What follows belongs to an exercise in optimizing a design on an open flow for small area and a short achievable clock period; a production flow would make more cautious choices.
Where RTL was checked, it was by simulation tests only, not by an equivalence proof against the original.
The series may have gaps, and a smaller design here may also do less where the tests do not look.
Only the layout flow was run in run 2; the RTL was not checked for function there.
Power is estimated from default activity; no workload was simulated.

## design.v

```verilog
`timescale 1ns/1ns
module bc_pe(
  input         clock,
  input         reset,
  input  [7:0]  io_ho_input,
  input  [31:0] io_ve_input,
  input         io_input_valid,
  input         io_iormac,
  output [31:0] io_ve_out,
  output [7:0]  io_ho_out
);
  reg [31:0] mac;  
  reg [7:0] ho_reg;  
  reg [31:0] ve_reg;  
  wire [39:0] _mac_T = $signed(io_ho_input) * $signed(io_ve_input);  
  wire [39:0] _GEN_1 = {{8{mac[31]}},mac};  
  wire [39:0] _mac_T_3 = $signed(_GEN_1) + $signed(_mac_T);  
  wire [32:0] _mac_T_4 = {{1{mac[31]}},mac};  
  wire [31:0] _mac_T_6 = _mac_T_4[31:0];  
  wire [39:0] _GEN_0 = io_input_valid ? $signed(_mac_T_3) : $signed({{8{_mac_T_6[31]}},_mac_T_6});  
  wire [39:0] _GEN_2 = reset ? $signed(40'sh0) : $signed(_GEN_0);  
  assign io_ve_out = io_iormac ? $signed(ve_reg) : $signed(mac);  
  assign io_ho_out = ho_reg;  
  always @(posedge clock) begin
    mac <= _GEN_2[31:0];  
    if (reset) begin  
      ho_reg <= 8'sh0;  
    end else begin
      ho_reg <= io_ho_input;  
    end
    if (reset) begin  
      ve_reg <= 32'sh0;  
    end else begin
      ve_reg <= io_ve_input;  
    end
  end
endmodule
module bc_mmul(
  input         clock,
  input         reset,
  input  [7:0]  io_x_input_0,
  input  [7:0]  io_x_input_1,
  input  [7:0]  io_x_input_2,
  input  [7:0]  io_x_input_3,
  input  [7:0]  io_w_input_0,
  input  [7:0]  io_w_input_1,
  input  [7:0]  io_w_input_2,
  input  [7:0]  io_w_input_3,
  input         io_input_valid_0,
  input         io_input_valid_1,
  input         io_input_valid_2,
  input         io_input_valid_3,
  input         io_input_valid_4,
  input         io_input_valid_5,
  input         io_input_valid_6,
  input         io_input_valid_7,
  input         io_input_valid_8,
  input         io_input_valid_9,
  input         io_input_valid_10,
  input         io_input_valid_11,
  input         io_input_valid_12,
  input         io_input_valid_13,
  input         io_input_valid_14,
  input         io_input_valid_15,
  input         io_iormac_0,
  input         io_iormac_1,
  input         io_iormac_2,
  input         io_iormac_3,
  input         io_iormac_4,
  input         io_iormac_5,
  input         io_iormac_6,
  input         io_iormac_7,
  input         io_iormac_8,
  input         io_iormac_9,
  input         io_iormac_10,
  input         io_iormac_11,
  input         io_iormac_12,
  input         io_iormac_13,
  input         io_iormac_14,
  input         io_iormac_15,
  output [31:0] io_out_0,
  output [31:0] io_out_1,
  output [31:0] io_out_2,
  output [31:0] io_out_3
);
  wire  bc_pe_clock;  
  wire  bc_pe_reset;  
  wire [7:0] bc_pe_io_ho_input;  
  wire [31:0] bc_pe_io_ve_input;  
  wire  bc_pe_io_input_valid;  
  wire  bc_pe_io_iormac;  
  wire [31:0] bc_pe_io_ve_out;  
  wire [7:0] bc_pe_io_ho_out;  
  wire  bc_pe_1_clock;  
  wire  bc_pe_1_reset;  
  wire [7:0] bc_pe_1_io_ho_input;  
  wire [31:0] bc_pe_1_io_ve_input;  
  wire  bc_pe_1_io_input_valid;  
  wire  bc_pe_1_io_iormac;  
  wire [31:0] bc_pe_1_io_ve_out;  
  wire [7:0] bc_pe_1_io_ho_out;  
  wire  bc_pe_2_clock;  
  wire  bc_pe_2_reset;  
  wire [7:0] bc_pe_2_io_ho_input;  
  wire [31:0] bc_pe_2_io_ve_input;  
  wire  bc_pe_2_io_input_valid;  
  wire  bc_pe_2_io_iormac;  
  wire [31:0] bc_pe_2_io_ve_out;  
  wire [7:0] bc_pe_2_io_ho_out;  
  wire  bc_pe_3_clock;  
  wire  bc_pe_3_reset;  
  wire [7:0] bc_pe_3_io_ho_input;  
  wire [31:0] bc_pe_3_io_ve_input;  
  wire  bc_pe_3_io_input_valid;  
  wire  bc_pe_3_io_iormac;  
  wire [31:0] bc_pe_3_io_ve_out;  
  wire [7:0] bc_pe_3_io_ho_out;  
  wire  bc_pe_4_clock;  
  wire  bc_pe_4_reset;  
  wire [7:0] bc_pe_4_io_ho_input;  
  wire [31:0] bc_pe_4_io_ve_input;  
  wire  bc_pe_4_io_input_valid;  
  wire  bc_pe_4_io_iormac;  
  wire [31:0] bc_pe_4_io_ve_out;  
  wire [7:0] bc_pe_4_io_ho_out;  
  wire  bc_pe_5_clock;  
  wire  bc_pe_5_reset;  
  wire [7:0] bc_pe_5_io_ho_input;  
  wire [31:0] bc_pe_5_io_ve_input;  
  wire  bc_pe_5_io_input_valid;  
  wire  bc_pe_5_io_iormac;  
  wire [31:0] bc_pe_5_io_ve_out;  
  wire [7:0] bc_pe_5_io_ho_out;  
  wire  bc_pe_6_clock;  
  wire  bc_pe_6_reset;  
  wire [7:0] bc_pe_6_io_ho_input;  
  wire [31:0] bc_pe_6_io_ve_input;  
  wire  bc_pe_6_io_input_valid;  
  wire  bc_pe_6_io_iormac;  
  wire [31:0] bc_pe_6_io_ve_out;  
  wire [7:0] bc_pe_6_io_ho_out;  
  wire  bc_pe_7_clock;  
  wire  bc_pe_7_reset;  
  wire [7:0] bc_pe_7_io_ho_input;  
  wire [31:0] bc_pe_7_io_ve_input;  
  wire  bc_pe_7_io_input_valid;  
  wire  bc_pe_7_io_iormac;  
  wire [31:0] bc_pe_7_io_ve_out;  
  wire [7:0] bc_pe_7_io_ho_out;  
  wire  bc_pe_8_clock;  
  wire  bc_pe_8_reset;  
  wire [7:0] bc_pe_8_io_ho_input;  
  wire [31:0] bc_pe_8_io_ve_input;  
  wire  bc_pe_8_io_input_valid;  
  wire  bc_pe_8_io_iormac;  
  wire [31:0] bc_pe_8_io_ve_out;  
  wire [7:0] bc_pe_8_io_ho_out;  
  wire  bc_pe_9_clock;  
  wire  bc_pe_9_reset;  
  wire [7:0] bc_pe_9_io_ho_input;  
  wire [31:0] bc_pe_9_io_ve_input;  
  wire  bc_pe_9_io_input_valid;  
  wire  bc_pe_9_io_iormac;  
  wire [31:0] bc_pe_9_io_ve_out;  
  wire [7:0] bc_pe_9_io_ho_out;  
  wire  bc_pe_10_clock;  
  wire  bc_pe_10_reset;  
  wire [7:0] bc_pe_10_io_ho_input;  
  wire [31:0] bc_pe_10_io_ve_input;  
  wire  bc_pe_10_io_input_valid;  
  wire  bc_pe_10_io_iormac;  
  wire [31:0] bc_pe_10_io_ve_out;  
  wire [7:0] bc_pe_10_io_ho_out;  
  wire  bc_pe_11_clock;  
  wire  bc_pe_11_reset;  
  wire [7:0] bc_pe_11_io_ho_input;  
  wire [31:0] bc_pe_11_io_ve_input;  
  wire  bc_pe_11_io_input_valid;  
  wire  bc_pe_11_io_iormac;  
  wire [31:0] bc_pe_11_io_ve_out;  
  wire [7:0] bc_pe_11_io_ho_out;  
  wire  bc_pe_12_clock;  
  wire  bc_pe_12_reset;  
  wire [7:0] bc_pe_12_io_ho_input;  
  wire [31:0] bc_pe_12_io_ve_input;  
  wire  bc_pe_12_io_input_valid;  
  wire  bc_pe_12_io_iormac;  
  wire [31:0] bc_pe_12_io_ve_out;  
  wire [7:0] bc_pe_12_io_ho_out;  
  wire  bc_pe_13_clock;  
  wire  bc_pe_13_reset;  
  wire [7:0] bc_pe_13_io_ho_input;  
  wire [31:0] bc_pe_13_io_ve_input;  
  wire  bc_pe_13_io_input_valid;  
  wire  bc_pe_13_io_iormac;  
  wire [31:0] bc_pe_13_io_ve_out;  
  wire [7:0] bc_pe_13_io_ho_out;  
  wire  bc_pe_14_clock;  
  wire  bc_pe_14_reset;  
  wire [7:0] bc_pe_14_io_ho_input;  
  wire [31:0] bc_pe_14_io_ve_input;  
  wire  bc_pe_14_io_input_valid;  
  wire  bc_pe_14_io_iormac;  
  wire [31:0] bc_pe_14_io_ve_out;  
  wire [7:0] bc_pe_14_io_ho_out;  
  wire  bc_pe_15_clock;  
  wire  bc_pe_15_reset;  
  wire [7:0] bc_pe_15_io_ho_input;  
  wire [31:0] bc_pe_15_io_ve_input;  
  wire  bc_pe_15_io_input_valid;  
  wire  bc_pe_15_io_iormac;  
  wire [31:0] bc_pe_15_io_ve_out;  
  wire [7:0] bc_pe_15_io_ho_out;  
  bc_pe bc_pe (  
    .clock(bc_pe_clock),
    .reset(bc_pe_reset),
    .io_ho_input(bc_pe_io_ho_input),
    .io_ve_input(bc_pe_io_ve_input),
    .io_input_valid(bc_pe_io_input_valid),
    .io_iormac(bc_pe_io_iormac),
    .io_ve_out(bc_pe_io_ve_out),
    .io_ho_out(bc_pe_io_ho_out)
  );
  bc_pe bc_pe_1 (  
    .clock(bc_pe_1_clock),
    .reset(bc_pe_1_reset),
    .io_ho_input(bc_pe_1_io_ho_input),
    .io_ve_input(bc_pe_1_io_ve_input),
    .io_input_valid(bc_pe_1_io_input_valid),
    .io_iormac(bc_pe_1_io_iormac),
    .io_ve_out(bc_pe_1_io_ve_out),
    .io_ho_out(bc_pe_1_io_ho_out)
  );
  bc_pe bc_pe_2 (  
    .clock(bc_pe_2_clock),
    .reset(bc_pe_2_reset),
    .io_ho_input(bc_pe_2_io_ho_input),
    .io_ve_input(bc_pe_2_io_ve_input),
    .io_input_valid(bc_pe_2_io_input_valid),
    .io_iormac(bc_pe_2_io_iormac),
    .io_ve_out(bc_pe_2_io_ve_out),
    .io_ho_out(bc_pe_2_io_ho_out)
  );
  bc_pe bc_pe_3 (  
    .clock(bc_pe_3_clock),
    .reset(bc_pe_3_reset),
    .io_ho_input(bc_pe_3_io_ho_input),
    .io_ve_input(bc_pe_3_io_ve_input),
    .io_input_valid(bc_pe_3_io_input_valid),
    .io_iormac(bc_pe_3_io_iormac),
    .io_ve_out(bc_pe_3_io_ve_out),
    .io_ho_out(bc_pe_3_io_ho_out)
  );
  bc_pe bc_pe_4 (  
    .clock(bc_pe_4_clock),
    .reset(bc_pe_4_reset),
    .io_ho_input(bc_pe_4_io_ho_input),
    .io_ve_input(bc_pe_4_io_ve_input),
    .io_input_valid(bc_pe_4_io_input_valid),
    .io_iormac(bc_pe_4_io_iormac),
    .io_ve_out(bc_pe_4_io_ve_out),
    .io_ho_out(bc_pe_4_io_ho_out)
  );
  bc_pe bc_pe_5 (  
    .clock(bc_pe_5_clock),
    .reset(bc_pe_5_reset),
    .io_ho_input(bc_pe_5_io_ho_input),
    .io_ve_input(bc_pe_5_io_ve_input),
    .io_input_valid(bc_pe_5_io_input_valid),
    .io_iormac(bc_pe_5_io_iormac),
    .io_ve_out(bc_pe_5_io_ve_out),
    .io_ho_out(bc_pe_5_io_ho_out)
  );
  bc_pe bc_pe_6 (  
    .clock(bc_pe_6_clock),
    .reset(bc_pe_6_reset),
    .io_ho_input(bc_pe_6_io_ho_input),
    .io_ve_input(bc_pe_6_io_ve_input),
    .io_input_valid(bc_pe_6_io_input_valid),
    .io_iormac(bc_pe_6_io_iormac),
    .io_ve_out(bc_pe_6_io_ve_out),
    .io_ho_out(bc_pe_6_io_ho_out)
  );
  bc_pe bc_pe_7 (  
    .clock(bc_pe_7_clock),
    .reset(bc_pe_7_reset),
    .io_ho_input(bc_pe_7_io_ho_input),
    .io_ve_input(bc_pe_7_io_ve_input),
    .io_input_valid(bc_pe_7_io_input_valid),
    .io_iormac(bc_pe_7_io_iormac),
    .io_ve_out(bc_pe_7_io_ve_out),
    .io_ho_out(bc_pe_7_io_ho_out)
  );
  bc_pe bc_pe_8 (  
    .clock(bc_pe_8_clock),
    .reset(bc_pe_8_reset),
    .io_ho_input(bc_pe_8_io_ho_input),
    .io_ve_input(bc_pe_8_io_ve_input),
    .io_input_valid(bc_pe_8_io_input_valid),
    .io_iormac(bc_pe_8_io_iormac),
    .io_ve_out(bc_pe_8_io_ve_out),
    .io_ho_out(bc_pe_8_io_ho_out)
  );
  bc_pe bc_pe_9 (  
    .clock(bc_pe_9_clock),
    .reset(bc_pe_9_reset),
    .io_ho_input(bc_pe_9_io_ho_input),
    .io_ve_input(bc_pe_9_io_ve_input),
    .io_input_valid(bc_pe_9_io_input_valid),
    .io_iormac(bc_pe_9_io_iormac),
    .io_ve_out(bc_pe_9_io_ve_out),
    .io_ho_out(bc_pe_9_io_ho_out)
  );
  bc_pe bc_pe_10 (  
    .clock(bc_pe_10_clock),
    .reset(bc_pe_10_reset),
    .io_ho_input(bc_pe_10_io_ho_input),
    .io_ve_input(bc_pe_10_io_ve_input),
    .io_input_valid(bc_pe_10_io_input_valid),
    .io_iormac(bc_pe_10_io_iormac),
    .io_ve_out(bc_pe_10_io_ve_out),
    .io_ho_out(bc_pe_10_io_ho_out)
  );
  bc_pe bc_pe_11 (  
    .clock(bc_pe_11_clock),
    .reset(bc_pe_11_reset),
    .io_ho_input(bc_pe_11_io_ho_input),
    .io_ve_input(bc_pe_11_io_ve_input),
    .io_input_valid(bc_pe_11_io_input_valid),
    .io_iormac(bc_pe_11_io_iormac),
    .io_ve_out(bc_pe_11_io_ve_out),
    .io_ho_out(bc_pe_11_io_ho_out)
  );
  bc_pe bc_pe_12 (  
    .clock(bc_pe_12_clock),
    .reset(bc_pe_12_reset),
    .io_ho_input(bc_pe_12_io_ho_input),
    .io_ve_input(bc_pe_12_io_ve_input),
    .io_input_valid(bc_pe_12_io_input_valid),
    .io_iormac(bc_pe_12_io_iormac),
    .io_ve_out(bc_pe_12_io_ve_out),
    .io_ho_out(bc_pe_12_io_ho_out)
  );
  bc_pe bc_pe_13 (  
    .clock(bc_pe_13_clock),
    .reset(bc_pe_13_reset),
    .io_ho_input(bc_pe_13_io_ho_input),
    .io_ve_input(bc_pe_13_io_ve_input),
    .io_input_valid(bc_pe_13_io_input_valid),
    .io_iormac(bc_pe_13_io_iormac),
    .io_ve_out(bc_pe_13_io_ve_out),
    .io_ho_out(bc_pe_13_io_ho_out)
  );
  bc_pe bc_pe_14 (  
    .clock(bc_pe_14_clock),
    .reset(bc_pe_14_reset),
    .io_ho_input(bc_pe_14_io_ho_input),
    .io_ve_input(bc_pe_14_io_ve_input),
    .io_input_valid(bc_pe_14_io_input_valid),
    .io_iormac(bc_pe_14_io_iormac),
    .io_ve_out(bc_pe_14_io_ve_out),
    .io_ho_out(bc_pe_14_io_ho_out)
  );
  bc_pe bc_pe_15 (  
    .clock(bc_pe_15_clock),
    .reset(bc_pe_15_reset),
    .io_ho_input(bc_pe_15_io_ho_input),
    .io_ve_input(bc_pe_15_io_ve_input),
    .io_input_valid(bc_pe_15_io_input_valid),
    .io_iormac(bc_pe_15_io_iormac),
    .io_ve_out(bc_pe_15_io_ve_out),
    .io_ho_out(bc_pe_15_io_ho_out)
  );
  assign io_out_0 = bc_pe_12_io_ve_out;  
  assign io_out_1 = bc_pe_13_io_ve_out;  
  assign io_out_2 = bc_pe_14_io_ve_out;  
  assign io_out_3 = bc_pe_15_io_ve_out;  
  assign bc_pe_clock = clock;
  assign bc_pe_reset = reset;
  assign bc_pe_io_ho_input = io_x_input_0;  
  assign bc_pe_io_ve_input = {{24{io_w_input_0[7]}},io_w_input_0};  
  assign bc_pe_io_input_valid = io_input_valid_0;  
  assign bc_pe_io_iormac = io_iormac_0;  
  assign bc_pe_1_clock = clock;
  assign bc_pe_1_reset = reset;
  assign bc_pe_1_io_ho_input = bc_pe_io_ho_out;  
  assign bc_pe_1_io_ve_input = {{24{io_w_input_1[7]}},io_w_input_1};  
  assign bc_pe_1_io_input_valid = io_input_valid_1;  
  assign bc_pe_1_io_iormac = io_iormac_1;  
  assign bc_pe_2_clock = clock;
  assign bc_pe_2_reset = reset;
  assign bc_pe_2_io_ho_input = bc_pe_1_io_ho_out;  
  assign bc_pe_2_io_ve_input = {{24{io_w_input_2[7]}},io_w_input_2};  
  assign bc_pe_2_io_input_valid = io_input_valid_2;  
  assign bc_pe_2_io_iormac = io_iormac_2;  
  assign bc_pe_3_clock = clock;
  assign bc_pe_3_reset = reset;
  assign bc_pe_3_io_ho_input = bc_pe_2_io_ho_out;  
  assign bc_pe_3_io_ve_input = {{24{io_w_input_3[7]}},io_w_input_3};  
  assign bc_pe_3_io_input_valid = io_input_valid_3;  
  assign bc_pe_3_io_iormac = io_iormac_3;  
  assign bc_pe_4_clock = clock;
  assign bc_pe_4_reset = reset;
  assign bc_pe_4_io_ho_input = io_x_input_1;  
  assign bc_pe_4_io_ve_input = bc_pe_io_ve_out;  
  assign bc_pe_4_io_input_valid = io_input_valid_4;  
  assign bc_pe_4_io_iormac = io_iormac_4;  
  assign bc_pe_5_clock = clock;
  assign bc_pe_5_reset = reset;
  assign bc_pe_5_io_ho_input = bc_pe_4_io_ho_out;  
  assign bc_pe_5_io_ve_input = bc_pe_1_io_ve_out;  
  assign bc_pe_5_io_input_valid = io_input_valid_5;  
  assign bc_pe_5_io_iormac = io_iormac_5;  
  assign bc_pe_6_clock = clock;
  assign bc_pe_6_reset = reset;
  assign bc_pe_6_io_ho_input = bc_pe_5_io_ho_out;  
  assign bc_pe_6_io_ve_input = bc_pe_2_io_ve_out;  
  assign bc_pe_6_io_input_valid = io_input_valid_6;  
  assign bc_pe_6_io_iormac = io_iormac_6;  
  assign bc_pe_7_clock = clock;
  assign bc_pe_7_reset = reset;
  assign bc_pe_7_io_ho_input = bc_pe_6_io_ho_out;  
  assign bc_pe_7_io_ve_input = bc_pe_3_io_ve_out;  
  assign bc_pe_7_io_input_valid = io_input_valid_7;  
  assign bc_pe_7_io_iormac = io_iormac_7;  
  assign bc_pe_8_clock = clock;
  assign bc_pe_8_reset = reset;
  assign bc_pe_8_io_ho_input = io_x_input_2;  
  assign bc_pe_8_io_ve_input = bc_pe_4_io_ve_out;  
  assign bc_pe_8_io_input_valid = io_input_valid_8;  
  assign bc_pe_8_io_iormac = io_iormac_8;  
  assign bc_pe_9_clock = clock;
  assign bc_pe_9_reset = reset;
  assign bc_pe_9_io_ho_input = bc_pe_8_io_ho_out;  
  assign bc_pe_9_io_ve_input = bc_pe_5_io_ve_out;  
  assign bc_pe_9_io_input_valid = io_input_valid_9;  
  assign bc_pe_9_io_iormac = io_iormac_9;  
  assign bc_pe_10_clock = clock;
  assign bc_pe_10_reset = reset;
  assign bc_pe_10_io_ho_input = bc_pe_9_io_ho_out;  
  assign bc_pe_10_io_ve_input = bc_pe_6_io_ve_out;  
  assign bc_pe_10_io_input_valid = io_input_valid_10;  
  assign bc_pe_10_io_iormac = io_iormac_10;  
  assign bc_pe_11_clock = clock;
  assign bc_pe_11_reset = reset;
  assign bc_pe_11_io_ho_input = bc_pe_10_io_ho_out;  
  assign bc_pe_11_io_ve_input = bc_pe_7_io_ve_out;  
  assign bc_pe_11_io_input_valid = io_input_valid_11;  
  assign bc_pe_11_io_iormac = io_iormac_11;  
  assign bc_pe_12_clock = clock;
  assign bc_pe_12_reset = reset;
  assign bc_pe_12_io_ho_input = io_x_input_3;  
  assign bc_pe_12_io_ve_input = bc_pe_8_io_ve_out;  
  assign bc_pe_12_io_input_valid = io_input_valid_12;  
  assign bc_pe_12_io_iormac = io_iormac_12;  
  assign bc_pe_13_clock = clock;
  assign bc_pe_13_reset = reset;
  assign bc_pe_13_io_ho_input = bc_pe_12_io_ho_out;  
  assign bc_pe_13_io_ve_input = bc_pe_9_io_ve_out;  
  assign bc_pe_13_io_input_valid = io_input_valid_13;  
  assign bc_pe_13_io_iormac = io_iormac_13;  
  assign bc_pe_14_clock = clock;
  assign bc_pe_14_reset = reset;
  assign bc_pe_14_io_ho_input = bc_pe_13_io_ho_out;  
  assign bc_pe_14_io_ve_input = bc_pe_10_io_ve_out;  
  assign bc_pe_14_io_input_valid = io_input_valid_14;  
  assign bc_pe_14_io_iormac = io_iormac_14;  
  assign bc_pe_15_clock = clock;
  assign bc_pe_15_reset = reset;
  assign bc_pe_15_io_ho_input = bc_pe_14_io_ho_out;  
  assign bc_pe_15_io_ve_input = bc_pe_11_io_ve_out;  
  assign bc_pe_15_io_input_valid = io_input_valid_15;  
  assign bc_pe_15_io_iormac = io_iormac_15;  
endmodule
module demux4to1(
  input        io_in,
  input  [1:0] io_sel,
  output       io_out0,
  output       io_out1,
  output       io_out2,
  output       io_out3
);
  assign io_out0 = io_sel == 2'h0 & io_in;  
  assign io_out1 = io_sel == 2'h1 & io_in;  
  assign io_out2 = io_sel == 2'h2 & io_in;  
  assign io_out3 = io_sel == 2'h3 & io_in;  
endmodule
module regfile(
  input          clock,
  input          reset,
  input  [31:0] io_din,
  input  [4:0]   io_addrs,
  input          io_en,
  input          io_load,
  output [31:0] io_regout
);
  reg [31:0] buffer_0;  
  reg [31:0] buffer_1;  
  reg [31:0] buffer_2;  
  reg [31:0] buffer_3;  
  reg [31:0] buffer_4;  
  reg [31:0] buffer_5;  
  reg [31:0] buffer_6;  
  reg [31:0] buffer_7;  
  reg [31:0] buffer_8;  
  reg [31:0] buffer_9;  
  reg [31:0] buffer_10;  
  reg [31:0] buffer_11;  
  reg [31:0] buffer_12;  
  reg [31:0] buffer_13;  
  reg [31:0] buffer_14;  
  reg [31:0] buffer_15;  
  reg [31:0] buffer_16;  
  reg [31:0] buffer_17;  
  reg [31:0] buffer_18;  
  reg [31:0] buffer_19;  
  reg [31:0] buffer_20;  
  reg [31:0] buffer_21;  
  reg [31:0] buffer_22;  
  reg [31:0] buffer_23;  
  reg [31:0] buffer_24;  
  reg [31:0] buffer_25;  
  reg [31:0] buffer_26;  
  reg [31:0] buffer_27;  
  reg [31:0] buffer_28;  
  reg [31:0] buffer_29;  
  reg [31:0] buffer_30;  
  reg [31:0] buffer_31;  
  wire [31:0] _GEN_33 = 5'h1 == io_addrs ? buffer_1 : buffer_0;  
  wire [31:0] _GEN_34 = 5'h2 == io_addrs ? buffer_2 : _GEN_33;  
  wire [31:0] _GEN_35 = 5'h3 == io_addrs ? buffer_3 : _GEN_34;  
  wire [31:0] _GEN_36 = 5'h4 == io_addrs ? buffer_4 : _GEN_35;  
  wire [31:0] _GEN_37 = 5'h5 == io_addrs ? buffer_5 : _GEN_36;  
  wire [31:0] _GEN_38 = 5'h6 == io_addrs ? buffer_6 : _GEN_37;  
  wire [31:0] _GEN_39 = 5'h7 == io_addrs ? buffer_7 : _GEN_38;  
  wire [31:0] _GEN_40 = 5'h8 == io_addrs ? buffer_8 : _GEN_39;  
  wire [31:0] _GEN_41 = 5'h9 == io_addrs ? buffer_9 : _GEN_40;  
  wire [31:0] _GEN_42 = 5'ha == io_addrs ? buffer_10 : _GEN_41;  
  wire [31:0] _GEN_43 = 5'hb == io_addrs ? buffer_11 : _GEN_42;  
  wire [31:0] _GEN_44 = 5'hc == io_addrs ? buffer_12 : _GEN_43;  
  wire [31:0] _GEN_45 = 5'hd == io_addrs ? buffer_13 : _GEN_44;  
  wire [31:0] _GEN_46 = 5'he == io_addrs ? buffer_14 : _GEN_45;  
  wire [31:0] _GEN_47 = 5'hf == io_addrs ? buffer_15 : _GEN_46;  
  wire [31:0] _GEN_48 = 5'h10 == io_addrs ? buffer_16 : _GEN_47;  
  wire [31:0] _GEN_49 = 5'h11 == io_addrs ? buffer_17 : _GEN_48;  
  wire [31:0] _GEN_50 = 5'h12 == io_addrs ? buffer_18 : _GEN_49;  
  wire [31:0] _GEN_51 = 5'h13 == io_addrs ? buffer_19 : _GEN_50;  
  wire [31:0] _GEN_52 = 5'h14 == io_addrs ? buffer_20 : _GEN_51;  
  wire [31:0] _GEN_53 = 5'h15 == io_addrs ? buffer_21 : _GEN_52;  
  wire [31:0] _GEN_54 = 5'h16 == io_addrs ? buffer_22 : _GEN_53;  
  wire [31:0] _GEN_55 = 5'h17 == io_addrs ? buffer_23 : _GEN_54;  
  wire [31:0] _GEN_56 = 5'h18 == io_addrs ? buffer_24 : _GEN_55;  
  wire [31:0] _GEN_57 = 5'h19 == io_addrs ? buffer_25 : _GEN_56;  
  wire [31:0] _GEN_58 = 5'h1a == io_addrs ? buffer_26 : _GEN_57;  
  wire [31:0] _GEN_59 = 5'h1b == io_addrs ? buffer_27 : _GEN_58;  
  wire [31:0] _GEN_60 = 5'h1c == io_addrs ? buffer_28 : _GEN_59;  
  wire [31:0] _GEN_61 = 5'h1d == io_addrs ? buffer_29 : _GEN_60;  
  wire [31:0] _GEN_62 = 5'h1e == io_addrs ? buffer_30 : _GEN_61;  
  wire [31:0] _GEN_63 = 5'h1f == io_addrs ? buffer_31 : _GEN_62;  
  assign io_regout = ~io_load & io_en ? _GEN_63 : 32'h0;  
  always @(posedge clock) begin
    if (reset) begin  
      buffer_0 <= 32'h0;  
    end else if (io_load & io_en) begin  
      if (5'h0 == io_addrs) begin  
        buffer_0 <= io_din;  
      end
    end
    if (reset) begin  
      buffer_1 <= 32'h0;  
    end else if (io_load & io_en) begin  
      if (5'h1 == io_addrs) begin  
        buffer_1 <= io_din;  
      end
    end
    if (reset) begin  
      buffer_2 <= 32'h0;  
    end else if (io_load & io_en) begin  
      if (5'h2 == io_addrs) begin  
        buffer_2 <= io_din;  
      end
    end
    if (reset) begin  
      buffer_3 <= 32'h0;  
    end else if (io_load & io_en) begin  
      if (5'h3 == io_addrs) begin  
        buffer_3 <= io_din;  
      end
    end
    if (reset) begin  
      buffer_4 <= 32'h0;  
    end else if (io_load & io_en) begin  
      if (5'h4 == io_addrs) begin  
        buffer_4 <= io_din;  
      end
    end
    if (reset) begin  
      buffer_5 <= 32'h0;  
    end else if (io_load & io_en) begin  
      if (5'h5 == io_addrs) begin  
        buffer_5 <= io_din;  
      end
    end
    if (reset) begin  
      buffer_6 <= 32'h0;  
    end else if (io_load & io_en) begin  
      if (5'h6 == io_addrs) begin  
        buffer_6 <= io_din;  
      end
    end
    if (reset) begin  
      buffer_7 <= 32'h0;  
    end else if (io_load & io_en) begin  
      if (5'h7 == io_addrs) begin  
        buffer_7 <= io_din;  
      end
    end
    if (reset) begin  
      buffer_8 <= 32'h0;  
    end else if (io_load & io_en) begin  
      if (5'h8 == io_addrs) begin  
        buffer_8 <= io_din;  
      end
    end
    if (reset) begin  
      buffer_9 <= 32'h0;  
    end else if (io_load & io_en) begin  
      if (5'h9 == io_addrs) begin  
        buffer_9 <= io_din;  
      end
    end
    if (reset) begin  
      buffer_10 <= 32'h0;  
    end else if (io_load & io_en) begin  
      if (5'ha == io_addrs) begin  
        buffer_10 <= io_din;  
      end
    end
    if (reset) begin  
      buffer_11 <= 32'h0;  
    end else if (io_load & io_en) begin  
      if (5'hb == io_addrs) begin  
        buffer_11 <= io_din;  
      end
    end
    if (reset) begin  
      buffer_12 <= 32'h0;  
    end else if (io_load & io_en) begin  
      if (5'hc == io_addrs) begin  
        buffer_12 <= io_din;  
      end
    end
    if (reset) begin  
      buffer_13 <= 32'h0;  
    end else if (io_load & io_en) begin  
      if (5'hd == io_addrs) begin  
        buffer_13 <= io_din;  
      end
    end
    if (reset) begin  
      buffer_14 <= 32'h0;  
    end else if (io_load & io_en) begin  
      if (5'he == io_addrs) begin  
        buffer_14 <= io_din;  
      end
    end
    if (reset) begin  
      buffer_15 <= 32'h0;  
    end else if (io_load & io_en) begin  
      if (5'hf == io_addrs) begin  
        buffer_15 <= io_din;  
      end
    end
    if (reset) begin  
      buffer_16 <= 32'h0;  
    end else if (io_load & io_en) begin  
      if (5'h10 == io_addrs) begin  
        buffer_16 <= io_din;  
      end
    end
    if (reset) begin  
      buffer_17 <= 32'h0;  
    end else if (io_load & io_en) begin  
      if (5'h11 == io_addrs) begin  
        buffer_17 <= io_din;  
      end
    end
    if (reset) begin  
      buffer_18 <= 32'h0;  
    end else if (io_load & io_en) begin  
      if (5'h12 == io_addrs) begin  
        buffer_18 <= io_din;  
      end
    end
    if (reset) begin  
      buffer_19 <= 32'h0;  
    end else if (io_load & io_en) begin  
      if (5'h13 == io_addrs) begin  
        buffer_19 <= io_din;  
      end
    end
    if (reset) begin  
      buffer_20 <= 32'h0;  
    end else if (io_load & io_en) begin  
      if (5'h14 == io_addrs) begin  
        buffer_20 <= io_din;  
      end
    end
    if (reset) begin  
      buffer_21 <= 32'h0;  
    end else if (io_load & io_en) begin  
      if (5'h15 == io_addrs) begin  
        buffer_21 <= io_din;  
      end
    end
    if (reset) begin  
      buffer_22 <= 32'h0;  
    end else if (io_load & io_en) begin  
      if (5'h16 == io_addrs) begin  
        buffer_22 <= io_din;  
      end
    end
    if (reset) begin  
      buffer_23 <= 32'h0;  
    end else if (io_load & io_en) begin  
      if (5'h17 == io_addrs) begin  
        buffer_23 <= io_din;  
      end
    end
    if (reset) begin  
      buffer_24 <= 32'h0;  
    end else if (io_load & io_en) begin  
      if (5'h18 == io_addrs) begin  
        buffer_24 <= io_din;  
      end
    end
    if (reset) begin  
      buffer_25 <= 32'h0;  
    end else if (io_load & io_en) begin  
      if (5'h19 == io_addrs) begin  
        buffer_25 <= io_din;  
      end
    end
    if (reset) begin  
      buffer_26 <= 32'h0;  
    end else if (io_load & io_en) begin  
      if (5'h1a == io_addrs) begin  
        buffer_26 <= io_din;  
      end
    end
    if (reset) begin  
      buffer_27 <= 32'h0;  
    end else if (io_load & io_en) begin  
      if (5'h1b == io_addrs) begin  
        buffer_27 <= io_din;  
      end
    end
    if (reset) begin  
      buffer_28 <= 32'h0;  
    end else if (io_load & io_en) begin  
      if (5'h1c == io_addrs) begin  
        buffer_28 <= io_din;  
      end
    end
    if (reset) begin  
      buffer_29 <= 32'h0;  
    end else if (io_load & io_en) begin  
      if (5'h1d == io_addrs) begin  
        buffer_29 <= io_din;  
      end
    end
    if (reset) begin  
      buffer_30 <= 32'h0;  
    end else if (io_load & io_en) begin  
      if (5'h1e == io_addrs) begin  
        buffer_30 <= io_din;  
      end
    end
    if (reset) begin  
      buffer_31 <= 32'h0;  
    end else if (io_load & io_en) begin  
      if (5'h1f == io_addrs) begin  
        buffer_31 <= io_din;  
      end
    end
  end
endmodule
module regfile_4(
  input         clock,
  input         reset,
  input  [31:0] io_din,
  input  [4:0]  io_addrs,
  input         io_en,
  input         io_load,
  output [31:0] io_regout
);
  reg [31:0] buffer_0;  
  reg [31:0] buffer_1;  
  reg [31:0] buffer_2;  
  reg [31:0] buffer_3;  
  reg [31:0] buffer_4;  
  reg [31:0] buffer_5;  
  reg [31:0] buffer_6;  
  reg [31:0] buffer_7;  
  reg [31:0] buffer_8;  
  reg [31:0] buffer_9;  
  reg [31:0] buffer_10;  
  reg [31:0] buffer_11;  
  reg [31:0] buffer_12;  
  reg [31:0] buffer_13;  
  reg [31:0] buffer_14;  
  reg [31:0] buffer_15;  
  reg [31:0] buffer_16;  
  reg [31:0] buffer_17;  
  reg [31:0] buffer_18;  
  reg [31:0] buffer_19;  
  reg [31:0] buffer_20;  
  reg [31:0] buffer_21;  
  reg [31:0] buffer_22;  
  reg [31:0] buffer_23;  
  reg [31:0] buffer_24;  
  reg [31:0] buffer_25;  
  reg [31:0] buffer_26;  
  reg [31:0] buffer_27;  
  reg [31:0] buffer_28;  
  reg [31:0] buffer_29;  
  reg [31:0] buffer_30;  
  reg [31:0] buffer_31;  
  wire [31:0] _GEN_33 = 5'h1 == io_addrs ? buffer_1 : buffer_0;  
  wire [31:0] _GEN_34 = 5'h2 == io_addrs ? buffer_2 : _GEN_33;  
  wire [31:0] _GEN_35 = 5'h3 == io_addrs ? buffer_3 : _GEN_34;  
  wire [31:0] _GEN_36 = 5'h4 == io_addrs ? buffer_4 : _GEN_35;  
  wire [31:0] _GEN_37 = 5'h5 == io_addrs ? buffer_5 : _GEN_36;  
  wire [31:0] _GEN_38 = 5'h6 == io_addrs ? buffer_6 : _GEN_37;  
  wire [31:0] _GEN_39 = 5'h7 == io_addrs ? buffer_7 : _GEN_38;  
  wire [31:0] _GEN_40 = 5'h8 == io_addrs ? buffer_8 : _GEN_39;  
  wire [31:0] _GEN_41 = 5'h9 == io_addrs ? buffer_9 : _GEN_40;  
  wire [31:0] _GEN_42 = 5'ha == io_addrs ? buffer_10 : _GEN_41;  
  wire [31:0] _GEN_43 = 5'hb == io_addrs ? buffer_11 : _GEN_42;  
  wire [31:0] _GEN_44 = 5'hc == io_addrs ? buffer_12 : _GEN_43;  
  wire [31:0] _GEN_45 = 5'hd == io_addrs ? buffer_13 : _GEN_44;  
  wire [31:0] _GEN_46 = 5'he == io_addrs ? buffer_14 : _GEN_45;  
  wire [31:0] _GEN_47 = 5'hf == io_addrs ? buffer_15 : _GEN_46;  
  wire [31:0] _GEN_48 = 5'h10 == io_addrs ? buffer_16 : _GEN_47;  
  wire [31:0] _GEN_49 = 5'h11 == io_addrs ? buffer_17 : _GEN_48;  
  wire [31:0] _GEN_50 = 5'h12 == io_addrs ? buffer_18 : _GEN_49;  
  wire [31:0] _GEN_51 = 5'h13 == io_addrs ? buffer_19 : _GEN_50;  
  wire [31:0] _GEN_52 = 5'h14 == io_addrs ? buffer_20 : _GEN_51;  
  wire [31:0] _GEN_53 = 5'h15 == io_addrs ? buffer_21 : _GEN_52;  
  wire [31:0] _GEN_54 = 5'h16 == io_addrs ? buffer_22 : _GEN_53;  
  wire [31:0] _GEN_55 = 5'h17 == io_addrs ? buffer_23 : _GEN_54;  
  wire [31:0] _GEN_56 = 5'h18 == io_addrs ? buffer_24 : _GEN_55;  
  wire [31:0] _GEN_57 = 5'h19 == io_addrs ? buffer_25 : _GEN_56;  
  wire [31:0] _GEN_58 = 5'h1a == io_addrs ? buffer_26 : _GEN_57;  
  wire [31:0] _GEN_59 = 5'h1b == io_addrs ? buffer_27 : _GEN_58;  
  wire [31:0] _GEN_60 = 5'h1c == io_addrs ? buffer_28 : _GEN_59;  
  wire [31:0] _GEN_61 = 5'h1d == io_addrs ? buffer_29 : _GEN_60;  
  wire [31:0] _GEN_62 = 5'h1e == io_addrs ? buffer_30 : _GEN_61;  
  wire [31:0] _GEN_63 = 5'h1f == io_addrs ? buffer_31 : _GEN_62;  
  assign io_regout = ~io_load & io_en ? _GEN_63 : 32'h0;  
  always @(posedge clock) begin
    if (reset) begin  
      buffer_0 <= 32'h0;  
    end else if (io_load & io_en) begin  
      if (5'h0 == io_addrs) begin  
        buffer_0 <= io_din;  
      end
    end
    if (reset) begin  
      buffer_1 <= 32'h0;  
    end else if (io_load & io_en) begin  
      if (5'h1 == io_addrs) begin  
        buffer_1 <= io_din;  
      end
    end
    if (reset) begin  
      buffer_2 <= 32'h0;  
    end else if (io_load & io_en) begin  
      if (5'h2 == io_addrs) begin  
        buffer_2 <= io_din;  
      end
    end
    if (reset) begin  
      buffer_3 <= 32'h0;  
    end else if (io_load & io_en) begin  
      if (5'h3 == io_addrs) begin  
        buffer_3 <= io_din;  
      end
    end
    if (reset) begin  
      buffer_4 <= 32'h0;  
    end else if (io_load & io_en) begin  
      if (5'h4 == io_addrs) begin  
        buffer_4 <= io_din;  
      end
    end
    if (reset) begin  
      buffer_5 <= 32'h0;  
    end else if (io_load & io_en) begin  
      if (5'h5 == io_addrs) begin  
        buffer_5 <= io_din;  
      end
    end
    if (reset) begin  
      buffer_6 <= 32'h0;  
    end else if (io_load & io_en) begin  
      if (5'h6 == io_addrs) begin  
        buffer_6 <= io_din;  
      end
    end
    if (reset) begin  
      buffer_7 <= 32'h0;  
    end else if (io_load & io_en) begin  
      if (5'h7 == io_addrs) begin  
        buffer_7 <= io_din;  
      end
    end
    if (reset) begin  
      buffer_8 <= 32'h0;  
    end else if (io_load & io_en) begin  
      if (5'h8 == io_addrs) begin  
        buffer_8 <= io_din;  
      end
    end
    if (reset) begin  
      buffer_9 <= 32'h0;  
    end else if (io_load & io_en) begin  
      if (5'h9 == io_addrs) begin  
        buffer_9 <= io_din;  
      end
    end
    if (reset) begin  
      buffer_10 <= 32'h0;  
    end else if (io_load & io_en) begin  
      if (5'ha == io_addrs) begin  
        buffer_10 <= io_din;  
      end
    end
    if (reset) begin  
      buffer_11 <= 32'h0;  
    end else if (io_load & io_en) begin  
      if (5'hb == io_addrs) begin  
        buffer_11 <= io_din;  
      end
    end
    if (reset) begin  
      buffer_12 <= 32'h0;  
    end else if (io_load & io_en) begin  
      if (5'hc == io_addrs) begin  
        buffer_12 <= io_din;  
      end
    end
    if (reset) begin  
      buffer_13 <= 32'h0;  
    end else if (io_load & io_en) begin  
      if (5'hd == io_addrs) begin  
        buffer_13 <= io_din;  
      end
    end
    if (reset) begin  
      buffer_14 <= 32'h0;  
    end else if (io_load & io_en) begin  
      if (5'he == io_addrs) begin  
        buffer_14 <= io_din;  
      end
    end
    if (reset) begin  
      buffer_15 <= 32'h0;  
    end else if (io_load & io_en) begin  
      if (5'hf == io_addrs) begin  
        buffer_15 <= io_din;  
      end
    end
    if (reset) begin  
      buffer_16 <= 32'h0;  
    end else if (io_load & io_en) begin  
      if (5'h10 == io_addrs) begin  
        buffer_16 <= io_din;  
      end
    end
    if (reset) begin  
      buffer_17 <= 32'h0;  
    end else if (io_load & io_en) begin  
      if (5'h11 == io_addrs) begin  
        buffer_17 <= io_din;  
      end
    end
    if (reset) begin  
      buffer_18 <= 32'h0;  
    end else if (io_load & io_en) begin  
      if (5'h12 == io_addrs) begin  
        buffer_18 <= io_din;  
      end
    end
    if (reset) begin  
      buffer_19 <= 32'h0;  
    end else if (io_load & io_en) begin  
      if (5'h13 == io_addrs) begin  
        buffer_19 <= io_din;  
      end
    end
    if (reset) begin  
      buffer_20 <= 32'h0;  
    end else if (io_load & io_en) begin  
      if (5'h14 == io_addrs) begin  
        buffer_20 <= io_din;  
      end
    end
    if (reset) begin  
      buffer_21 <= 32'h0;  
    end else if (io_load & io_en) begin  
      if (5'h15 == io_addrs) begin  
        buffer_21 <= io_din;  
      end
    end
    if (reset) begin  
      buffer_22 <= 32'h0;  
    end else if (io_load & io_en) begin  
      if (5'h16 == io_addrs) begin  
        buffer_22 <= io_din;  
      end
    end
    if (reset) begin  
      buffer_23 <= 32'h0;  
    end else if (io_load & io_en) begin  
      if (5'h17 == io_addrs) begin  
        buffer_23 <= io_din;  
      end
    end
    if (reset) begin  
      buffer_24 <= 32'h0;  
    end else if (io_load & io_en) begin  
      if (5'h18 == io_addrs) begin  
        buffer_24 <= io_din;  
      end
    end
    if (reset) begin  
      buffer_25 <= 32'h0;  
    end else if (io_load & io_en) begin  
      if (5'h19 == io_addrs) begin  
        buffer_25 <= io_din;  
      end
    end
    if (reset) begin  
      buffer_26 <= 32'h0;  
    end else if (io_load & io_en) begin  
      if (5'h1a == io_addrs) begin  
        buffer_26 <= io_din;  
      end
    end
    if (reset) begin  
      buffer_27 <= 32'h0;  
    end else if (io_load & io_en) begin  
      if (5'h1b == io_addrs) begin  
        buffer_27 <= io_din;  
      end
    end
    if (reset) begin  
      buffer_28 <= 32'h0;  
    end else if (io_load & io_en) begin  
      if (5'h1c == io_addrs) begin  
        buffer_28 <= io_din;  
      end
    end
    if (reset) begin  
      buffer_29 <= 32'h0;  
    end else if (io_load & io_en) begin  
      if (5'h1d == io_addrs) begin  
        buffer_29 <= io_din;  
      end
    end
    if (reset) begin  
      buffer_30 <= 32'h0;  
    end else if (io_load & io_en) begin  
      if (5'h1e == io_addrs) begin  
        buffer_30 <= io_din;  
      end
    end
    if (reset) begin  
      buffer_31 <= 32'h0;  
    end else if (io_load & io_en) begin  
      if (5'h1f == io_addrs) begin  
        buffer_31 <= io_din;  
      end
    end
  end
endmodule
module top_2dsys(
  input          clock,
  input          reset,
  input  [127:0] io_in,
  input          io_rw_co,
  input          io_ping_pong_wr,
  input          io_ping_pong_rd,
  input          io_wr_input,
  output         io_wr_ready,
  input          io_start,
  input          io_iormac,
  output         io_sys_busy,
  input          io_rd_output,
  output         io_rd_ready,
  output [127:0] io_out
);
  wire  bc_mmul_clock;  
  wire  bc_mmul_reset;  
  wire [7:0] bc_mmul_io_x_input_0;  
  wire [7:0] bc_mmul_io_x_input_1;  
  wire [7:0] bc_mmul_io_x_input_2;  
  wire [7:0] bc_mmul_io_x_input_3;  
  wire [7:0] bc_mmul_io_w_input_0;  
  wire [7:0] bc_mmul_io_w_input_1;  
  wire [7:0] bc_mmul_io_w_input_2;  
  wire [7:0] bc_mmul_io_w_input_3;  
  wire  bc_mmul_io_input_valid_0;  
  wire  bc_mmul_io_input_valid_1;  
  wire  bc_mmul_io_input_valid_2;  
  wire  bc_mmul_io_input_valid_3;  
  wire  bc_mmul_io_input_valid_4;  
  wire  bc_mmul_io_input_valid_5;  
  wire  bc_mmul_io_input_valid_6;  
  wire  bc_mmul_io_input_valid_7;  
  wire  bc_mmul_io_input_valid_8;  
  wire  bc_mmul_io_input_valid_9;  
  wire  bc_mmul_io_input_valid_10;  
  wire  bc_mmul_io_input_valid_11;  
  wire  bc_mmul_io_input_valid_12;  
  wire  bc_mmul_io_input_valid_13;  
  wire  bc_mmul_io_input_valid_14;  
  wire  bc_mmul_io_input_valid_15;  
  wire  bc_mmul_io_iormac_0;  
  wire  bc_mmul_io_iormac_1;  
  wire  bc_mmul_io_iormac_2;  
  wire  bc_mmul_io_iormac_3;  
  wire  bc_mmul_io_iormac_4;  
  wire  bc_mmul_io_iormac_5;  
  wire  bc_mmul_io_iormac_6;  
  wire  bc_mmul_io_iormac_7;  
  wire  bc_mmul_io_iormac_8;  
  wire  bc_mmul_io_iormac_9;  
  wire  bc_mmul_io_iormac_10;  
  wire  bc_mmul_io_iormac_11;  
  wire  bc_mmul_io_iormac_12;  
  wire  bc_mmul_io_iormac_13;  
  wire  bc_mmul_io_iormac_14;  
  wire  bc_mmul_io_iormac_15;  
  wire [31:0] bc_mmul_io_out_0;  
  wire [31:0] bc_mmul_io_out_1;  
  wire [31:0] bc_mmul_io_out_2;  
  wire [31:0] bc_mmul_io_out_3;  
  wire  demux4to1_io_in;  
  wire [1:0] demux4to1_io_sel;  
  wire  demux4to1_io_out0;  
  wire  demux4to1_io_out1;  
  wire  demux4to1_io_out2;  
  wire  demux4to1_io_out3;  
  wire  regfile_clock;  
  wire  regfile_reset;  
  wire [31:0] regfile_io_din;  
  wire [4:0] regfile_io_addrs;  
  wire  regfile_io_en;  
  wire  regfile_io_load;  
  wire [31:0] regfile_io_regout;  
  wire  regfile_1_clock;  
  wire  regfile_1_reset;  
  wire [31:0] regfile_1_io_din;  
  wire [4:0] regfile_1_io_addrs;  
  wire  regfile_1_io_en;  
  wire  regfile_1_io_load;  
  wire [31:0] regfile_1_io_regout;  
  wire  regfile_2_clock;  
  wire  regfile_2_reset;  
  wire [31:0] regfile_2_io_din;  
  wire [4:0] regfile_2_io_addrs;  
  wire  regfile_2_io_en;  
  wire  regfile_2_io_load;  
  wire [31:0] regfile_2_io_regout;  
  wire  regfile_3_clock;  
  wire  regfile_3_reset;  
  wire [31:0] regfile_3_io_din;  
  wire [4:0] regfile_3_io_addrs;  
  wire  regfile_3_io_en;  
  wire  regfile_3_io_load;  
  wire [31:0] regfile_3_io_regout;  
  wire  regfile_4_clock;  
  wire  regfile_4_reset;  
  wire [31:0] regfile_4_io_din;  
  wire [4:0] regfile_4_io_addrs;  
  wire  regfile_4_io_en;  
  wire  regfile_4_io_load;  
  wire [31:0] regfile_4_io_regout;  
  wire  regfile_5_clock;  
  wire  regfile_5_reset;  
  wire [31:0] regfile_5_io_din;  
  wire [4:0] regfile_5_io_addrs;  
  wire  regfile_5_io_en;  
  wire  regfile_5_io_load;  
  wire [31:0] regfile_5_io_regout;  
  wire  regfile_6_clock;  
  wire  regfile_6_reset;  
  wire [31:0] regfile_6_io_din;  
  wire [4:0] regfile_6_io_addrs;  
  wire  regfile_6_io_en;  
  wire  regfile_6_io_load;  
  wire [31:0] regfile_6_io_regout;  
  wire  regfile_7_clock;  
  wire  regfile_7_reset;  
  wire [31:0] regfile_7_io_din;  
  wire [4:0] regfile_7_io_addrs;  
  wire  regfile_7_io_en;  
  wire  regfile_7_io_load;  
  wire [31:0] regfile_7_io_regout;  
  reg  wr_fsm;  
  reg [1:0] matmul_fsm;  
  reg  rd_fsm;  
  reg [4:0] addr_count_wr;  
  reg [4:0] addr_count_rd;  
  reg [4:0] addr_count_out;  
  reg  reg_en;  
  reg  reg_load;  
  reg [1:0] demux_sel;  
  reg [31:0] x_input;  
  reg [31:0] w_input;  
  reg  iormac_reg_0;  
  reg  iormac_reg_1;  
  reg  iormac_reg_2;  
  reg  shiftRegister_0;  
  reg  shiftRegister_1;  
  reg  shiftRegister_2;  
  reg  shiftRegister_3;  
  reg  shiftRegister_4;  
  reg  shiftRegister_5;  
  reg  shiftRegister_6;  
  wire  _T = matmul_fsm == 2'h0;  
  wire [7:0] _T_34 = x_input[7:0];  
  wire [7:0] _T_38 = x_input[15:8];  
  wire [7:0] _T_42 = x_input[23:16];  
  wire [7:0] _T_46 = x_input[31:24];  
  wire [7:0] _T_50 = w_input[7:0];  
  wire [7:0] _T_54 = w_input[15:8];  
  wire [7:0] _T_58 = w_input[23:16];  
  wire [7:0] _T_62 = w_input[31:24];  
  wire  _io_rd_ready_T = ~rd_fsm;  
  wire  _io_wr_ready_T = ~wr_fsm;  
  wire [31:0] reg_out_1_regout = regfile_5_io_regout;  
  wire [31:0] reg_out_0_regout = regfile_4_io_regout;  
  wire [63:0] io_out_lo = {reg_out_1_regout,reg_out_0_regout};  
  wire [31:0] reg_out_3_regout = regfile_7_io_regout;  
  wire [31:0] reg_out_2_regout = regfile_6_io_regout;  
  wire [63:0] io_out_hi = {reg_out_3_regout,reg_out_2_regout};  
  wire  _GEN_0 = io_ping_pong_wr ? 1'h0 : 1'h1;  
  wire  _T_103 = io_wr_input & ~io_rw_co;  
  wire [1:0] _GEN_1 = io_ping_pong_wr ? 2'h2 : 2'h3;  
  wire  _GEN_4 = io_wr_input & io_rw_co | _T_103;  
  wire [4:0] _addr_count_wr_T_1 = addr_count_wr + 5'h1;  
  wire  _GEN_7 = io_wr_input & reg_load;  
  wire  _GEN_11 = _io_wr_ready_T | reg_en;  
  wire [4:0] _addr_count_rd_T_1 = addr_count_rd + 5'h1;  
  wire [4:0] _GEN_16 = io_start ? _addr_count_rd_T_1 : 5'h0;  
  wire [1:0] _matmul_fsm_T_1 = ~iormac_reg_2 ? 2'h3 : 2'h2;  
  wire [1:0] _GEN_20 = addr_count_rd >= 5'h3 ? 2'h0 : matmul_fsm;  
  wire [4:0] _GEN_21 = 2'h3 == matmul_fsm ? _addr_count_rd_T_1 : addr_count_rd;  
  wire [1:0] _GEN_22 = 2'h3 == matmul_fsm ? _GEN_20 : matmul_fsm;  
  wire  _GEN_29 = io_rd_output | rd_fsm;  
  wire [4:0] _addr_count_out_T_1 = addr_count_out + 5'h1;  
  bc_mmul bc_mmul (  
    .clock(bc_mmul_clock),
    .reset(bc_mmul_reset),
    .io_x_input_0(bc_mmul_io_x_input_0),
    .io_x_input_1(bc_mmul_io_x_input_1),
    .io_x_input_2(bc_mmul_io_x_input_2),
    .io_x_input_3(bc_mmul_io_x_input_3),
    .io_w_input_0(bc_mmul_io_w_input_0),
    .io_w_input_1(bc_mmul_io_w_input_1),
    .io_w_input_2(bc_mmul_io_w_input_2),
    .io_w_input_3(bc_mmul_io_w_input_3),
    .io_input_valid_0(bc_mmul_io_input_valid_0),
    .io_input_valid_1(bc_mmul_io_input_valid_1),
    .io_input_valid_2(bc_mmul_io_input_valid_2),
    .io_input_valid_3(bc_mmul_io_input_valid_3),
    .io_input_valid_4(bc_mmul_io_input_valid_4),
    .io_input_valid_5(bc_mmul_io_input_valid_5),
    .io_input_valid_6(bc_mmul_io_input_valid_6),
    .io_input_valid_7(bc_mmul_io_input_valid_7),
    .io_input_valid_8(bc_mmul_io_input_valid_8),
    .io_input_valid_9(bc_mmul_io_input_valid_9),
    .io_input_valid_10(bc_mmul_io_input_valid_10),
    .io_input_valid_11(bc_mmul_io_input_valid_11),
    .io_input_valid_12(bc_mmul_io_input_valid_12),
    .io_input_valid_13(bc_mmul_io_input_valid_13),
    .io_input_valid_14(bc_mmul_io_input_valid_14),
    .io_input_valid_15(bc_mmul_io_input_valid_15),
    .io_iormac_0(bc_mmul_io_iormac_0),
    .io_iormac_1(bc_mmul_io_iormac_1),
    .io_iormac_2(bc_mmul_io_iormac_2),
    .io_iormac_3(bc_mmul_io_iormac_3),
    .io_iormac_4(bc_mmul_io_iormac_4),
    .io_iormac_5(bc_mmul_io_iormac_5),
    .io_iormac_6(bc_mmul_io_iormac_6),
    .io_iormac_7(bc_mmul_io_iormac_7),
    .io_iormac_8(bc_mmul_io_iormac_8),
    .io_iormac_9(bc_mmul_io_iormac_9),
    .io_iormac_10(bc_mmul_io_iormac_10),
    .io_iormac_11(bc_mmul_io_iormac_11),
    .io_iormac_12(bc_mmul_io_iormac_12),
    .io_iormac_13(bc_mmul_io_iormac_13),
    .io_iormac_14(bc_mmul_io_iormac_14),
    .io_iormac_15(bc_mmul_io_iormac_15),
    .io_out_0(bc_mmul_io_out_0),
    .io_out_1(bc_mmul_io_out_1),
    .io_out_2(bc_mmul_io_out_2),
    .io_out_3(bc_mmul_io_out_3)
  );
  demux4to1 demux4to1 (  
    .io_in(demux4to1_io_in),
    .io_sel(demux4to1_io_sel),
    .io_out0(demux4to1_io_out0),
    .io_out1(demux4to1_io_out1),
    .io_out2(demux4to1_io_out2),
    .io_out3(demux4to1_io_out3)
  );
  regfile regfile (  
    .clock(regfile_clock),
    .reset(regfile_reset),
    .io_din(regfile_io_din),
    .io_addrs(regfile_io_addrs),
    .io_en(regfile_io_en),
    .io_load(regfile_io_load),
    .io_regout(regfile_io_regout)
  );
  regfile regfile_1 (  
    .clock(regfile_1_clock),
    .reset(regfile_1_reset),
    .io_din(regfile_1_io_din),
    .io_addrs(regfile_1_io_addrs),
    .io_en(regfile_1_io_en),
    .io_load(regfile_1_io_load),
    .io_regout(regfile_1_io_regout)
  );
  regfile regfile_2 (  
    .clock(regfile_2_clock),
    .reset(regfile_2_reset),
    .io_din(regfile_2_io_din),
    .io_addrs(regfile_2_io_addrs),
    .io_en(regfile_2_io_en),
    .io_load(regfile_2_io_load),
    .io_regout(regfile_2_io_regout)
  );
  regfile regfile_3 (  
    .clock(regfile_3_clock),
    .reset(regfile_3_reset),
    .io_din(regfile_3_io_din),
    .io_addrs(regfile_3_io_addrs),
    .io_en(regfile_3_io_en),
    .io_load(regfile_3_io_load),
    .io_regout(regfile_3_io_regout)
  );
  regfile_4 regfile_4 (  
    .clock(regfile_4_clock),
    .reset(regfile_4_reset),
    .io_din(regfile_4_io_din),
    .io_addrs(regfile_4_io_addrs),
    .io_en(regfile_4_io_en),
    .io_load(regfile_4_io_load),
    .io_regout(regfile_4_io_regout)
  );
  regfile_4 regfile_5 (  
    .clock(regfile_5_clock),
    .reset(regfile_5_reset),
    .io_din(regfile_5_io_din),
    .io_addrs(regfile_5_io_addrs),
    .io_en(regfile_5_io_en),
    .io_load(regfile_5_io_load),
    .io_regout(regfile_5_io_regout)
  );
  regfile_4 regfile_6 (  
    .clock(regfile_6_clock),
    .reset(regfile_6_reset),
    .io_din(regfile_6_io_din),
    .io_addrs(regfile_6_io_addrs),
    .io_en(regfile_6_io_en),
    .io_load(regfile_6_io_load),
    .io_regout(regfile_6_io_regout)
  );
  regfile_4 regfile_7 (  
    .clock(regfile_7_clock),
    .reset(regfile_7_reset),
    .io_din(regfile_7_io_din),
    .io_addrs(regfile_7_io_addrs),
    .io_en(regfile_7_io_en),
    .io_load(regfile_7_io_load),
    .io_regout(regfile_7_io_regout)
  );
  assign io_wr_ready = ~wr_fsm ? 1'h0 : 1'h1;  
  assign io_sys_busy = _T ? 1'h0 : 1'h1;  
  assign io_rd_ready = ~rd_fsm ? 1'h0 : 1'h1;  
  assign io_out = {io_out_hi,io_out_lo};  
  assign bc_mmul_clock = clock;
  assign bc_mmul_reset = reset;
  assign bc_mmul_io_x_input_0 = _T ? $signed(8'sh0) : $signed(_T_34);  
  assign bc_mmul_io_x_input_1 = _T ? $signed(8'sh0) : $signed(_T_38);  
  assign bc_mmul_io_x_input_2 = _T ? $signed(8'sh0) : $signed(_T_42);  
  assign bc_mmul_io_x_input_3 = _T ? $signed(8'sh0) : $signed(_T_46);  
  assign bc_mmul_io_w_input_0 = _T ? $signed(8'sh0) : $signed(_T_50);  
  assign bc_mmul_io_w_input_1 = _T ? $signed(8'sh0) : $signed(_T_54);  
  assign bc_mmul_io_w_input_2 = _T ? $signed(8'sh0) : $signed(_T_58);  
  assign bc_mmul_io_w_input_3 = _T ? $signed(8'sh0) : $signed(_T_62);  
  assign bc_mmul_io_input_valid_0 = matmul_fsm == 2'h0 ? 1'h0 : io_start;  
  assign bc_mmul_io_input_valid_1 = matmul_fsm == 2'h0 ? 1'h0 : io_start;  
  assign bc_mmul_io_input_valid_2 = matmul_fsm == 2'h0 ? 1'h0 : io_start;  
  assign bc_mmul_io_input_valid_3 = matmul_fsm == 2'h0 ? 1'h0 : io_start;  
  assign bc_mmul_io_input_valid_4 = matmul_fsm == 2'h0 ? 1'h0 : io_start;  
  assign bc_mmul_io_input_valid_5 = matmul_fsm == 2'h0 ? 1'h0 : io_start;  
  assign bc_mmul_io_input_valid_6 = matmul_fsm == 2'h0 ? 1'h0 : io_start;  
  assign bc_mmul_io_input_valid_7 = matmul_fsm == 2'h0 ? 1'h0 : io_start;  
  assign bc_mmul_io_input_valid_8 = matmul_fsm == 2'h0 ? 1'h0 : io_start;  
  assign bc_mmul_io_input_valid_9 = matmul_fsm == 2'h0 ? 1'h0 : io_start;  
  assign bc_mmul_io_input_valid_10 = matmul_fsm == 2'h0 ? 1'h0 : io_start;  
  assign bc_mmul_io_input_valid_11 = matmul_fsm == 2'h0 ? 1'h0 : io_start;  
  assign bc_mmul_io_input_valid_12 = matmul_fsm == 2'h0 ? 1'h0 : io_start;  
  assign bc_mmul_io_input_valid_13 = matmul_fsm == 2'h0 ? 1'h0 : io_start;  
  assign bc_mmul_io_input_valid_14 = matmul_fsm == 2'h0 ? 1'h0 : io_start;  
  assign bc_mmul_io_input_valid_15 = matmul_fsm == 2'h0 ? 1'h0 : io_start;  
  assign bc_mmul_io_iormac_0 = io_iormac ? io_iormac : shiftRegister_0;  
  assign bc_mmul_io_iormac_1 = io_iormac ? io_iormac : shiftRegister_0;  
  assign bc_mmul_io_iormac_2 = io_iormac ? io_iormac : shiftRegister_0;  
  assign bc_mmul_io_iormac_3 = io_iormac ? io_iormac : shiftRegister_0;  
  assign bc_mmul_io_iormac_4 = io_iormac ? io_iormac : shiftRegister_2;  
  assign bc_mmul_io_iormac_5 = io_iormac ? io_iormac : shiftRegister_2;  
  assign bc_mmul_io_iormac_6 = io_iormac ? io_iormac : shiftRegister_2;  
  assign bc_mmul_io_iormac_7 = io_iormac ? io_iormac : shiftRegister_2;  
  assign bc_mmul_io_iormac_8 = io_iormac ? io_iormac : shiftRegister_4;  
  assign bc_mmul_io_iormac_9 = io_iormac ? io_iormac : shiftRegister_4;  
  assign bc_mmul_io_iormac_10 = io_iormac ? io_iormac : shiftRegister_4;  
  assign bc_mmul_io_iormac_11 = io_iormac ? io_iormac : shiftRegister_4;  
  assign bc_mmul_io_iormac_12 = io_iormac ? io_iormac : shiftRegister_6;  
  assign bc_mmul_io_iormac_13 = io_iormac ? io_iormac : shiftRegister_6;  
  assign bc_mmul_io_iormac_14 = io_iormac ? io_iormac : shiftRegister_6;  
  assign bc_mmul_io_iormac_15 = io_iormac ? io_iormac : shiftRegister_6;  
  assign demux4to1_io_in = reg_load;  
  assign demux4to1_io_sel = demux_sel;  
  assign regfile_clock = clock;
  assign regfile_reset = reset;
  assign regfile_io_din = io_in[31:0];  
  assign regfile_io_addrs = demux_sel == 2'h0 & io_wr_ready ? addr_count_wr : addr_count_rd;  
  assign regfile_io_en = reg_en;  
  assign regfile_io_load = demux4to1_io_out0;  
  assign regfile_1_clock = clock;
  assign regfile_1_reset = reset;
  assign regfile_1_io_din = io_in[31:0];  
  assign regfile_1_io_addrs = demux_sel == 2'h2 & io_wr_ready ? addr_count_wr : addr_count_rd;  
  assign regfile_1_io_en = reg_en;  
  assign regfile_1_io_load = demux4to1_io_out2;  
  assign regfile_2_clock = clock;
  assign regfile_2_reset = reset;
  assign regfile_2_io_din = io_in[31:0];  
  assign regfile_2_io_addrs = demux_sel == 2'h1 & io_wr_ready ? addr_count_wr : addr_count_rd;  
  assign regfile_2_io_en = reg_en;  
  assign regfile_2_io_load = demux4to1_io_out1;  
  assign regfile_3_clock = clock;
  assign regfile_3_reset = reset;
  assign regfile_3_io_din = io_in[31:0];  
  assign regfile_3_io_addrs = demux_sel == 2'h3 & io_wr_ready ? addr_count_wr : addr_count_rd;  
  assign regfile_3_io_en = reg_en;  
  assign regfile_3_io_load = demux4to1_io_out3;  
  assign regfile_4_clock = clock;
  assign regfile_4_reset = reset;
  assign regfile_4_io_din = bc_mmul_io_out_0;  
  assign regfile_4_io_addrs = rd_fsm ? addr_count_out : addr_count_rd;  
  assign regfile_4_io_en = reg_en;  
  assign regfile_4_io_load = matmul_fsm == 2'h3;  
  assign regfile_5_clock = clock;
  assign regfile_5_reset = reset;
  assign regfile_5_io_din = bc_mmul_io_out_1;  
  assign regfile_5_io_addrs = rd_fsm ? addr_count_out : addr_count_rd;  
  assign regfile_5_io_en = reg_en;  
  assign regfile_5_io_load = matmul_fsm == 2'h3;  
  assign regfile_6_clock = clock;
  assign regfile_6_reset = reset;
  assign regfile_6_io_din = bc_mmul_io_out_2;  
  assign regfile_6_io_addrs = rd_fsm ? addr_count_out : addr_count_rd;  
  assign regfile_6_io_en = reg_en;  
  assign regfile_6_io_load = matmul_fsm == 2'h3;  
  assign regfile_7_clock = clock;
  assign regfile_7_reset = reset;
  assign regfile_7_io_din = bc_mmul_io_out_3;  
  assign regfile_7_io_addrs = rd_fsm ? addr_count_out : addr_count_rd;  
  assign regfile_7_io_en = reg_en;  
  assign regfile_7_io_load = matmul_fsm == 2'h3;  
  always @(posedge clock) begin
    if (reset) begin  
      wr_fsm <= 1'h0;  
    end else if (_io_wr_ready_T) begin  
      wr_fsm <= _GEN_4;
    end else if (wr_fsm) begin  
      wr_fsm <= io_wr_input;
    end
    if (reset) begin  
      matmul_fsm <= 2'h0;  
    end else if (2'h0 == matmul_fsm) begin  
      if (io_start) begin  
        matmul_fsm <= 2'h1;  
      end
    end else if (2'h1 == matmul_fsm) begin  
      if (!(io_start)) begin  
        matmul_fsm <= 2'h2;  
      end
    end else if (2'h2 == matmul_fsm) begin  
      matmul_fsm <= _matmul_fsm_T_1;  
    end else begin
      matmul_fsm <= _GEN_22;
    end
    if (reset) begin  
      rd_fsm <= 1'h0;  
    end else if (_io_rd_ready_T) begin  
      rd_fsm <= _GEN_29;
    end else if (rd_fsm) begin  
      if (addr_count_out >= 5'h3) begin  
        rd_fsm <= 1'h0;  
      end
    end
    if (reset) begin  
      addr_count_wr <= 5'h0;  
    end else if (_io_wr_ready_T) begin  
      addr_count_wr <= 5'h0;  
    end else if (wr_fsm) begin  
      addr_count_wr <= _addr_count_wr_T_1;  
    end
    if (reset) begin  
      addr_count_rd <= 5'h0;  
    end else if (2'h0 == matmul_fsm) begin  
      addr_count_rd <= _GEN_16;
    end else if (2'h1 == matmul_fsm) begin  
      addr_count_rd <= _GEN_16;
    end else if (!(2'h2 == matmul_fsm)) begin  
      addr_count_rd <= _GEN_21;
    end
    if (reset) begin  
      addr_count_out <= 5'h0;  
    end else if (_io_rd_ready_T) begin  
      addr_count_out <= 5'h0;  
    end else if (rd_fsm) begin  
      if (addr_count_out >= 5'h3) begin  
        addr_count_out <= 5'h0;  
      end else begin
        addr_count_out <= _addr_count_out_T_1;  
      end
    end
    if (reset) begin  
      reg_en <= 1'h0;  
    end else begin
      reg_en <= _GEN_11;
    end
    if (reset) begin  
      reg_load <= 1'h0;  
    end else if (_io_wr_ready_T) begin  
      reg_load <= _GEN_4;
    end else if (wr_fsm) begin  
      reg_load <= _GEN_7;
    end
    if (reset) begin  
      demux_sel <= 2'h2;  
    end else if (_io_wr_ready_T) begin  
      if (io_wr_input & io_rw_co) begin  
        demux_sel <= {{1'd0}, _GEN_0};
      end else if (io_wr_input & ~io_rw_co) begin  
        demux_sel <= _GEN_1;
      end
    end
    if (reset) begin  
      x_input <= 32'h0;  
    end else if (io_ping_pong_rd) begin  
      x_input <= regfile_io_regout;
    end else begin
      x_input <= regfile_2_io_regout;
    end
    if (reset) begin  
      w_input <= 32'h0;  
    end else if (io_ping_pong_rd) begin  
      w_input <= regfile_1_io_regout;
    end else begin
      w_input <= regfile_3_io_regout;
    end
    iormac_reg_0 <= reset | io_iormac;  
    iormac_reg_1 <= reset | iormac_reg_0;  
    iormac_reg_2 <= reset | iormac_reg_1;  
    shiftRegister_0 <= reset | io_iormac;  
    shiftRegister_1 <= reset | shiftRegister_0;  
    shiftRegister_2 <= reset | shiftRegister_1;  
    shiftRegister_3 <= reset | shiftRegister_2;  
    shiftRegister_4 <= reset | shiftRegister_3;  
    shiftRegister_5 <= reset | shiftRegister_4;  
    shiftRegister_6 <= reset | shiftRegister_5;  
  end
endmodule
```

## constraint.sdc

```tcl
create_clock -name core_clock -period 12.0 [get_ports {clock}]
set_input_delay 2.4000 -clock core_clock [delete_from_list [all_inputs] [get_ports {clock}]]
set_output_delay 2.4000 -clock core_clock [all_outputs]
set_load 0.01 [all_outputs]
```

## run.sh

```bash
#!/bin/bash
# synth_recipe.tcl (not shown) runs the flow's synth.tcl, then flattens the netlist and writes it again
# the make line also repeats each setting of config.mk as NAME=value (left out here)
make -C /OpenROAD-flow-scripts/flow DESIGN_CONFIG=/design/flow/config.mk WORK_HOME=/design/flow/orfs CLKGATE_MAP_FILE= SYNTH_SCRIPT=/design/flow/synth_recipe.tcl finish
```

## config.mk

```make
export PLATFORM = sky130hd
export DESIGN_NAME = top_2dsys
export DESIGN_NICKNAME = top_2dsys
export VERILOG_FILES = /design/flow/design.v
export SDC_FILE = /design/flow/constraint.sdc
export NUM_CORES = 8
export LEC_CHECK = 0
export CAP_MARGIN = 20
export CORE_MARGIN = 2
export CORE_UTILIZATION = 45
export SLEW_MARGIN = 30
```

Run 1, clock tree branches:
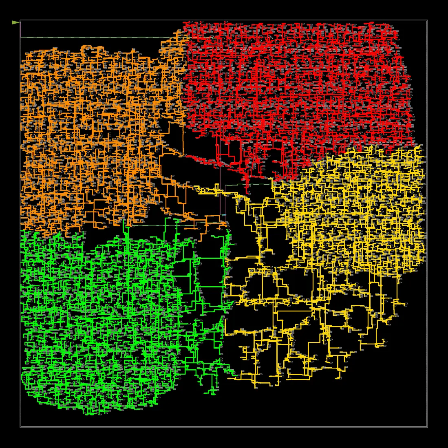
total clock buffers created by CTS: 1118
count of clock tree sinks: 9310
Clock H-tree levels: 7
cell at the root of the clock tree: clkbuf_16
sequential cell count of the final layout: 9310

Run 1, IR drop over the die:
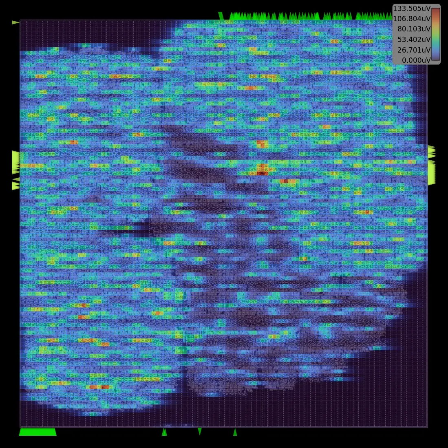
net load switching power: 19.7 mW
cell area power density: 133 nW/um^2
total power draw: 72.5 mW
cell-internal power: 52.8 mW

Run 1, metal 1:
Supply wires on this layer in gray.
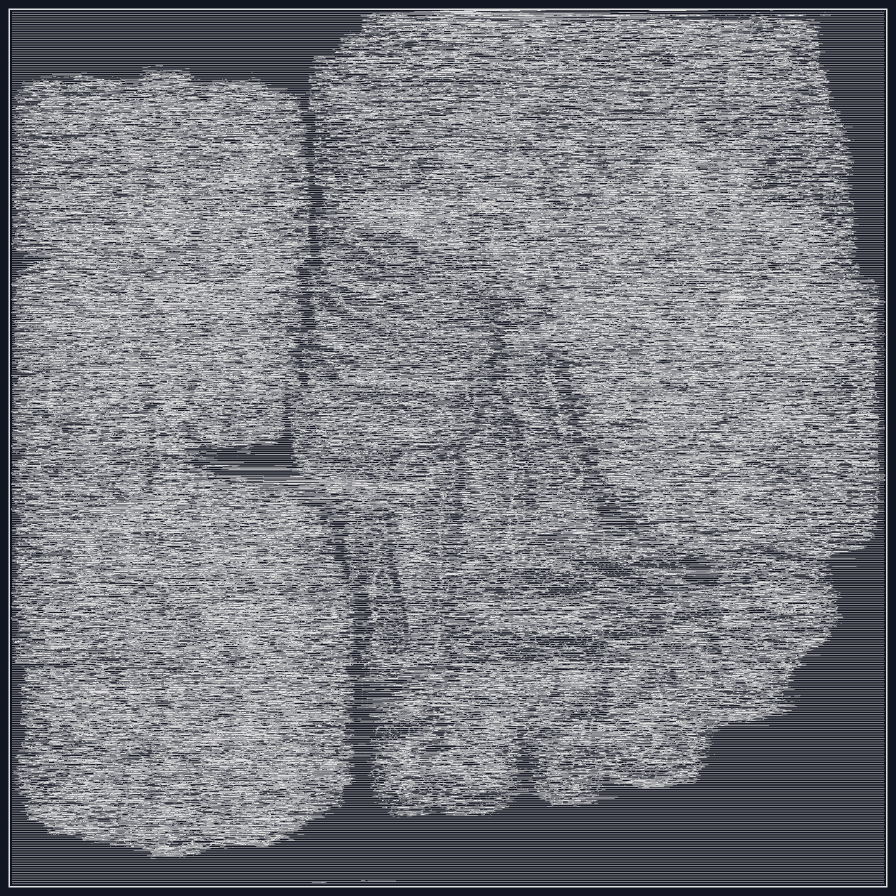
nets with wire on the layer = 58550
main direction = horizontal
longest straight run = 167 um
vias: 427431
Total Routed Length: 1810000 um

==> impl_metrics.xml, run 1 <==
<?xml version="1.0" encoding="UTF-8"?>
<metrics>
  <group name="worst_setup_path">
    <metric name="critPathCaptureType" unit="">primary output</metric>
    <metric name="regToRegSetupSlack" unit="ns">3.69</metric>
    <metric name="reg2reg_depth" unit="">24</metric>
    <metric name="cp-start-kind" unit="">flip-flop</metric>
  </group>
  <group name="clocking">
    <metric name="cts_hold_repair.buffers" unit="">0</metric>
    <metric name="post_cts.resized_instances" unit="">0</metric>
    <metric name="skew_pair_late_insertion_delay" unit="ns">1.27</metric>
    <metric name="tritoncts" unit="">done</metric>
    <metric name="cts.repair_timing.setup_buffer_count" unit="">0</metric>
  </group>
  <group name="floorplanning">
    <metric name="dieWidth" unit="um">1050</metric>
    <metric name="fp-row-count" unit="">384</metric>
    <metric name="floorplan.initialDensity" unit="%">45.1</metric>
    <metric name="die_height" unit="um">1050</metric>
  </group>
  <group name="flow_run">
    <metric name="drv_cap" unit="">0</metric>
  </group>
  <group name="timing">
    <metric name="period_minus_slack" unit="ns">10.39</metric>
    <metric name="max_freq" unit="GHz">0.0963</metric>
    <metric name="fin_worst_skew" unit="ns">0.102</metric>
    <metric name="final_hold_violating_endpoints" unit="">0</metric>
    <metric name="final.setup.tns" unit="ns">0</metric>
    <metric name="rsz0062_at_grt" unit="">no</metric>
  </group>
  <group name="synthesis">
    <metric name="netlist_instances" unit="">60228</metric>
    <metric name="synth-warning-count" unit="">4</metric>
    <metric name="synth_seq_area_share" unit="%">37.9</metric>
    <metric name="ys_ff_latch" unit="">9310</metric>
    <metric name="postSynth.asyncResetShare" unit="%">0</metric>
    <metric name="synth_area_per_cell" unit="sq um">8.17</metric>
    <metric name="number_of_distinct_library_cells_after_synthesis" unit="">121</metric>
    <metric name="syn_area" unit="sq um">492000</metric>
    <metric name="netlist_top_cells_area" unit="">dfxtp_1 38%, fa_1 11%, nand2_1 9.4%</metric>
  </group>
  <group name="grt">
    <metric name="groute.usage.overall" unit="%">31.5</metric>
    <metric name="antenna_found_initial" unit="">90</metric>
    <metric name="globalRouteOverflowTotal" unit="">0</metric>
    <metric name="grt_pass1_vias" unit="">405972</metric>
  </group>
  <group name="drt">
    <metric name="drt-initial-drc-count" unit="">47196</metric>
    <metric name="avgRoutedWirePerCell" unit="um">24.8</metric>
    <metric name="drt-vias-per-instance" unit="">5.87</metric>
  </group>
  <group name="run_status">
    <metric name="status" unit="">timing/DRC/antenna clean</metric>
  </group>
  <group name="layout">
    <metric name="post-route-cell-area" unit="sq um">543000</metric>
    <metric name="final_cell_mix" unit="">12197 x nand2_1, 9291 x dfxtp_1, 6011 x nor2_1</metric>
    <metric name="synthToLayoutAreaGrowth" unit="%">10.4</metric>
    <metric name="drive_gt1_share" unit="%">6.82</metric>
  </group>
  <group name="place">
    <metric name="place_hpwl" unit="um">1130000</metric>
  </group>
</metrics>
run 1: logic make-up after synthesis:
group / Yosys count / share of synthesized area (%)
other: 1 / 0.000762
adder cells (fa/ha/maj): 3880 / 14.1
flip-flops: 9310 / 37.9
AO/OA/AOI/OAI: 15596 / 20.5
buffers and inverters: 8582 / 6.70
multiplexers: 1034 / 2.18
XOR/XNOR: 576 / 1.03
AND/OR/NAND/NOR: 21249 / 17.6
run 1: critical path, cell delays in order (launching register included):
cell,delay [ns]
dfxtp_1,0.63
buf_4,0.37
nor3b_1,0.45
or2_0,0.61
nand2_1,0.34
nor2_4,0.84
buf_4,0.71
buf_4,0.50
nand2_1,0.10
a31oi_1,0.19
a211oi_1,0.08
o2111ai_1,0.31
a22o_1,0.18
a21oi_1,0.10
o21ai_1,0.58
clkdlybuf4s50_1,0.71
run 1: metrics by stage:
stage / util, % / worst slack [ns] / std cells
floorplan: - / 2.32 / 60230
global placement: 46.2 / 1.11 / 70702
detailed placement: 46.4 / 1.05 / 70772
CTS: 49.6 / 1.73 / 72628
global route: 49.8 / 1.52 / 72812
finish: 49.8 / 1.61 / 72853
run 1: path summary, 6_finish.rpt:
check | endpoint | startpoint
worst max-delay path | io_out[115] | rd_fsm
worst min-delay path | shiftRegister_6 | shiftRegister_5
worst max register to register | bc_mmul.bc_pe_1.mac[28] | matmul_fsm[0]
worst min register to register | shiftRegister_6 | shiftRegister_5
run 1: metal layers:
metal / global-route usage [%] / up-vias / share of wire (%)
met3: 5.19 / 3824 / 8.3
met2: 49.5 / 17983 / 44
met1: 42.5 / 207182 / 42
met5: 0 / - / 0.020
met4: 15.1 / 50 / 5.5
li1: - / 198392 / -
run 1: synth_stat cells, types with 44 or more instances:
cell,number
a221o_1,174
o211ai_1,245
nor3_1,259
o21a_1,94
ha_1,1088
nand3_1,303
nand2b_1,136
o21ai_1,186
or3_1,229
a211oi_1,4554
o21bai_1,63
o221ai_1,258
nand4_1,70
dfxtp_1,9310
buf_1,318
nor4_1,112
and2_1,953
nor2_1,6200
a21o_1,243
o22ai_1,832
o31ai_1,73
fa_1,2792
xor2_1,157
nor2b_1,303
nand2_1,12276
a221oi_1,317
a22o_1,325
mux2i_1,771
or2_2,150
a222oi_1,142
a211o_1,47
o22a_1,44
xnor2_1,417
clkbuf_1,4545
a21oi_1,5836
buf_2,408
a31oi_1,372
a2111oi_0,49
a22oi_1,443
inv_1,3262
o2111ai_1,159
o21ai_0,883
mux2_2,255
run 1: final cells by class:
cell class / count / area, sq um
Clock buffer: 1598 / 32400
Clock inverter: 258 / 2890
Fill cell: 105393 / 548000
Multi-Input combinational cell: 42338 / 277000
Sequential cell: 9310 / 186000
Timing Repair Buffer: 1431 / 14100
Tap cell: 14475 / 18100
Antenna cell: 181 / 453
Inverter: 3262 / 12200
run 1: power breakdown:
group	leakage (nW)	switching, mW	internal [mW]
Combinational	103	5.86	1.92
Clock	17.4	13.7	19.8
Sequential	75.0	0.170	31.0
--- run 2 (changed files replaced; the others as in run 1) ---
==> design.v <==
`timescale 1ns/1ns
module top_2dsys(
  input          clock,
  input          reset,
  input  [127:0] io_in,
  input          io_rw_co,
  input          io_ping_pong_wr,
  input          io_ping_pong_rd,
  input          io_wr_input,
  output         io_wr_ready,
  input          io_start,
  input          io_iormac,
  output         io_sys_busy,
  input          io_rd_output,
  output         io_rd_ready,
  output [127:0] io_out
);
  reg rst_q;
  always @(posedge clock) rst_q <= reset;
  reg        wr_fsm;
  reg  [1:0] wsel;    
  reg        we_q;
  reg  [4:0] wa;
  reg [31:0] wd;
  always @(posedge clock) begin
    wr_fsm <= ~reset & io_wr_input;
    if (~wr_fsm & io_wr_input) wsel <= {~io_rw_co, ~io_ping_pong_wr};
    we_q <= ~reset & wr_fsm;
    wa   <= we_q ? wa + 5'd1 : 5'd0;
    wd   <= io_in[31:0];
  end
  wire [6:0]    widx = {wsel, wa};
  wire [4095:0] mem;
  reg  [127:0]  vb;
  genvar g;
  generate
    for (g = 0; g < 128; g = g + 1) begin : word
      reg [31:0] d;
      always @(posedge clock)
        if (we_q && widx == g) d <= wd;
      assign mem[32*g +: 32] = d;
    end
  endgenerate
  always @(posedge clock)
    if (rst_q) vb <= 128'd0;
    else if (we_q) vb[widx] <= 1'b1;
  reg  [1:0] fsm;     
  reg        busy;
  reg  [2:0] im;
  reg  [1:0] dc;
  reg        b_q;
  reg [31:0] rsel;
  reg  [1:0] fsm_n;
  always @* begin
    fsm_n = fsm;
    case (fsm)
      2'd0: if (io_start) fsm_n = 2'd1;
      2'd1: if (!io_start) fsm_n = 2'd2;
      2'd2: if (!im[2]) fsm_n = 2'd3;
      2'd3: if (dc == 2'd3) fsm_n = 2'd0;
    endcase
    if (reset) fsm_n = 2'd0;
  end
  wire comp = fsm == 2'd1;
  always @(posedge clock) begin
    fsm  <= fsm_n;
    busy <= fsm_n != 2'd0;
    im   <= {im[1:0], io_iormac} | {3{reset}};
    dc   <= (fsm == 2'd3) ? dc + 2'd1 : 2'd0;
    if (fsm == 2'd0) b_q <= io_ping_pong_rd;
    rsel <= comp ? {rsel[30:0], rsel[31]} : 32'd1;
  end
  reg [31:0] xrd, wrd;
  reg        xv, wv;
  integer i;
  always @* begin
    xrd = 32'd0; wrd = 32'd0; xv = 1'b0; wv = 1'b0;
    for (i = 0; i < 32; i = i + 1) begin
      xrd = xrd | ({32{rsel[i] &  b_q}} & mem[32*i +: 32])
                | ({32{rsel[i] & ~b_q}} & mem[32*(32+i) +: 32]);
      wrd = wrd | ({32{rsel[i] &  b_q}} & mem[32*(64+i) +: 32])
                | ({32{rsel[i] & ~b_q}} & mem[32*(96+i) +: 32]);
      xv  = xv | (rsel[i] & (b_q ? vb[i] : vb[32+i]));
      wv  = wv | (rsel[i] & (b_q ? vb[64+i] : vb[96+i]));
    end
  end
  reg [31:0] xr, wr;
  reg        fx, fw, v1;
  always @(posedge clock) begin
    xr <= xrd;
    wr <= wrd;
    fx <= ~reset & comp & xv;
    fw <= ~reset & comp & wv;
    v1 <= ~reset & comp & io_start;
  end
  reg [7:0] xd [0:3][1:3];
  reg [7:0] wdl [0:3][1:3];
  reg [3:1] fxd, fwd;
  integer r, c;
  always @(posedge clock) begin
    for (r = 0; r < 4; r = r + 1) begin
      xd[r][1] <= xr[8*r +: 8];
      xd[r][2] <= xd[r][1];
      xd[r][3] <= xd[r][2];
      wdl[r][1] <= wr[8*r +: 8];
      wdl[r][2] <= wdl[r][1];
      wdl[r][3] <= wdl[r][2];
    end
    fxd <= reset ? 3'd0 : {fxd[2:1], fx};
    fwd <= reset ? 3'd0 : {fwd[2:1], fw};
  end
  wire [3:0] fxa = {fxd, fx};
  wire [3:0] fwa = {fwd, fw};
  wire [511:0] accs;
  genvar gr, gc;
  generate
    for (gr = 0; gr < 4; gr = gr + 1) begin : row
      for (gc = 0; gc < 4; gc = gc + 1) begin : col
        wire [7:0] xo = (gc == 0) ? xr[8*gr +: 8] : xd[gr][gc];
        wire [7:0] wo = (gr == 0) ? wr[8*gc +: 8] : wdl[gc][gr];
        wire       en = v1 & fxa[gc] & fwa[gr];
        wire [7:0] xg = en ? xo : 8'd0;
        reg [17:0] pp [0:7];
        integer i, j;
        always @* begin
          for (i = 0; i < 8; i = i + 1) begin
            pp[i] = 18'd0;
            for (j = 0; j < 8; j = j + 1)
              pp[i][i+j] = ((i == 7) ^ (j == 7)) ? ~(xg[i] & wo[j]) : (xg[i] & wo[j]);
          end
        end
        reg  [15:0] lo, hi;
        reg   [1:0] cq;    
        wire [17:0] t = {2'b00, lo} + pp[0] + pp[1] + pp[2] + pp[3]
                        + pp[4] + pp[5] + pp[6] + pp[7] + 18'h38100;
        always @(posedge clock) begin
          lo <= rst_q ? 16'd0 : t[15:0];
          cq <= t[17:16];
          hi <= rst_q ? 16'd0 : hi + {{14{cq[1]}}, cq};
        end
        wire [31:0] acc = {hi, lo};
        assign accs[128*gr + 32*gc +: 32] = acc;
      end
    end
  endgenerate
  reg         rd_fsm;
  reg   [1:0] aco;
  reg [127:0] out_q;
  wire  [1:0] nrow = rd_fsm ? aco + 2'd1 : 2'd0;
  always @(posedge clock) begin
    if (reset) begin
      rd_fsm <= 1'b0;
      aco    <= 2'd0;
    end else if (!rd_fsm) begin
      rd_fsm <= io_rd_output;
      aco    <= 2'd0;
    end else if (aco == 2'd3) begin
      rd_fsm <= 1'b0;
      aco    <= 2'd0;
    end else begin
      aco    <= aco + 2'd1;
    end
    out_q <= rst_q ? 128'd0 : accs[128*nrow +: 128];
  end
  assign io_wr_ready = wr_fsm;
  assign io_sys_busy = busy;
  assign io_rd_ready = rd_fsm;
  assign io_out      = out_q;
endmodule
Run 2, close-up of the layout:
Window x 164 to 194, y 523 to 553 um. Cells in gray, sequential cells in the stronger gray; small squares are vias.
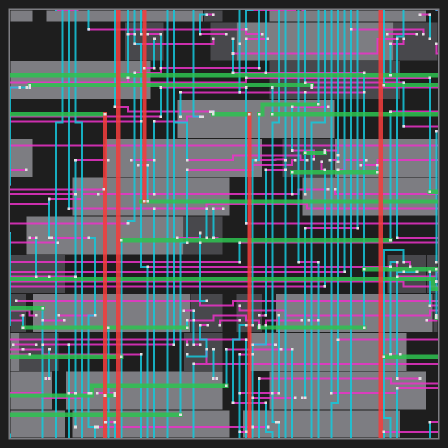
green -> metal 3
red -> metal 4
magenta -> metal 1
cyan -> metal 2
sequential cells in the window = 15
most frequent = edfxtp_1 (15), a22oi_1 (5)
cells with their middle in the window = 26
netlist names of flops here include = `word.d` (15)

Run 2, signal metal coverage by tile:
Drawn at 0.5 px/um. 36 x 36 tiles, from white (low) to dark blue (high), scaled to the fullest tile. Values are wire area over tile area, all layers added.
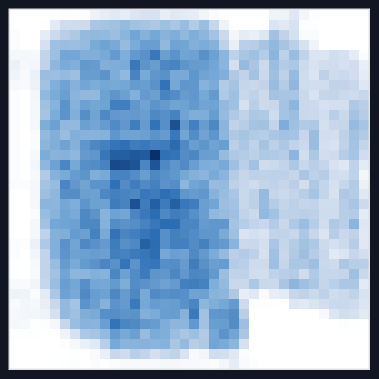
tiles over half the peak = 30%
fullest tile = 0.77
mean over tiles = 0.26
emptiest ninth of the die = lower right
densest ninth of the die = center
vias: 152011
wire length per cell: 32.9 um
Total Routed Length: 786000 um
gr usage total: 29.9%

Run 2, met2 routing:
Drawn at 1 px/um.
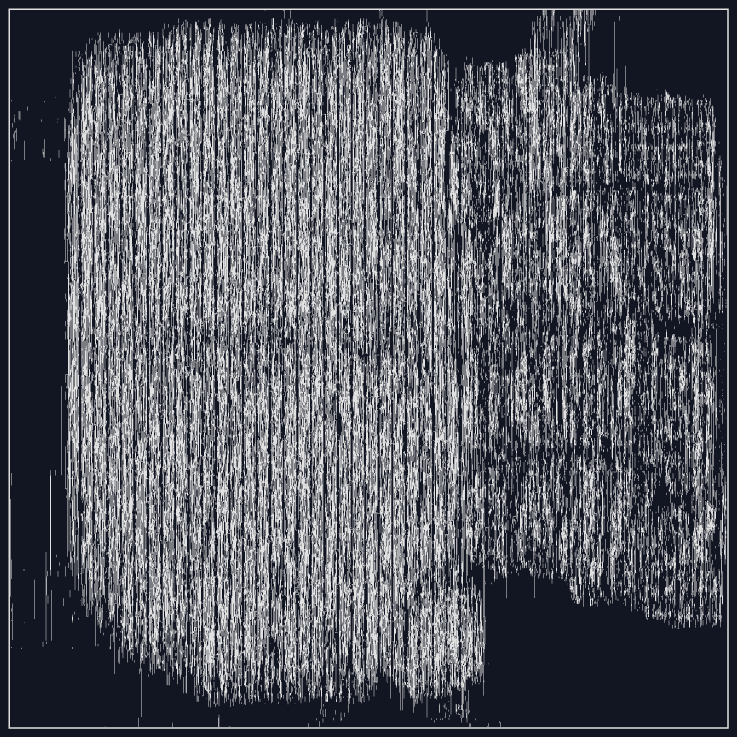
nets with wire on the layer = 15188
share of all routed wire = 46%
main direction = vertical
longest straight run = 260 um
met2 usage: 48.2%

==> run 2 against run 1 <==
Still clean on timing, DRC and antenna. Critical path depth up 2. Flip-flop and latch count shrank 4063. Register-to-register slack better by 1.9 ns. Worst setup slack better by 4.0 ns. Synthesized cell count fell by 73%. Clock power decreased by 49%. Total power shrank 34%. Hold slack worse by 0.00081 ns. Area after synthesis is 53% lower. Global-route usage decreased by 1.6 points. Count of clock-buffer cells in the layout shrank 850. Die area is 53% lower. Highest routed layer unchanged.
==> impl_metrics.xml, run 2 <==
<?xml version="1.0" encoding="UTF-8"?>
<metrics>
  <group name="worst_hold_path">
    <metric name="timing.hold.worst_endpoint" unit="">im[2]</metric>
  </group>
  <group name="worst_setup_path">
    <metric name="timing.rr.end" unit="">row[1].col[0].cq[1]</metric>
    <metric name="crit-reg2reg-launch" unit="">v1</metric>
  </group>
  <group name="clocking">
    <metric name="cts.repair_timing.setup_buffer_count" unit="">0</metric>
    <metric name="skew_pair_late_insertion_delay" unit="ns">1.12</metric>
    <metric name="post_cts.resized_instances" unit="">0</metric>
    <metric name="cts_hold_repair.buffers" unit="">0</metric>
    <metric name="numCtsBuffers" unit="">561</metric>
    <metric name="tritoncts" unit="">done</metric>
    <metric name="ctsHtreeMaxLevel" unit="">6</metric>
  </group>
  <group name="synthesis">
    <metric name="synthMostInstantiatedCell" unit="">edfxtp_1</metric>
    <metric name="synth_seq_area_share" unit="%">63.8</metric>
    <metric name="synth_top_cells_by_count" unit="">4099 x edfxtp_1, 1148 x dfxtp_1, 1055 x inv_1, 897 x a22oi_1, 871 x ha_1</metric>
    <metric name="number_of_distinct_library_cells_after_synthesis" unit="">77</metric>
    <metric name="synth_area_per_cell" unit="sq um">14.0</metric>
    <metric name="postSynth.asyncResetShare" unit="%">0</metric>
    <metric name="synth-warning-count" unit="">19</metric>
    <metric name="ys_ff_latch" unit="">5247</metric>
    <metric name="syn_area" unit="sq um">229000</metric>
    <metric name="netlist_instances" unit="">16388</metric>
    <metric name="netlist_top_cells_area" unit="">edfxtp_1 54%, dfxtp_1 10%, fa_1 7.1%</metric>
  </group>
  <group name="pwr">
    <metric name="p_int" unit="mW">34.3</metric>
    <metric name="power_switching_share" unit="%">28.5</metric>
    <metric name="comb_power_share" unit="%">20.1</metric>
    <metric name="cell_area_power_density" unit="nW/um^2">185</metric>
  </group>
  <group name="layout">
    <metric name="final_cell_mix" unit="">4099 x edfxtp_1, 1082 x dfxtp_1, 1055 x inv_1</metric>
    <metric name="drive_gt1_share" unit="%">8.95</metric>
    <metric name="final_cells" unit="">23857</metric>
    <metric name="n_fill_cell" unit="">42710</metric>
    <metric name="synthToLayoutAreaGrowth" unit="%">12.9</metric>
    <metric name="seq_area" unit="sq um">146000</metric>
    <metric name="area_of_the_multi_input_gates" unit="sq um">76900</metric>
  </group>
  <group name="grt">
    <metric name="grt_pass1_vias" unit="">145933</metric>
    <metric name="globalRouteOverflowTotal" unit="">0</metric>
    <metric name="antenna_found_initial" unit="">59</metric>
  </group>
  <group name="run_status">
    <metric name="status" unit="">timing/DRC/antenna clean</metric>
  </group>
  <group name="flow_run">
    <metric name="drv_cap" unit="">0</metric>
  </group>
  <group name="timing">
    <metric name="fin_worst_skew" unit="ns">0.106</metric>
    <metric name="final_hold_violating_endpoints" unit="">0</metric>
    <metric name="period_minus_slack" unit="ns">6.39</metric>
    <metric name="worst_slack" unit="ns">5.61</metric>
    <metric name="rsz0062_at_grt" unit="">no</metric>
    <metric name="final.setup.tns" unit="ns">0</metric>
  </group>
  <group name="floorplanning">
    <metric name="fp-row-count" unit="">261</metric>
    <metric name="floorplan.initialDensity" unit="%">45.3</metric>
    <metric name="dieWidth" unit="um">717</metric>
  </group>
  <group name="drt">
    <metric name="drt-vias-per-instance" unit="">6.37</metric>
    <metric name="drt-initial-drc-count" unit="">22348</metric>
  </group>
  <group name="place">
    <metric name="post-place-cells" unit="">22803</metric>
    <metric name="dp_worst_setup_slack" unit="ns">5.57</metric>
  </group>
</metrics>
[run 2: stage by stage]
stage | area, sq um | util, % | total power, mW
CTS | 258000 | 51.0 | 48.0
detailed placement | 241000 | 47.6 | 31.2
global placement | 240000 | 47.5 | 31.1
finish | 258000 | 51.1 | 47.9
floorplan | 229000 | - | 28.7
global route | 258000 | 51.1 | 50.1
[run 2: routing by layer]
metal | routed length [um] | GRT usage, % | part of all wire (%)
met1 | 291000 | 39.6 | 37
met2 | 361000 | 48.2 | 46
met3 | 97200 | 6.81 | 12
met4 | 35700 | 11.3 | 4.5
met5 | 214 | 0 | 0.027
[run 2: area by class of cell]
type,instances,share of cell area [%]
diodes,42,0.0407
multi-input cells,9247,29.8
well taps,6706,3.25
inverters,1056,1.53
clock buffers,748,5.94
flip-flops and latches,5247,56.6
repair buffers,551,1.97
clock inverters,260,0.895
[run 2: how the worst max path moves through the flow]
stage          depth (start not counted)  start                  end
4_1_cts                               17     v1  row[1].col[0].cq[1]
3_5_place_dp                          17     v1  row[1].col[0].cq[1]
2_1_floorplan                         20     v1  row[0].col[0].cq[0]
6_report                              17     v1  row[1].col[0].cq[1]
3_3_place_gp                          17     v1  row[1].col[0].cq[1]
5_1_grt                               17     v1  row[1].col[0].cq[1]
[run 2: worst max-delay path: stages, from the launching register on]
cell,delay (ns)
dfxtp_1,0.75
and3_1,0.27
buf_4,0.41
and2_1,0.36
nand2_1,0.12
fa_1,0.54
fa_1,0.44
fa_1,0.54
inv_1,0.05
fa_1,0.43
ha_1,0.33
o21a_1,0.13
a21oi_1,0.27
o21ai_0,0.21
and4_1,0.25
a2111oi_2,0.45
a21oi_1,0.17
xor2_1,0.46
[run 2: power by group through the flow]
stage	clock network [mW]	registers, mW	logic (mW)
2_1_floorplan	0	21.4	7.35
3_3_place_gp	0	21.7	9.39
3_5_place_dp	0	21.7	9.52
4_1_cts	17.1	21.3	9.62
5_1_grt	17.7	21.4	10.9
6_report	17.0	21.3	9.62
[run 2: cells by family (layout without fill, tap and decap cells)]
group | Yosys count | in the layout | share of synthesized area, %
compound gates | 3556 | 3556 | 11.5
xor+xnor | 341 | 341 | 1.32
fa+ha+maj | 1687 | 1687 | 11.9
buf+inv | 1894 | 2615 | 3.12
flops | 5247 | 5247 | 63.8
mux | 67 | 67 | 0.328
other cells | 0 | 42 | 0
simple gates | 3596 | 3596 | 7.98
--- run 3 (changed files replaced; the others as in run 2) ---
==> design.v <==
`timescale 1ns/1ns
module top_2dsys(
  input          clock,
  input          reset,
  input  [127:0] io_in,
  input          io_rw_co,
  input          io_ping_pong_wr,
  input          io_ping_pong_rd,
  input          io_wr_input,
  output         io_wr_ready,
  input          io_start,
  input          io_iormac,
  output         io_sys_busy,
  input          io_rd_output,
  output         io_rd_ready,
  output [127:0] io_out
);
  reg rst_q;
  always @(posedge clock) rst_q <= reset;
  reg        wr_rdy, wr_idle;
  reg  [1:0] wsel;    
  reg  [4:0] waddr;
  wire       wr_fsm = ~wr_idle;
  always @(posedge clock) begin
    wr_rdy  <= ~reset & io_wr_input;
    wr_idle <= reset | ~io_wr_input;
    if (wr_idle & io_wr_input) wsel <= {~io_rw_co, ~io_ping_pong_wr};
    waddr   <= wr_fsm ? waddr + 5'd1 : 5'd0;
  end
  wire  [6:0]   widx = {wsel, waddr};
  wire [31:0]   din  = rst_q ? 32'd0 : io_in[31:0];
  wire [4095:0] mem;
  genvar g;
  generate
    for (g = 0; g < 128; g = g + 1) begin : word
      reg [31:0] d;
      always @(posedge clock)
        if (rst_q | (wr_fsm & (widx == g))) d <= din;
      assign mem[32*g +: 32] = d;
    end
  endgenerate
  reg  [1:0] fsm;     
  reg        busy;
  reg  [2:0] im;
  reg  [1:0] dc;
  reg [31:0] selp, selq;    
  reg  [1:0] fsm_n;
  always @* begin
    fsm_n = fsm;
    case (fsm)
      2'd0: if (io_start) fsm_n = 2'd1;
      2'd1: if (!io_start) fsm_n = 2'd2;
      2'd2: if (!im[2]) fsm_n = 2'd3;
      2'd3: if (dc == 2'd3) fsm_n = 2'd0;
    endcase
    if (reset) fsm_n = 2'd0;
  end
  wire comp = fsm == 2'd1;
  always @(posedge clock) begin
    fsm  <= fsm_n;
    busy <= fsm_n != 2'd0;
    im   <= {im[1:0], io_iormac} | {3{reset}};
    dc   <= (fsm == 2'd3) ? dc + 2'd1 : 2'd0;
    if (comp) begin
      selp <= {selp[30:0], selp[31]};
      selq <= {selq[30:0], selq[31]};
    end else begin
      selp <= {31'd0,  io_ping_pong_rd};
      selq <= {31'd0, ~io_ping_pong_rd};
    end
  end
  reg [31:0] xrd, wrd;
  integer i;
  always @* begin
    xrd = 32'd0;
    wrd = 32'd0;
    for (i = 0; i < 32; i = i + 1) begin
      xrd = xrd | ({32{selp[i]}} & mem[32*i +: 32])
                | ({32{selq[i]}} & mem[32*(32+i) +: 32]);
      wrd = wrd | ({32{selp[i]}} & mem[32*(64+i) +: 32])
                | ({32{selq[i]}} & mem[32*(96+i) +: 32]);
    end
  end
  wire [47:0] wrdg;
  genvar gb;
  generate
    for (gb = 0; gb < 4; gb = gb + 1) begin : benc
      booth_enc enc (.w(wrd[8*gb +: 8]), .dg(wrdg[12*gb +: 12]));
    end
  endgenerate
  wire       go   = ~reset & comp & io_start;
  wire       kill = reset | (comp & ~io_start);
  reg [31:0] xr;
  reg [47:0] wr;
  reg  [7:0] xd [0:3][1:3];
  reg [11:0] wdl [0:3][1:3];
  integer r;
  always @(posedge clock) begin
    xr <= go ? xrd : 32'd0;
    wr <= go ? wrdg : 48'd0;
    for (r = 0; r < 4; r = r + 1) begin
      xd[r][1]  <= kill ? 8'd0 : xr[8*r +: 8];
      xd[r][2]  <= kill ? 8'd0 : xd[r][1];
      xd[r][3]  <= kill ? 8'd0 : xd[r][2];
      wdl[r][1] <= kill ? 12'd0 : wr[12*r +: 12];
      wdl[r][2] <= kill ? 12'd0 : wdl[r][1];
      wdl[r][3] <= kill ? 12'd0 : wdl[r][2];
    end
  end
  wire [511:0] accs;
  genvar gr, gc;
  generate
    for (gr = 0; gr < 4; gr = gr + 1) begin : row
      for (gc = 0; gc < 4; gc = gc + 1) begin : col
        wire [7:0] xo = (gc == 0) ? xr[8*gr +: 8] : xd[gr][gc];
        wire [11:0] wo = (gr == 0) ? wr[12*gc +: 12] : wdl[gc][gr];
        reg  [15:0] lo, hi;
        reg   [2:0] pc;    
        reg   [1:0] cq;    
        wire  [2:0] pco;
        wire [17:0] t;     
        pe_mac mac (.x(xo), .dg(wo), .lo(lo), .pc(pc), .pco(pco), .t(t));
        always @(posedge clock) begin
          lo <= reset ? 16'd0 : t[15:0];
          pc <= reset ? 3'd0 : pco;
          cq <= reset ? 2'd0 : t[17:16];
          hi <= reset ? 16'd0 : hi + {{14{cq[1]}}, cq};
        end
        assign accs[128*gr + 32*gc +: 32] = {hi, lo};
      end
    end
  endgenerate
  reg         rd_rdy, rd_idle;
  reg   [1:0] aco;
  reg [127:0] out_q;
  wire        rd_fsm = ~rd_idle;
  wire  [1:0] nrow = rd_fsm ? aco + 2'd1 : 2'd0;
  wire        rd_n = ~reset & (rd_fsm ? (aco != 2'd3) : io_rd_output);
  always @(posedge clock) begin
    rd_rdy  <= rd_n;
    rd_idle <= ~(~reset & (rd_fsm ? (aco != 2'd3) : io_rd_output));
    aco     <= (reset | ~rd_fsm | (aco == 2'd3)) ? 2'd0 : aco + 2'd1;
    out_q   <= accs[128*nrow +: 128];
  end
  assign io_wr_ready = wr_rdy;
  assign io_sys_busy = busy;
  assign io_rd_ready = rd_rdy;
  assign io_out      = out_q;
endmodule
module pe_mac(
  input  [7:0]  x,
  input  [11:0] dg,
  input  [15:0] lo,
  input  [2:0]  pc,
  output [2:0]  pco,
  output [17:0] t
);
  wire [8:0] xe = {x[7], x};
  wire one0 = dg[0], two0 = dg[1], neg0 = dg[2];
  wire b_0_0 = (one0 & xe[0]) ^ neg0;
  wire b_0_1 = ((one0 & xe[1]) | (two0 & xe[0])) ^ neg0;
  wire b_0_2 = ((one0 & xe[2]) | (two0 & xe[1])) ^ neg0;
  wire b_0_3 = ((one0 & xe[3]) | (two0 & xe[2])) ^ neg0;
  wire b_0_4 = ((one0 & xe[4]) | (two0 & xe[3])) ^ neg0;
  wire b_0_5 = ((one0 & xe[5]) | (two0 & xe[4])) ^ neg0;
  wire b_0_6 = ((one0 & xe[6]) | (two0 & xe[5])) ^ neg0;
  wire b_0_7 = ((one0 & xe[7]) | (two0 & xe[6])) ^ neg0;
  wire b_0_8 = ((one0 & xe[8]) | (two0 & xe[7])) ^ neg0;
  wire one1 = dg[3], two1 = dg[4], neg1 = dg[5];
  wire b_1_0 = (one1 & xe[0]) ^ neg1;
  wire b_1_1 = ((one1 & xe[1]) | (two1 & xe[0])) ^ neg1;
  wire b_1_2 = ((one1 & xe[2]) | (two1 & xe[1])) ^ neg1;
  wire b_1_3 = ((one1 & xe[3]) | (two1 & xe[2])) ^ neg1;
  wire b_1_4 = ((one1 & xe[4]) | (two1 & xe[3])) ^ neg1;
  wire b_1_5 = ((one1 & xe[5]) | (two1 & xe[4])) ^ neg1;
  wire b_1_6 = ((one1 & xe[6]) | (two1 & xe[5])) ^ neg1;
  wire b_1_7 = ((one1 & xe[7]) | (two1 & xe[6])) ^ neg1;
  wire b_1_8 = ((one1 & xe[8]) | (two1 & xe[7])) ^ neg1;
  wire one2 = dg[6], two2 = dg[7], neg2 = dg[8];
  wire b_2_0 = (one2 & xe[0]) ^ neg2;
  wire b_2_1 = ((one2 & xe[1]) | (two2 & xe[0])) ^ neg2;
  wire b_2_2 = ((one2 & xe[2]) | (two2 & xe[1])) ^ neg2;
  wire b_2_3 = ((one2 & xe[3]) | (two2 & xe[2])) ^ neg2;
  wire b_2_4 = ((one2 & xe[4]) | (two2 & xe[3])) ^ neg2;
  wire b_2_5 = ((one2 & xe[5]) | (two2 & xe[4])) ^ neg2;
  wire b_2_6 = ((one2 & xe[6]) | (two2 & xe[5])) ^ neg2;
  wire b_2_7 = ((one2 & xe[7]) | (two2 & xe[6])) ^ neg2;
  wire b_2_8 = ((one2 & xe[8]) | (two2 & xe[7])) ^ neg2;
  wire one3 = dg[9], two3 = dg[10], neg3 = dg[11];
  wire b_3_0 = (one3 & xe[0]) ^ neg3;
  wire b_3_1 = ((one3 & xe[1]) | (two3 & xe[0])) ^ neg3;
  wire b_3_2 = ((one3 & xe[2]) | (two3 & xe[1])) ^ neg3;
  wire b_3_3 = ((one3 & xe[3]) | (two3 & xe[2])) ^ neg3;
  wire b_3_4 = ((one3 & xe[4]) | (two3 & xe[3])) ^ neg3;
  wire b_3_5 = ((one3 & xe[5]) | (two3 & xe[4])) ^ neg3;
  wire b_3_6 = ((one3 & xe[6]) | (two3 & xe[5])) ^ neg3;
  wire b_3_7 = ((one3 & xe[7]) | (two3 & xe[6])) ^ neg3;
  wire b_3_8 = ((one3 & xe[8]) | (two3 & xe[7])) ^ neg3;
  wire ss12 = ~b_0_8 ^ ~b_1_8 ^ ~b_2_8;
  wire sc12 = (~b_0_8 & ~b_1_8) | (~b_0_8 & ~b_2_8) | (~b_1_8 & ~b_2_8);
  wire s1 = lo[4] ^ pc[0] ^ neg2;
  wire c2 = (lo[4] & pc[0]) | (lo[4] & neg2) | (pc[0] & neg2);
  wire s3 = lo[5] ^ b_0_5;
  wire c4 = lo[5] & b_0_5;
  wire s5 = lo[6] ^ neg3 ^ b_0_6;
  wire c6 = (lo[6] & neg3) | (lo[6] & b_0_6) | (neg3 & b_0_6);
  wire s7 = b_1_4 ^ b_2_2;
  wire c8 = b_1_4 & b_2_2;
  wire s9 = lo[7] ^ b_0_7 ^ b_1_5;
  wire c10 = (lo[7] & b_0_7) | (lo[7] & b_1_5) | (b_0_7 & b_1_5);
  wire s11 = b_2_3 ^ b_3_1;
  wire c12 = b_2_3 & b_3_1;
  wire s13 = lo[8] ^ pc[1] ^ b_0_8;
  wire c14 = (lo[8] & pc[1]) | (lo[8] & b_0_8) | (pc[1] & b_0_8);
  wire s15 = b_1_6 ^ b_2_4 ^ b_3_2;
  wire c16 = (b_1_6 & b_2_4) | (b_1_6 & b_3_2) | (b_2_4 & b_3_2);
  wire s17 = lo[9] ^ b_0_8 ^ b_1_7;
  wire c18 = (lo[9] & b_0_8) | (lo[9] & b_1_7) | (b_0_8 & b_1_7);
  wire s19 = b_2_5 ^ b_3_3;
  wire c20 = b_2_5 & b_3_3;
  wire s21 = lo[10] ^ b_0_8 ^ b_1_8;
  wire c22 = (lo[10] & b_0_8) | (lo[10] & b_1_8) | (b_0_8 & b_1_8);
  wire s23 = b_2_6 ^ b_3_4;
  wire c24 = b_2_6 & b_3_4;
  wire s25 = lo[11] ^ b_0_8 ^ b_1_8;
  wire c26 = (lo[11] & b_0_8) | (lo[11] & b_1_8) | (b_0_8 & b_1_8);
  wire s27 = b_2_7 ^ b_3_5;
  wire c28 = b_2_7 & b_3_5;
  wire s29 = 1'b1 ^ lo[12] ^ pc[2];
  wire c30 = (1'b1 & lo[12]) | (1'b1 & pc[2]) | (lo[12] & pc[2]);
  wire s31 = b_3_6 ^ ss12;
  wire c32 = b_3_6 & ss12;
  wire s33 = lo[13] ^ b_3_7;
  wire c34 = lo[13] & b_3_7;
  wire s35 = lo[2] ^ neg1;
  wire c36 = lo[2] & neg1;
  wire s37 = lo[3] ^ b_0_3;
  wire c38 = lo[3] & b_0_3;
  wire s39 = b_0_4 ^ b_1_2 ^ b_2_0;
  wire c40 = (b_0_4 & b_1_2) | (b_0_4 & b_2_0) | (b_1_2 & b_2_0);
  wire s41 = b_1_3 ^ b_2_1 ^ c2;
  wire c42 = (b_1_3 & b_2_1) | (b_1_3 & c2) | (b_2_1 & c2);
  wire s43 = b_3_0 ^ c4 ^ s7;
  wire c44 = (b_3_0 & c4) | (b_3_0 & s7) | (c4 & s7);
  wire s45 = c8 ^ s11 ^ c6;
  wire c46 = (c8 & s11) | (c8 & c6) | (s11 & c6);
  wire s47 = c12 ^ c10 ^ s13;
  wire c48 = (c12 & c10) | (c12 & s13) | (c10 & s13);
  wire s49 = s19 ^ c14 ^ c16;
  wire c50 = (s19 & c14) | (s19 & c16) | (c14 & c16);
  wire s51 = c20 ^ s23 ^ c18;
  wire c52 = (c20 & s23) | (c20 & c18) | (s23 & c18);
  wire s53 = c24 ^ s27 ^ c22;
  wire c54 = (c24 & s27) | (c24 & c22) | (s27 & c22);
  wire s55 = s29 ^ c28 ^ c26;
  wire c56 = (s29 & c28) | (s29 & c26) | (c28 & c26);
  wire s57 = c30 ^ s33 ^ sc12;
  wire c58 = (c30 & s33) | (c30 & sc12) | (s33 & sc12);
  wire s59 = lo[14] ^ ~b_3_8;
  wire c60 = lo[14] & ~b_3_8;
  wire s61 = lo[0] ^ neg0;
  wire c62 = lo[0] & neg0;
  wire s63 = lo[1] ^ b_0_1;
  wire c64 = lo[1] & b_0_1;
  wire s65 = s35 ^ b_0_2 ^ b_1_0;
  wire c66 = (s35 & b_0_2) | (s35 & b_1_0) | (b_0_2 & b_1_0);
  wire s67 = c36 ^ b_1_1 ^ s37;
  wire c68 = (c36 & b_1_1) | (c36 & s37) | (b_1_1 & s37);
  wire s69 = s1 ^ c38 ^ s39;
  wire c70 = (s1 & c38) | (s1 & s39) | (c38 & s39);
  wire s71 = s3 ^ c40 ^ s41;
  wire c72 = (s3 & c40) | (s3 & s41) | (c40 & s41);
  wire s73 = c42 ^ s5 ^ s43;
  wire c74 = (c42 & s5) | (c42 & s43) | (s5 & s43);
  wire s75 = s9 ^ c44 ^ s45;
  wire c76 = (s9 & c44) | (s9 & s45) | (c44 & s45);
  wire s77 = s15 ^ c46 ^ s47;
  wire c78 = (s15 & c46) | (s15 & s47) | (c46 & s47);
  wire s79 = s17 ^ c48 ^ s49;
  wire c80 = (s17 & c48) | (s17 & s49) | (c48 & s49);
  wire s81 = s21 ^ c50 ^ s51;
  wire c82 = (s21 & c50) | (s21 & s51) | (c50 & s51);
  wire s83 = s25 ^ c52 ^ s53;
  wire c84 = (s25 & c52) | (s25 & s53) | (c52 & s53);
  wire s85 = c54 ^ s55 ^ s31;
  wire c86 = (c54 & s55) | (c54 & s31) | (s55 & s31);
  wire s87 = c32 ^ c56 ^ s57;
  wire c88 = (c32 & c56) | (c32 & s57) | (c56 & s57);
  wire s89 = c34 ^ s59 ^ c58;
  wire c90 = (c34 & s59) | (c34 & c58) | (s59 & c58);
  wire s91 = 1'b1 ^ lo[15] ^ c60;
  wire c92 = (1'b1 & lo[15]) | (1'b1 & c60) | (lo[15] & c60);
  wire [17:0] ra = {1'b1, 1'b1, s91, c88, c86, c84, c82, c80, c78, c76, c74, c72, c70, c68, c66, c64, c62, s61};
  wire [17:0] rb = {1'b0, c92, c90, s89, s87, s85, s83, s81, s79, s77, s75, s73, s71, s69, s67, s65, s63, b_0_0};
  wire [4:0] sg0 = ra[3:0] + rb[3:0];
  assign pco[0] = sg0[4];
  wire [4:0] sg1 = ra[7:4] + rb[7:4];
  assign pco[1] = sg1[4];
  wire [4:0] sg2 = ra[11:8] + rb[11:8];
  assign pco[2] = sg2[4];
  wire [6:0] sg3 = ra[17:12] + rb[17:12];
  assign t = {sg3[5:0], sg2[3:0], sg1[3:0], sg0[3:0]};
endmodule
module booth_enc(
  input  [7:0]  w,
  output [11:0] dg
);
  wire [8:0] we = {w, 1'b0};
  genvar i;
  generate
    for (i = 0; i < 4; i = i + 1) begin : d
      wire a = we[2*i+2], b = we[2*i+1], c = we[2*i];
      assign dg[3*i]   = b ^ c;
      assign dg[3*i+1] = (a & ~b & ~c) | (~a & b & c);
      assign dg[3*i+2] = a;
    end
  endgenerate
endmodule
Run 3, metal 1:
Drawn at 1 px/um. Supply wires on this layer in gray.
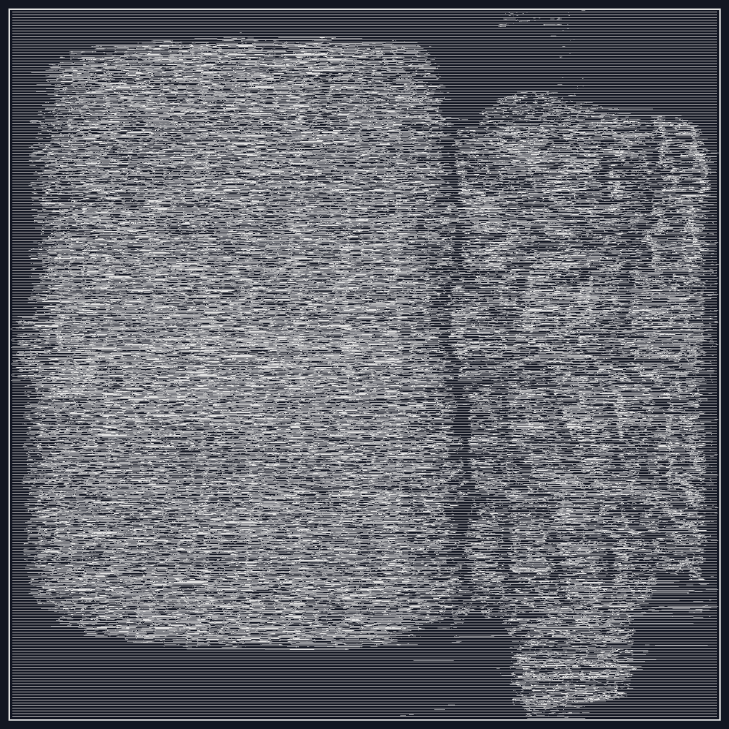
nets with wire on the layer = 16452
longest straight run = 158 um
Total Routed Length: 840000 um
vias: 150021
met1 Resource Use GR: 42.8%

Run 3, clock tree branches:
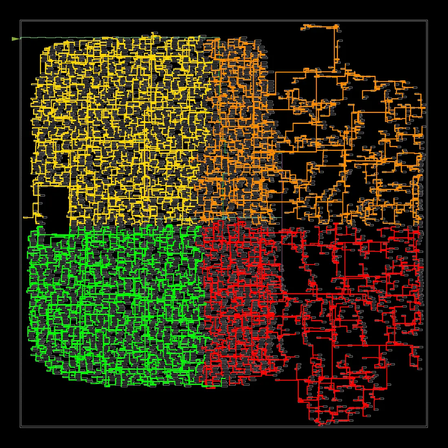
total clock buffers created by CTS: 558
sequential cell count of the final layout: 5222

==> run 3 against run 2 <==
Still clean. Global-route usage grew 2.7 points. Critical path depth is 16 lower. Synthesized cell count shrank 4.5%. Critical endpoint is now io_out[13]. Largest cell class unchanged. Highest routed layer unchanged.
==> impl_metrics.xml, run 3 <==
<?xml version="1.0" encoding="UTF-8"?>
<metrics>
  <group name="run_status">
    <metric name="status" unit="">timing/DRC/antenna clean</metric>
  </group>
  <group name="worst_setup_path">
    <metric name="critical_path.n_buffers_inverters" unit="">1</metric>
    <metric name="cp_cell_sequence" unit="">clkdlybuf4s50_1</metric>
    <metric name="critical_path.top_delay_family" unit="">buffers and inverters</metric>
    <metric name="cp_slowest_cell" unit="">clkdlybuf4s50_1</metric>
    <metric name="timing.setup.critical_path_class" unit="">flip-flop to primary output</metric>
    <metric name="timing.critical_path.slowest_cell_delay" unit="ns">0.57</metric>
  </group>
  <group name="drt">
    <metric name="drt-vias-per-instance" unit="">6.54</metric>
    <metric name="avgRoutedWirePerCell" unit="um">36.6</metric>
  </group>
  <group name="grt">
    <metric name="groute.usage.overall" unit="%">32.6</metric>
    <metric name="grt_pass1_vias" unit="">139875</metric>
    <metric name="antenna_found_initial" unit="">51</metric>
  </group>
  <group name="synthesis">
    <metric name="synth_seq_area_share" unit="%">65.0</metric>
    <metric name="postSynth.asyncResetShare" unit="%">0</metric>
    <metric name="synth-warning-count" unit="">3</metric>
    <metric name="number_of_distinct_library_cells_after_synthesis" unit="">60</metric>
    <metric name="ys_ff_latch" unit="">5222</metric>
    <metric name="netlist_top_cells_area" unit="">edfxtp_1 55%, dfxtp_1 10%, fa_1 5.3%</metric>
    <metric name="syn_area" unit="sq um">224000</metric>
    <metric name="netlist_instances" unit="">15655</metric>
    <metric name="synthMostInstantiatedCell" unit="">edfxtp_1</metric>
    <metric name="synth_area_per_cell" unit="sq um">14.3</metric>
  </group>
  <group name="place">
    <metric name="post-place-cells" unit="">21881</metric>
    <metric name="dpl_cell_area" unit="sq um">236000</metric>
  </group>
  <group name="pwr">
    <metric name="p_int" unit="mW">32.9</metric>
    <metric name="comb_power_share" unit="%">13.3</metric>
    <metric name="power_switching_share" unit="%">26.5</metric>
    <metric name="cell_area_power_density" unit="nW/um^2">176</metric>
  </group>
  <group name="flow_run">
    <metric name="drv_cap" unit="">0</metric>
  </group>
  <group name="clocking">
    <metric name="cts.repair_timing.setup_buffer_count" unit="">0</metric>
    <metric name="post_cts.resized_instances" unit="">0</metric>
    <metric name="skew_pair_late_insertion_delay" unit="ns">1.14</metric>
    <metric name="cts_hold_repair.buffers" unit="">0</metric>
    <metric name="tritoncts" unit="">done</metric>
    <metric name="ctsHtreeMaxLevel" unit="">6</metric>
  </group>
  <group name="layout">
    <metric name="final_cells" unit="">22935</metric>
    <metric name="post-route-cell-area" unit="sq um">253000</metric>
    <metric name="final_cell_mix" unit="">4098 x edfxtp_1, 1103 x inv_1, 1058 x dfxtp_1</metric>
  </group>
  <group name="floorplanning">
    <metric name="fp-row-count" unit="">259</metric>
    <metric name="floorplan.initialDensity" unit="%">45.1</metric>
  </group>
  <group name="timing">
    <metric name="rsz0062_at_grt" unit="">no</metric>
    <metric name="fin_worst_skew" unit="ns">0.0829</metric>
    <metric name="final.setup.tns" unit="ns">0</metric>
    <metric name="period_minus_slack" unit="ns">4.48</metric>
    <metric name="final_hold_violating_endpoints" unit="">0</metric>
  </group>
</metrics>
Run 3, met2 routing:
Drawn at 1 px/um.
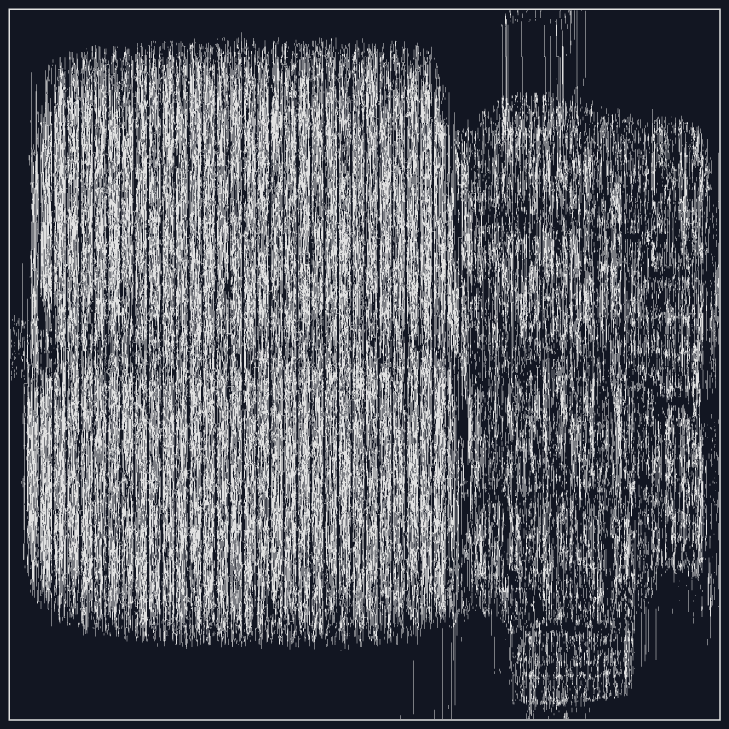
share of all routed wire = 44%
main direction = vertical
wire length on this layer = 367 mm
nets with wire on the layer = 14119
longest straight run = 207 um
met2 usage: 49.4%

-- run 3: changes by cell type after synthesis, moves of 271 or more --
cell      previous run  this run
a21oi_1            618       232
a22o_1             285       888
nand2_1            650       379
xnor2_1            191       494
and3_1             831        60
nand3_1            510        73
a221oi_1           382       887
-- run 3: worst paths after layout --
path              startpoint             endpoint  depth (start not counted)
setup / recovery   out_q[13]           io_out[13]                          1
hold / removal         im[1]                im[2]                          1
hold reg to reg        im[1]                im[2]                          1
setup reg to reg      xr[15]  row[1].col[0].cq[1]                         13
-- run 3: area by class of cell --
| cell class | instances | area, sq um |
|---|---|---|
| inverter | 1103 | 4140 |
| multi-input combinational | 8331 | 71600 |
| clock buffer | 745 | 15200 |
| antenna | 45 | 113 |
| clock inverter | 261 | 2420 |
| tap | 6655 | 8330 |
| fill | 41913 | 243000 |
| timing repair buffer | 573 | 5780 |
| sequential | 5222 | 146000 |
-- run 3: stage by stage --
stage               total power [mW]  utilization [%]  setup WS, ns
finish                          44.7             51.0          7.52
global route                    46.1             51.0          7.17
CTS                             44.6             51.0          7.45
detailed placement              28.0             47.4          6.72
global placement                27.8             47.2          6.70
floorplan                       25.8                -          5.66
-- run 3: logic make-up (layout without fill, tap and decap cells) --
group | after synthesis | in the layout | share of synthesized area [%]
AOI/OAI and AO/OA | 3664 | 3664 | 12.8
other | 0 | 45 | 0
adders and majority gates | 1334 | 1334 | 9.44
xor gates and xnor gates | 844 | 844 | 3.30
and+or+nand+nor | 2475 | 2475 | 5.75
muxes | 14 | 14 | 0.0699
DFF | 5222 | 5222 | 65.0
buffers and inverters | 2102 | 2682 | 3.59
-- run 3: metal layers --
metal  GRT usage, %  part of all wire (%)  vias to the layer above
met5              0                 0.017                        -
met4           15.6                   5.9                       20
met3           9.98                    15                     2702
met2           49.4                    44                    12040
met1           42.8                    36                    75627
li1               -                     -                    59632
-- run 3: power by group through the flow --
stage / sequential [mW] / clock [mW] / combinational (mW)
finish: 21.8 / 16.9 / 5.94
global route: 22.0 / 17.7 / 6.50
CTS: 21.8 / 17.0 / 5.85
detailed placement: 22.2 / 0 / 5.82
global placement: 22.2 / 0 / 5.69
floorplan: 22.0 / 0 / 3.78
==> run 4, diff against run 3 <==
--- a/config.mk
+++ b/config.mk
@@ -10,2 +10,4 @@
 export CORE_UTILIZATION = 45
+export CTS_CLUSTER_DIAMETER = 100
+export CTS_CLUSTER_SIZE = 20
 export SLEW_MARGIN = 30
Run 4, clock tree branches:
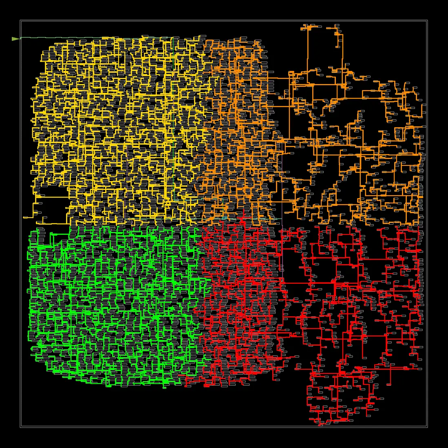
count of clock tree sinks: 5222
total clock buffers created by CTS: 310
Clock H-tree levels: 5

Run 4, metal 1:
Drawn at 1 px/um. Supply wires on this layer in gray.
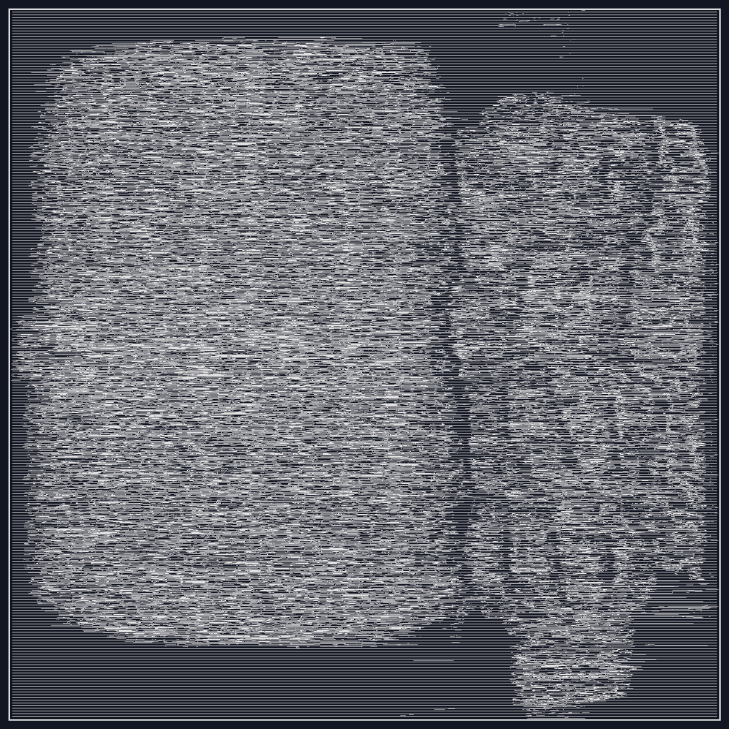
main direction = horizontal
nets with wire on the layer = 16185
share of all routed wire = 36%
met1 Resource Use GR: 42.9%
Total Routed Length: 833000 um
vias: 147675

==> run 4 against run 3 <==
Final area fell by 3.4%. Count of clock-buffer cells in the layout fell by 319. Worst setup slack improved by 0.0017 ns. Synthesized cell count did not move. Largest power group unchanged.
==> impl_metrics.xml, run 4 <==
<?xml version="1.0" encoding="UTF-8"?>
<metrics>
  <group name="timing">
    <metric name="worst_slack" unit="ns">7.52</metric>
    <metric name="fin_worst_skew" unit="ns">0.0777</metric>
    <metric name="rsz0062_at_grt" unit="">no</metric>
    <metric name="final_hold_violating_endpoints" unit="">0</metric>
    <metric name="final.setup.tns" unit="ns">0</metric>
    <metric name="period_minus_slack" unit="ns">4.48</metric>
    <metric name="slew_viols_final" unit="">0</metric>
  </group>
  <group name="drt">
    <metric name="maxUsedRoutingLayer" unit="">met5</metric>
    <metric name="ant_nets" unit="">0</metric>
    <metric name="drt-vias-per-instance" unit="">6.59</metric>
    <metric name="met1_layer_wirelength_in_the_final_routing" unit="um">299000</metric>
    <metric name="wl_met2" unit="um">364000</metric>
    <metric name="met3_length" unit="um">122000</metric>
  </group>
  <group name="floorplanning">
    <metric name="floorplan.initialDensity" unit="%">45.1</metric>
    <metric name="fp-row-count" unit="">259</metric>
    <metric name="dieWidth" unit="um">709</metric>
  </group>
  <group name="clocking">
    <metric name="post_cts.resized_instances" unit="">0</metric>
    <metric name="cts_hold_repair.buffers" unit="">0</metric>
    <metric name="cts.repair_timing.setup_buffer_count" unit="">0</metric>
    <metric name="tritoncts" unit="">done</metric>
    <metric name="skew_pair_late_insertion_delay" unit="ns">1.05</metric>
    <metric name="clk_pin_slew" unit="ns">0.08</metric>
  </group>
  <group name="layout">
    <metric name="final_cell_mix" unit="">4098 x edfxtp_1, 1103 x inv_1, 1058 x dfxtp_1</metric>
    <metric name="n_fill_cell" unit="">42732</metric>
    <metric name="post-route-cell-area" unit="sq um">245000</metric>
    <metric name="final_cells" unit="">22401</metric>
    <metric name="drive_gt1_share" unit="%">7.01</metric>
  </group>
  <group name="run_status">
    <metric name="status" unit="">timing/DRC/antenna clean</metric>
  </group>
  <group name="grt">
    <metric name="grt_pass1_vias" unit="">136888</metric>
    <metric name="antenna_found_initial" unit="">61</metric>
  </group>
  <group name="synthesis">
    <metric name="netlist_top_cells_area" unit="">edfxtp_1 55%, dfxtp_1 10%, fa_1 5.3%</metric>
    <metric name="ys_ff_latch" unit="">5222</metric>
    <metric name="synthMostInstantiatedCell" unit="">edfxtp_1</metric>
    <metric name="netlist_instances" unit="">15655</metric>
    <metric name="synth_area_per_cell" unit="sq um">14.3</metric>
    <metric name="postSynth.asyncResetShare" unit="%">0</metric>
    <metric name="number_of_distinct_library_cells_after_synthesis" unit="">60</metric>
    <metric name="synth_top_cells_by_count" unit="">4098 x edfxtp_1, 1124 x dfxtp_1, 1103 x inv_1, 888 x a22o_1, 887 x a221oi_1</metric>
    <metric name="syn_area" unit="sq um">224000</metric>
    <metric name="synth-warning-count" unit="">3</metric>
    <metric name="synthDominantCellAreaShare" unit="%">55.0</metric>
    <metric name="synth_seq_area_share" unit="%">65.0</metric>
  </group>
  <group name="pwr">
    <metric name="report.power.total" unit="mW">38.9</metric>
    <metric name="cell_area_power_density" unit="nW/um^2">159</metric>
  </group>
  <group name="flow_run">
    <metric name="drv_cap" unit="">0</metric>
  </group>
  <group name="place">
    <metric name="dp_worst_setup_slack" unit="ns">6.72</metric>
    <metric name="placer_congestion" unit="">0.856</metric>
    <metric name="dpl_cell_area" unit="sq um">236000</metric>
    <metric name="post-place-cells" unit="">21881</metric>
  </group>
  <group name="worst_setup_path">
    <metric name="timing.setup.critical_path_class" unit="">flip-flop to flip-flop</metric>
  </group>
</metrics>
Run 4, signal metal coverage by tile:
Drawn at 0.5 px/um. 35 x 35 tiles, from white (low) to dark blue (high), scaled to the fullest tile. Values are wire area over tile area, all layers added.
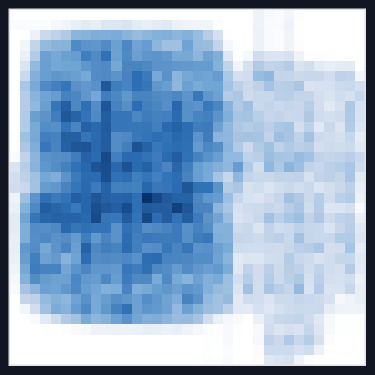
nearly empty tiles = 15%
mean over tiles = 0.30
fullest tile = 0.80
emptiest ninth of the die = upper right
gr usage total: 32.3%
wire length per cell: 37.2 um

run 4: cell counts after synthesis:
No cell type changed its count.
run 4: path summary, 6_finish.rpt:
kind | endpoint | depth (start not counted) | from | slack [ns]
setup reg to reg | row[1].col[0].cq[1] | 13 | xr[15] | 7.52
hold / removal | im[2] | 1 | im[1] | 0.41
hold reg to reg | im[2] | 1 | im[1] | 0.41
setup / recovery | row[1].col[0].cq[1] | 13 | xr[15] | 7.52
run 4: stage by stage:
| step | utilization, % | hold WS [ns] |
|---|---|---|
| after CTS | 49.3 | 0.415 |
| after global placement | 47.2 | 0.392 |
| after global routing | 49.3 | 0.435 |
| after detailed placement | 47.4 | 0.395 |
| final | 49.3 | 0.413 |
| after floorplan | - | 0.389 |
run 4: cell type report:
class	count	area (sq um)	share of cell area (%)
diodes	39	97.6	0.0399
clock buffers	426	8380	3.42
clock inverters	53	649	0.265
inverters	1103	4140	1.69
multi-input cells	8331	71600	29.3
flip-flops and latches	5222	146000	59.6
well taps	6655	8330	3.40
repair buffers	572	5760	2.35
run 4: cell families (layout without fill, tap and decap cells):
group,after synthesis,after routing,share of synthesized area [%]
DFF,5222,5222,65.0
AOI/OAI and AO/OA,3664,3664,12.8
and+or+nand+nor,2475,2475,5.75
buffers and inverters,2102,2154,3.59
adders and majority gates,1334,1334,9.44
xor gates and xnor gates,844,844,3.30
muxes,14,14,0.0699
other,0,39,0
run 4: power breakdown:
part / switching [mW] / internal [mW]
sequential: 0.743 / 21.0
clock: 6.20 / 5.02
combinational: 3.67 / 2.26
total: 10.6 / 28.3
run 4: worst max-delay path, stage by stage (launching register included):
cell,delay (ns)
dfxtp_1,0.56
o21ai_0,0.18
xnor2_1,0.44
inv_1,0.19
fa_1,0.39
inv_1,0.09
fa_1,0.38
inv_1,0.09
fa_1,0.41
ha_1,0.29
a21o_1,0.17
a21oi_1,0.31
nor2b_1,0.12
nor4b_1,0.67
run 4: routing by layer:
metal | up-vias | global-route usage [%]
met4 | 26 | 14.6
li1 | 58778 | -
met2 | 11658 | 49.2
met1 | 74682 | 42.9
met3 | 2531 | 9.52
met5 | - | 0

==> gallery <==
Close-up of the layout.
panel A
Window x 162 to 192, y 517 to 547 um. Cells in gray, sequential cells in the stronger gray; small squares are vias.
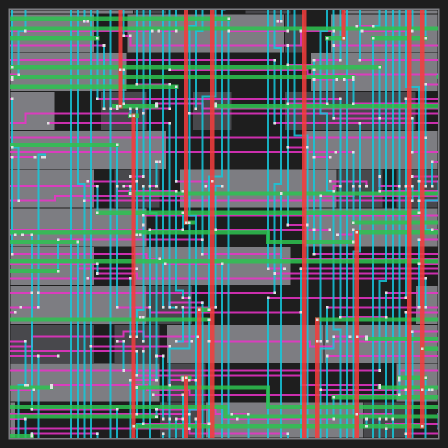
panel B
Window x 247 to 277, y 772 to 802 um. Cells in gray, sequential cells in the stronger gray; small squares are vias.
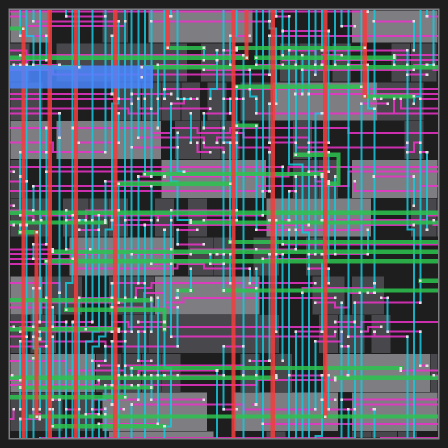
Panel A is run 3.
Panel B is run 1.

Key to panel A:
red -> metal 4
cyan -> metal 2
green -> metal 3
magenta -> metal 1
sequential cells in the window = 18
netlist names of flops here include = `word.d` (18)
most frequent = edfxtp_1 (18), a22o_1 (4), a221oi_1 (4)
cells with their middle in the window = 31


==> layout pictures side by side <==
IR drop over the die.
picture 1
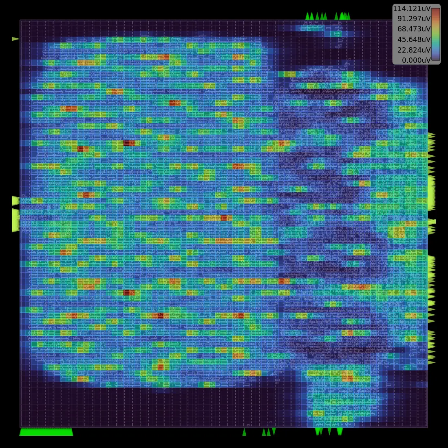
picture 2
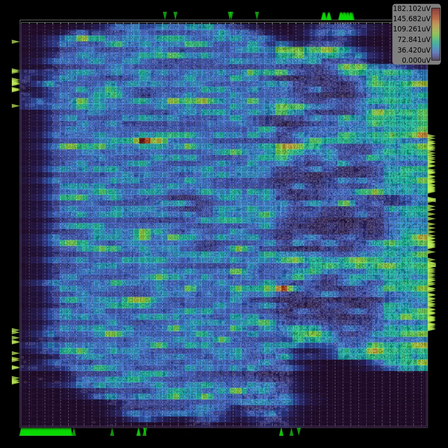
Picture 1 is run 4.
Picture 2 is run 2.

-- separate check: timing with driven ports --
Ports are ideal in the flow. The routed layouts listed here were re-timed in OpenROAD. Step 1: set_driving_cell puts a clkbuf_16 on clock and a buf_2 on each other input, an assumption about the parent block. Step 2 adds t to the input delays and takes it off the output delays; t is the mean of the earliest and latest rising clock arrival at the registers after step 1. Input paths then give back, and output paths get back, about the clock's delay inside the block. Three values: ideal ports, drivers, drivers and shift; two values: the first two.
| run | shift t [ns] | slack for setup (ns) | worst hold slack (ns) | worst setup path at the end |
|---|---|---|---|---|
| run 1 | 1.374 | 1.611 / 1.448 / 0.725 | 0.406 / 0.406 / 0.406 | input to register |
| run 2 | 1.186 | 5.607 / 5.607 / 5.607 | 0.406 / 0.406 / 0.406 | register to register |
| run 3 | 1.223 | 7.523 / 7.405 / 6.719 | 0.407 / 0.407 / 0.407 | input to register |
| run 4 | 1.135 | 7.525 / 7.459 / 6.748 | 0.413 / 0.413 / 0.413 | input to register |
After both steps every run listed still meets setup and hold. For run 1, which loses most, drivers alone change the setup slack by -0.163 ns; drivers and shift together by -0.886 ns.
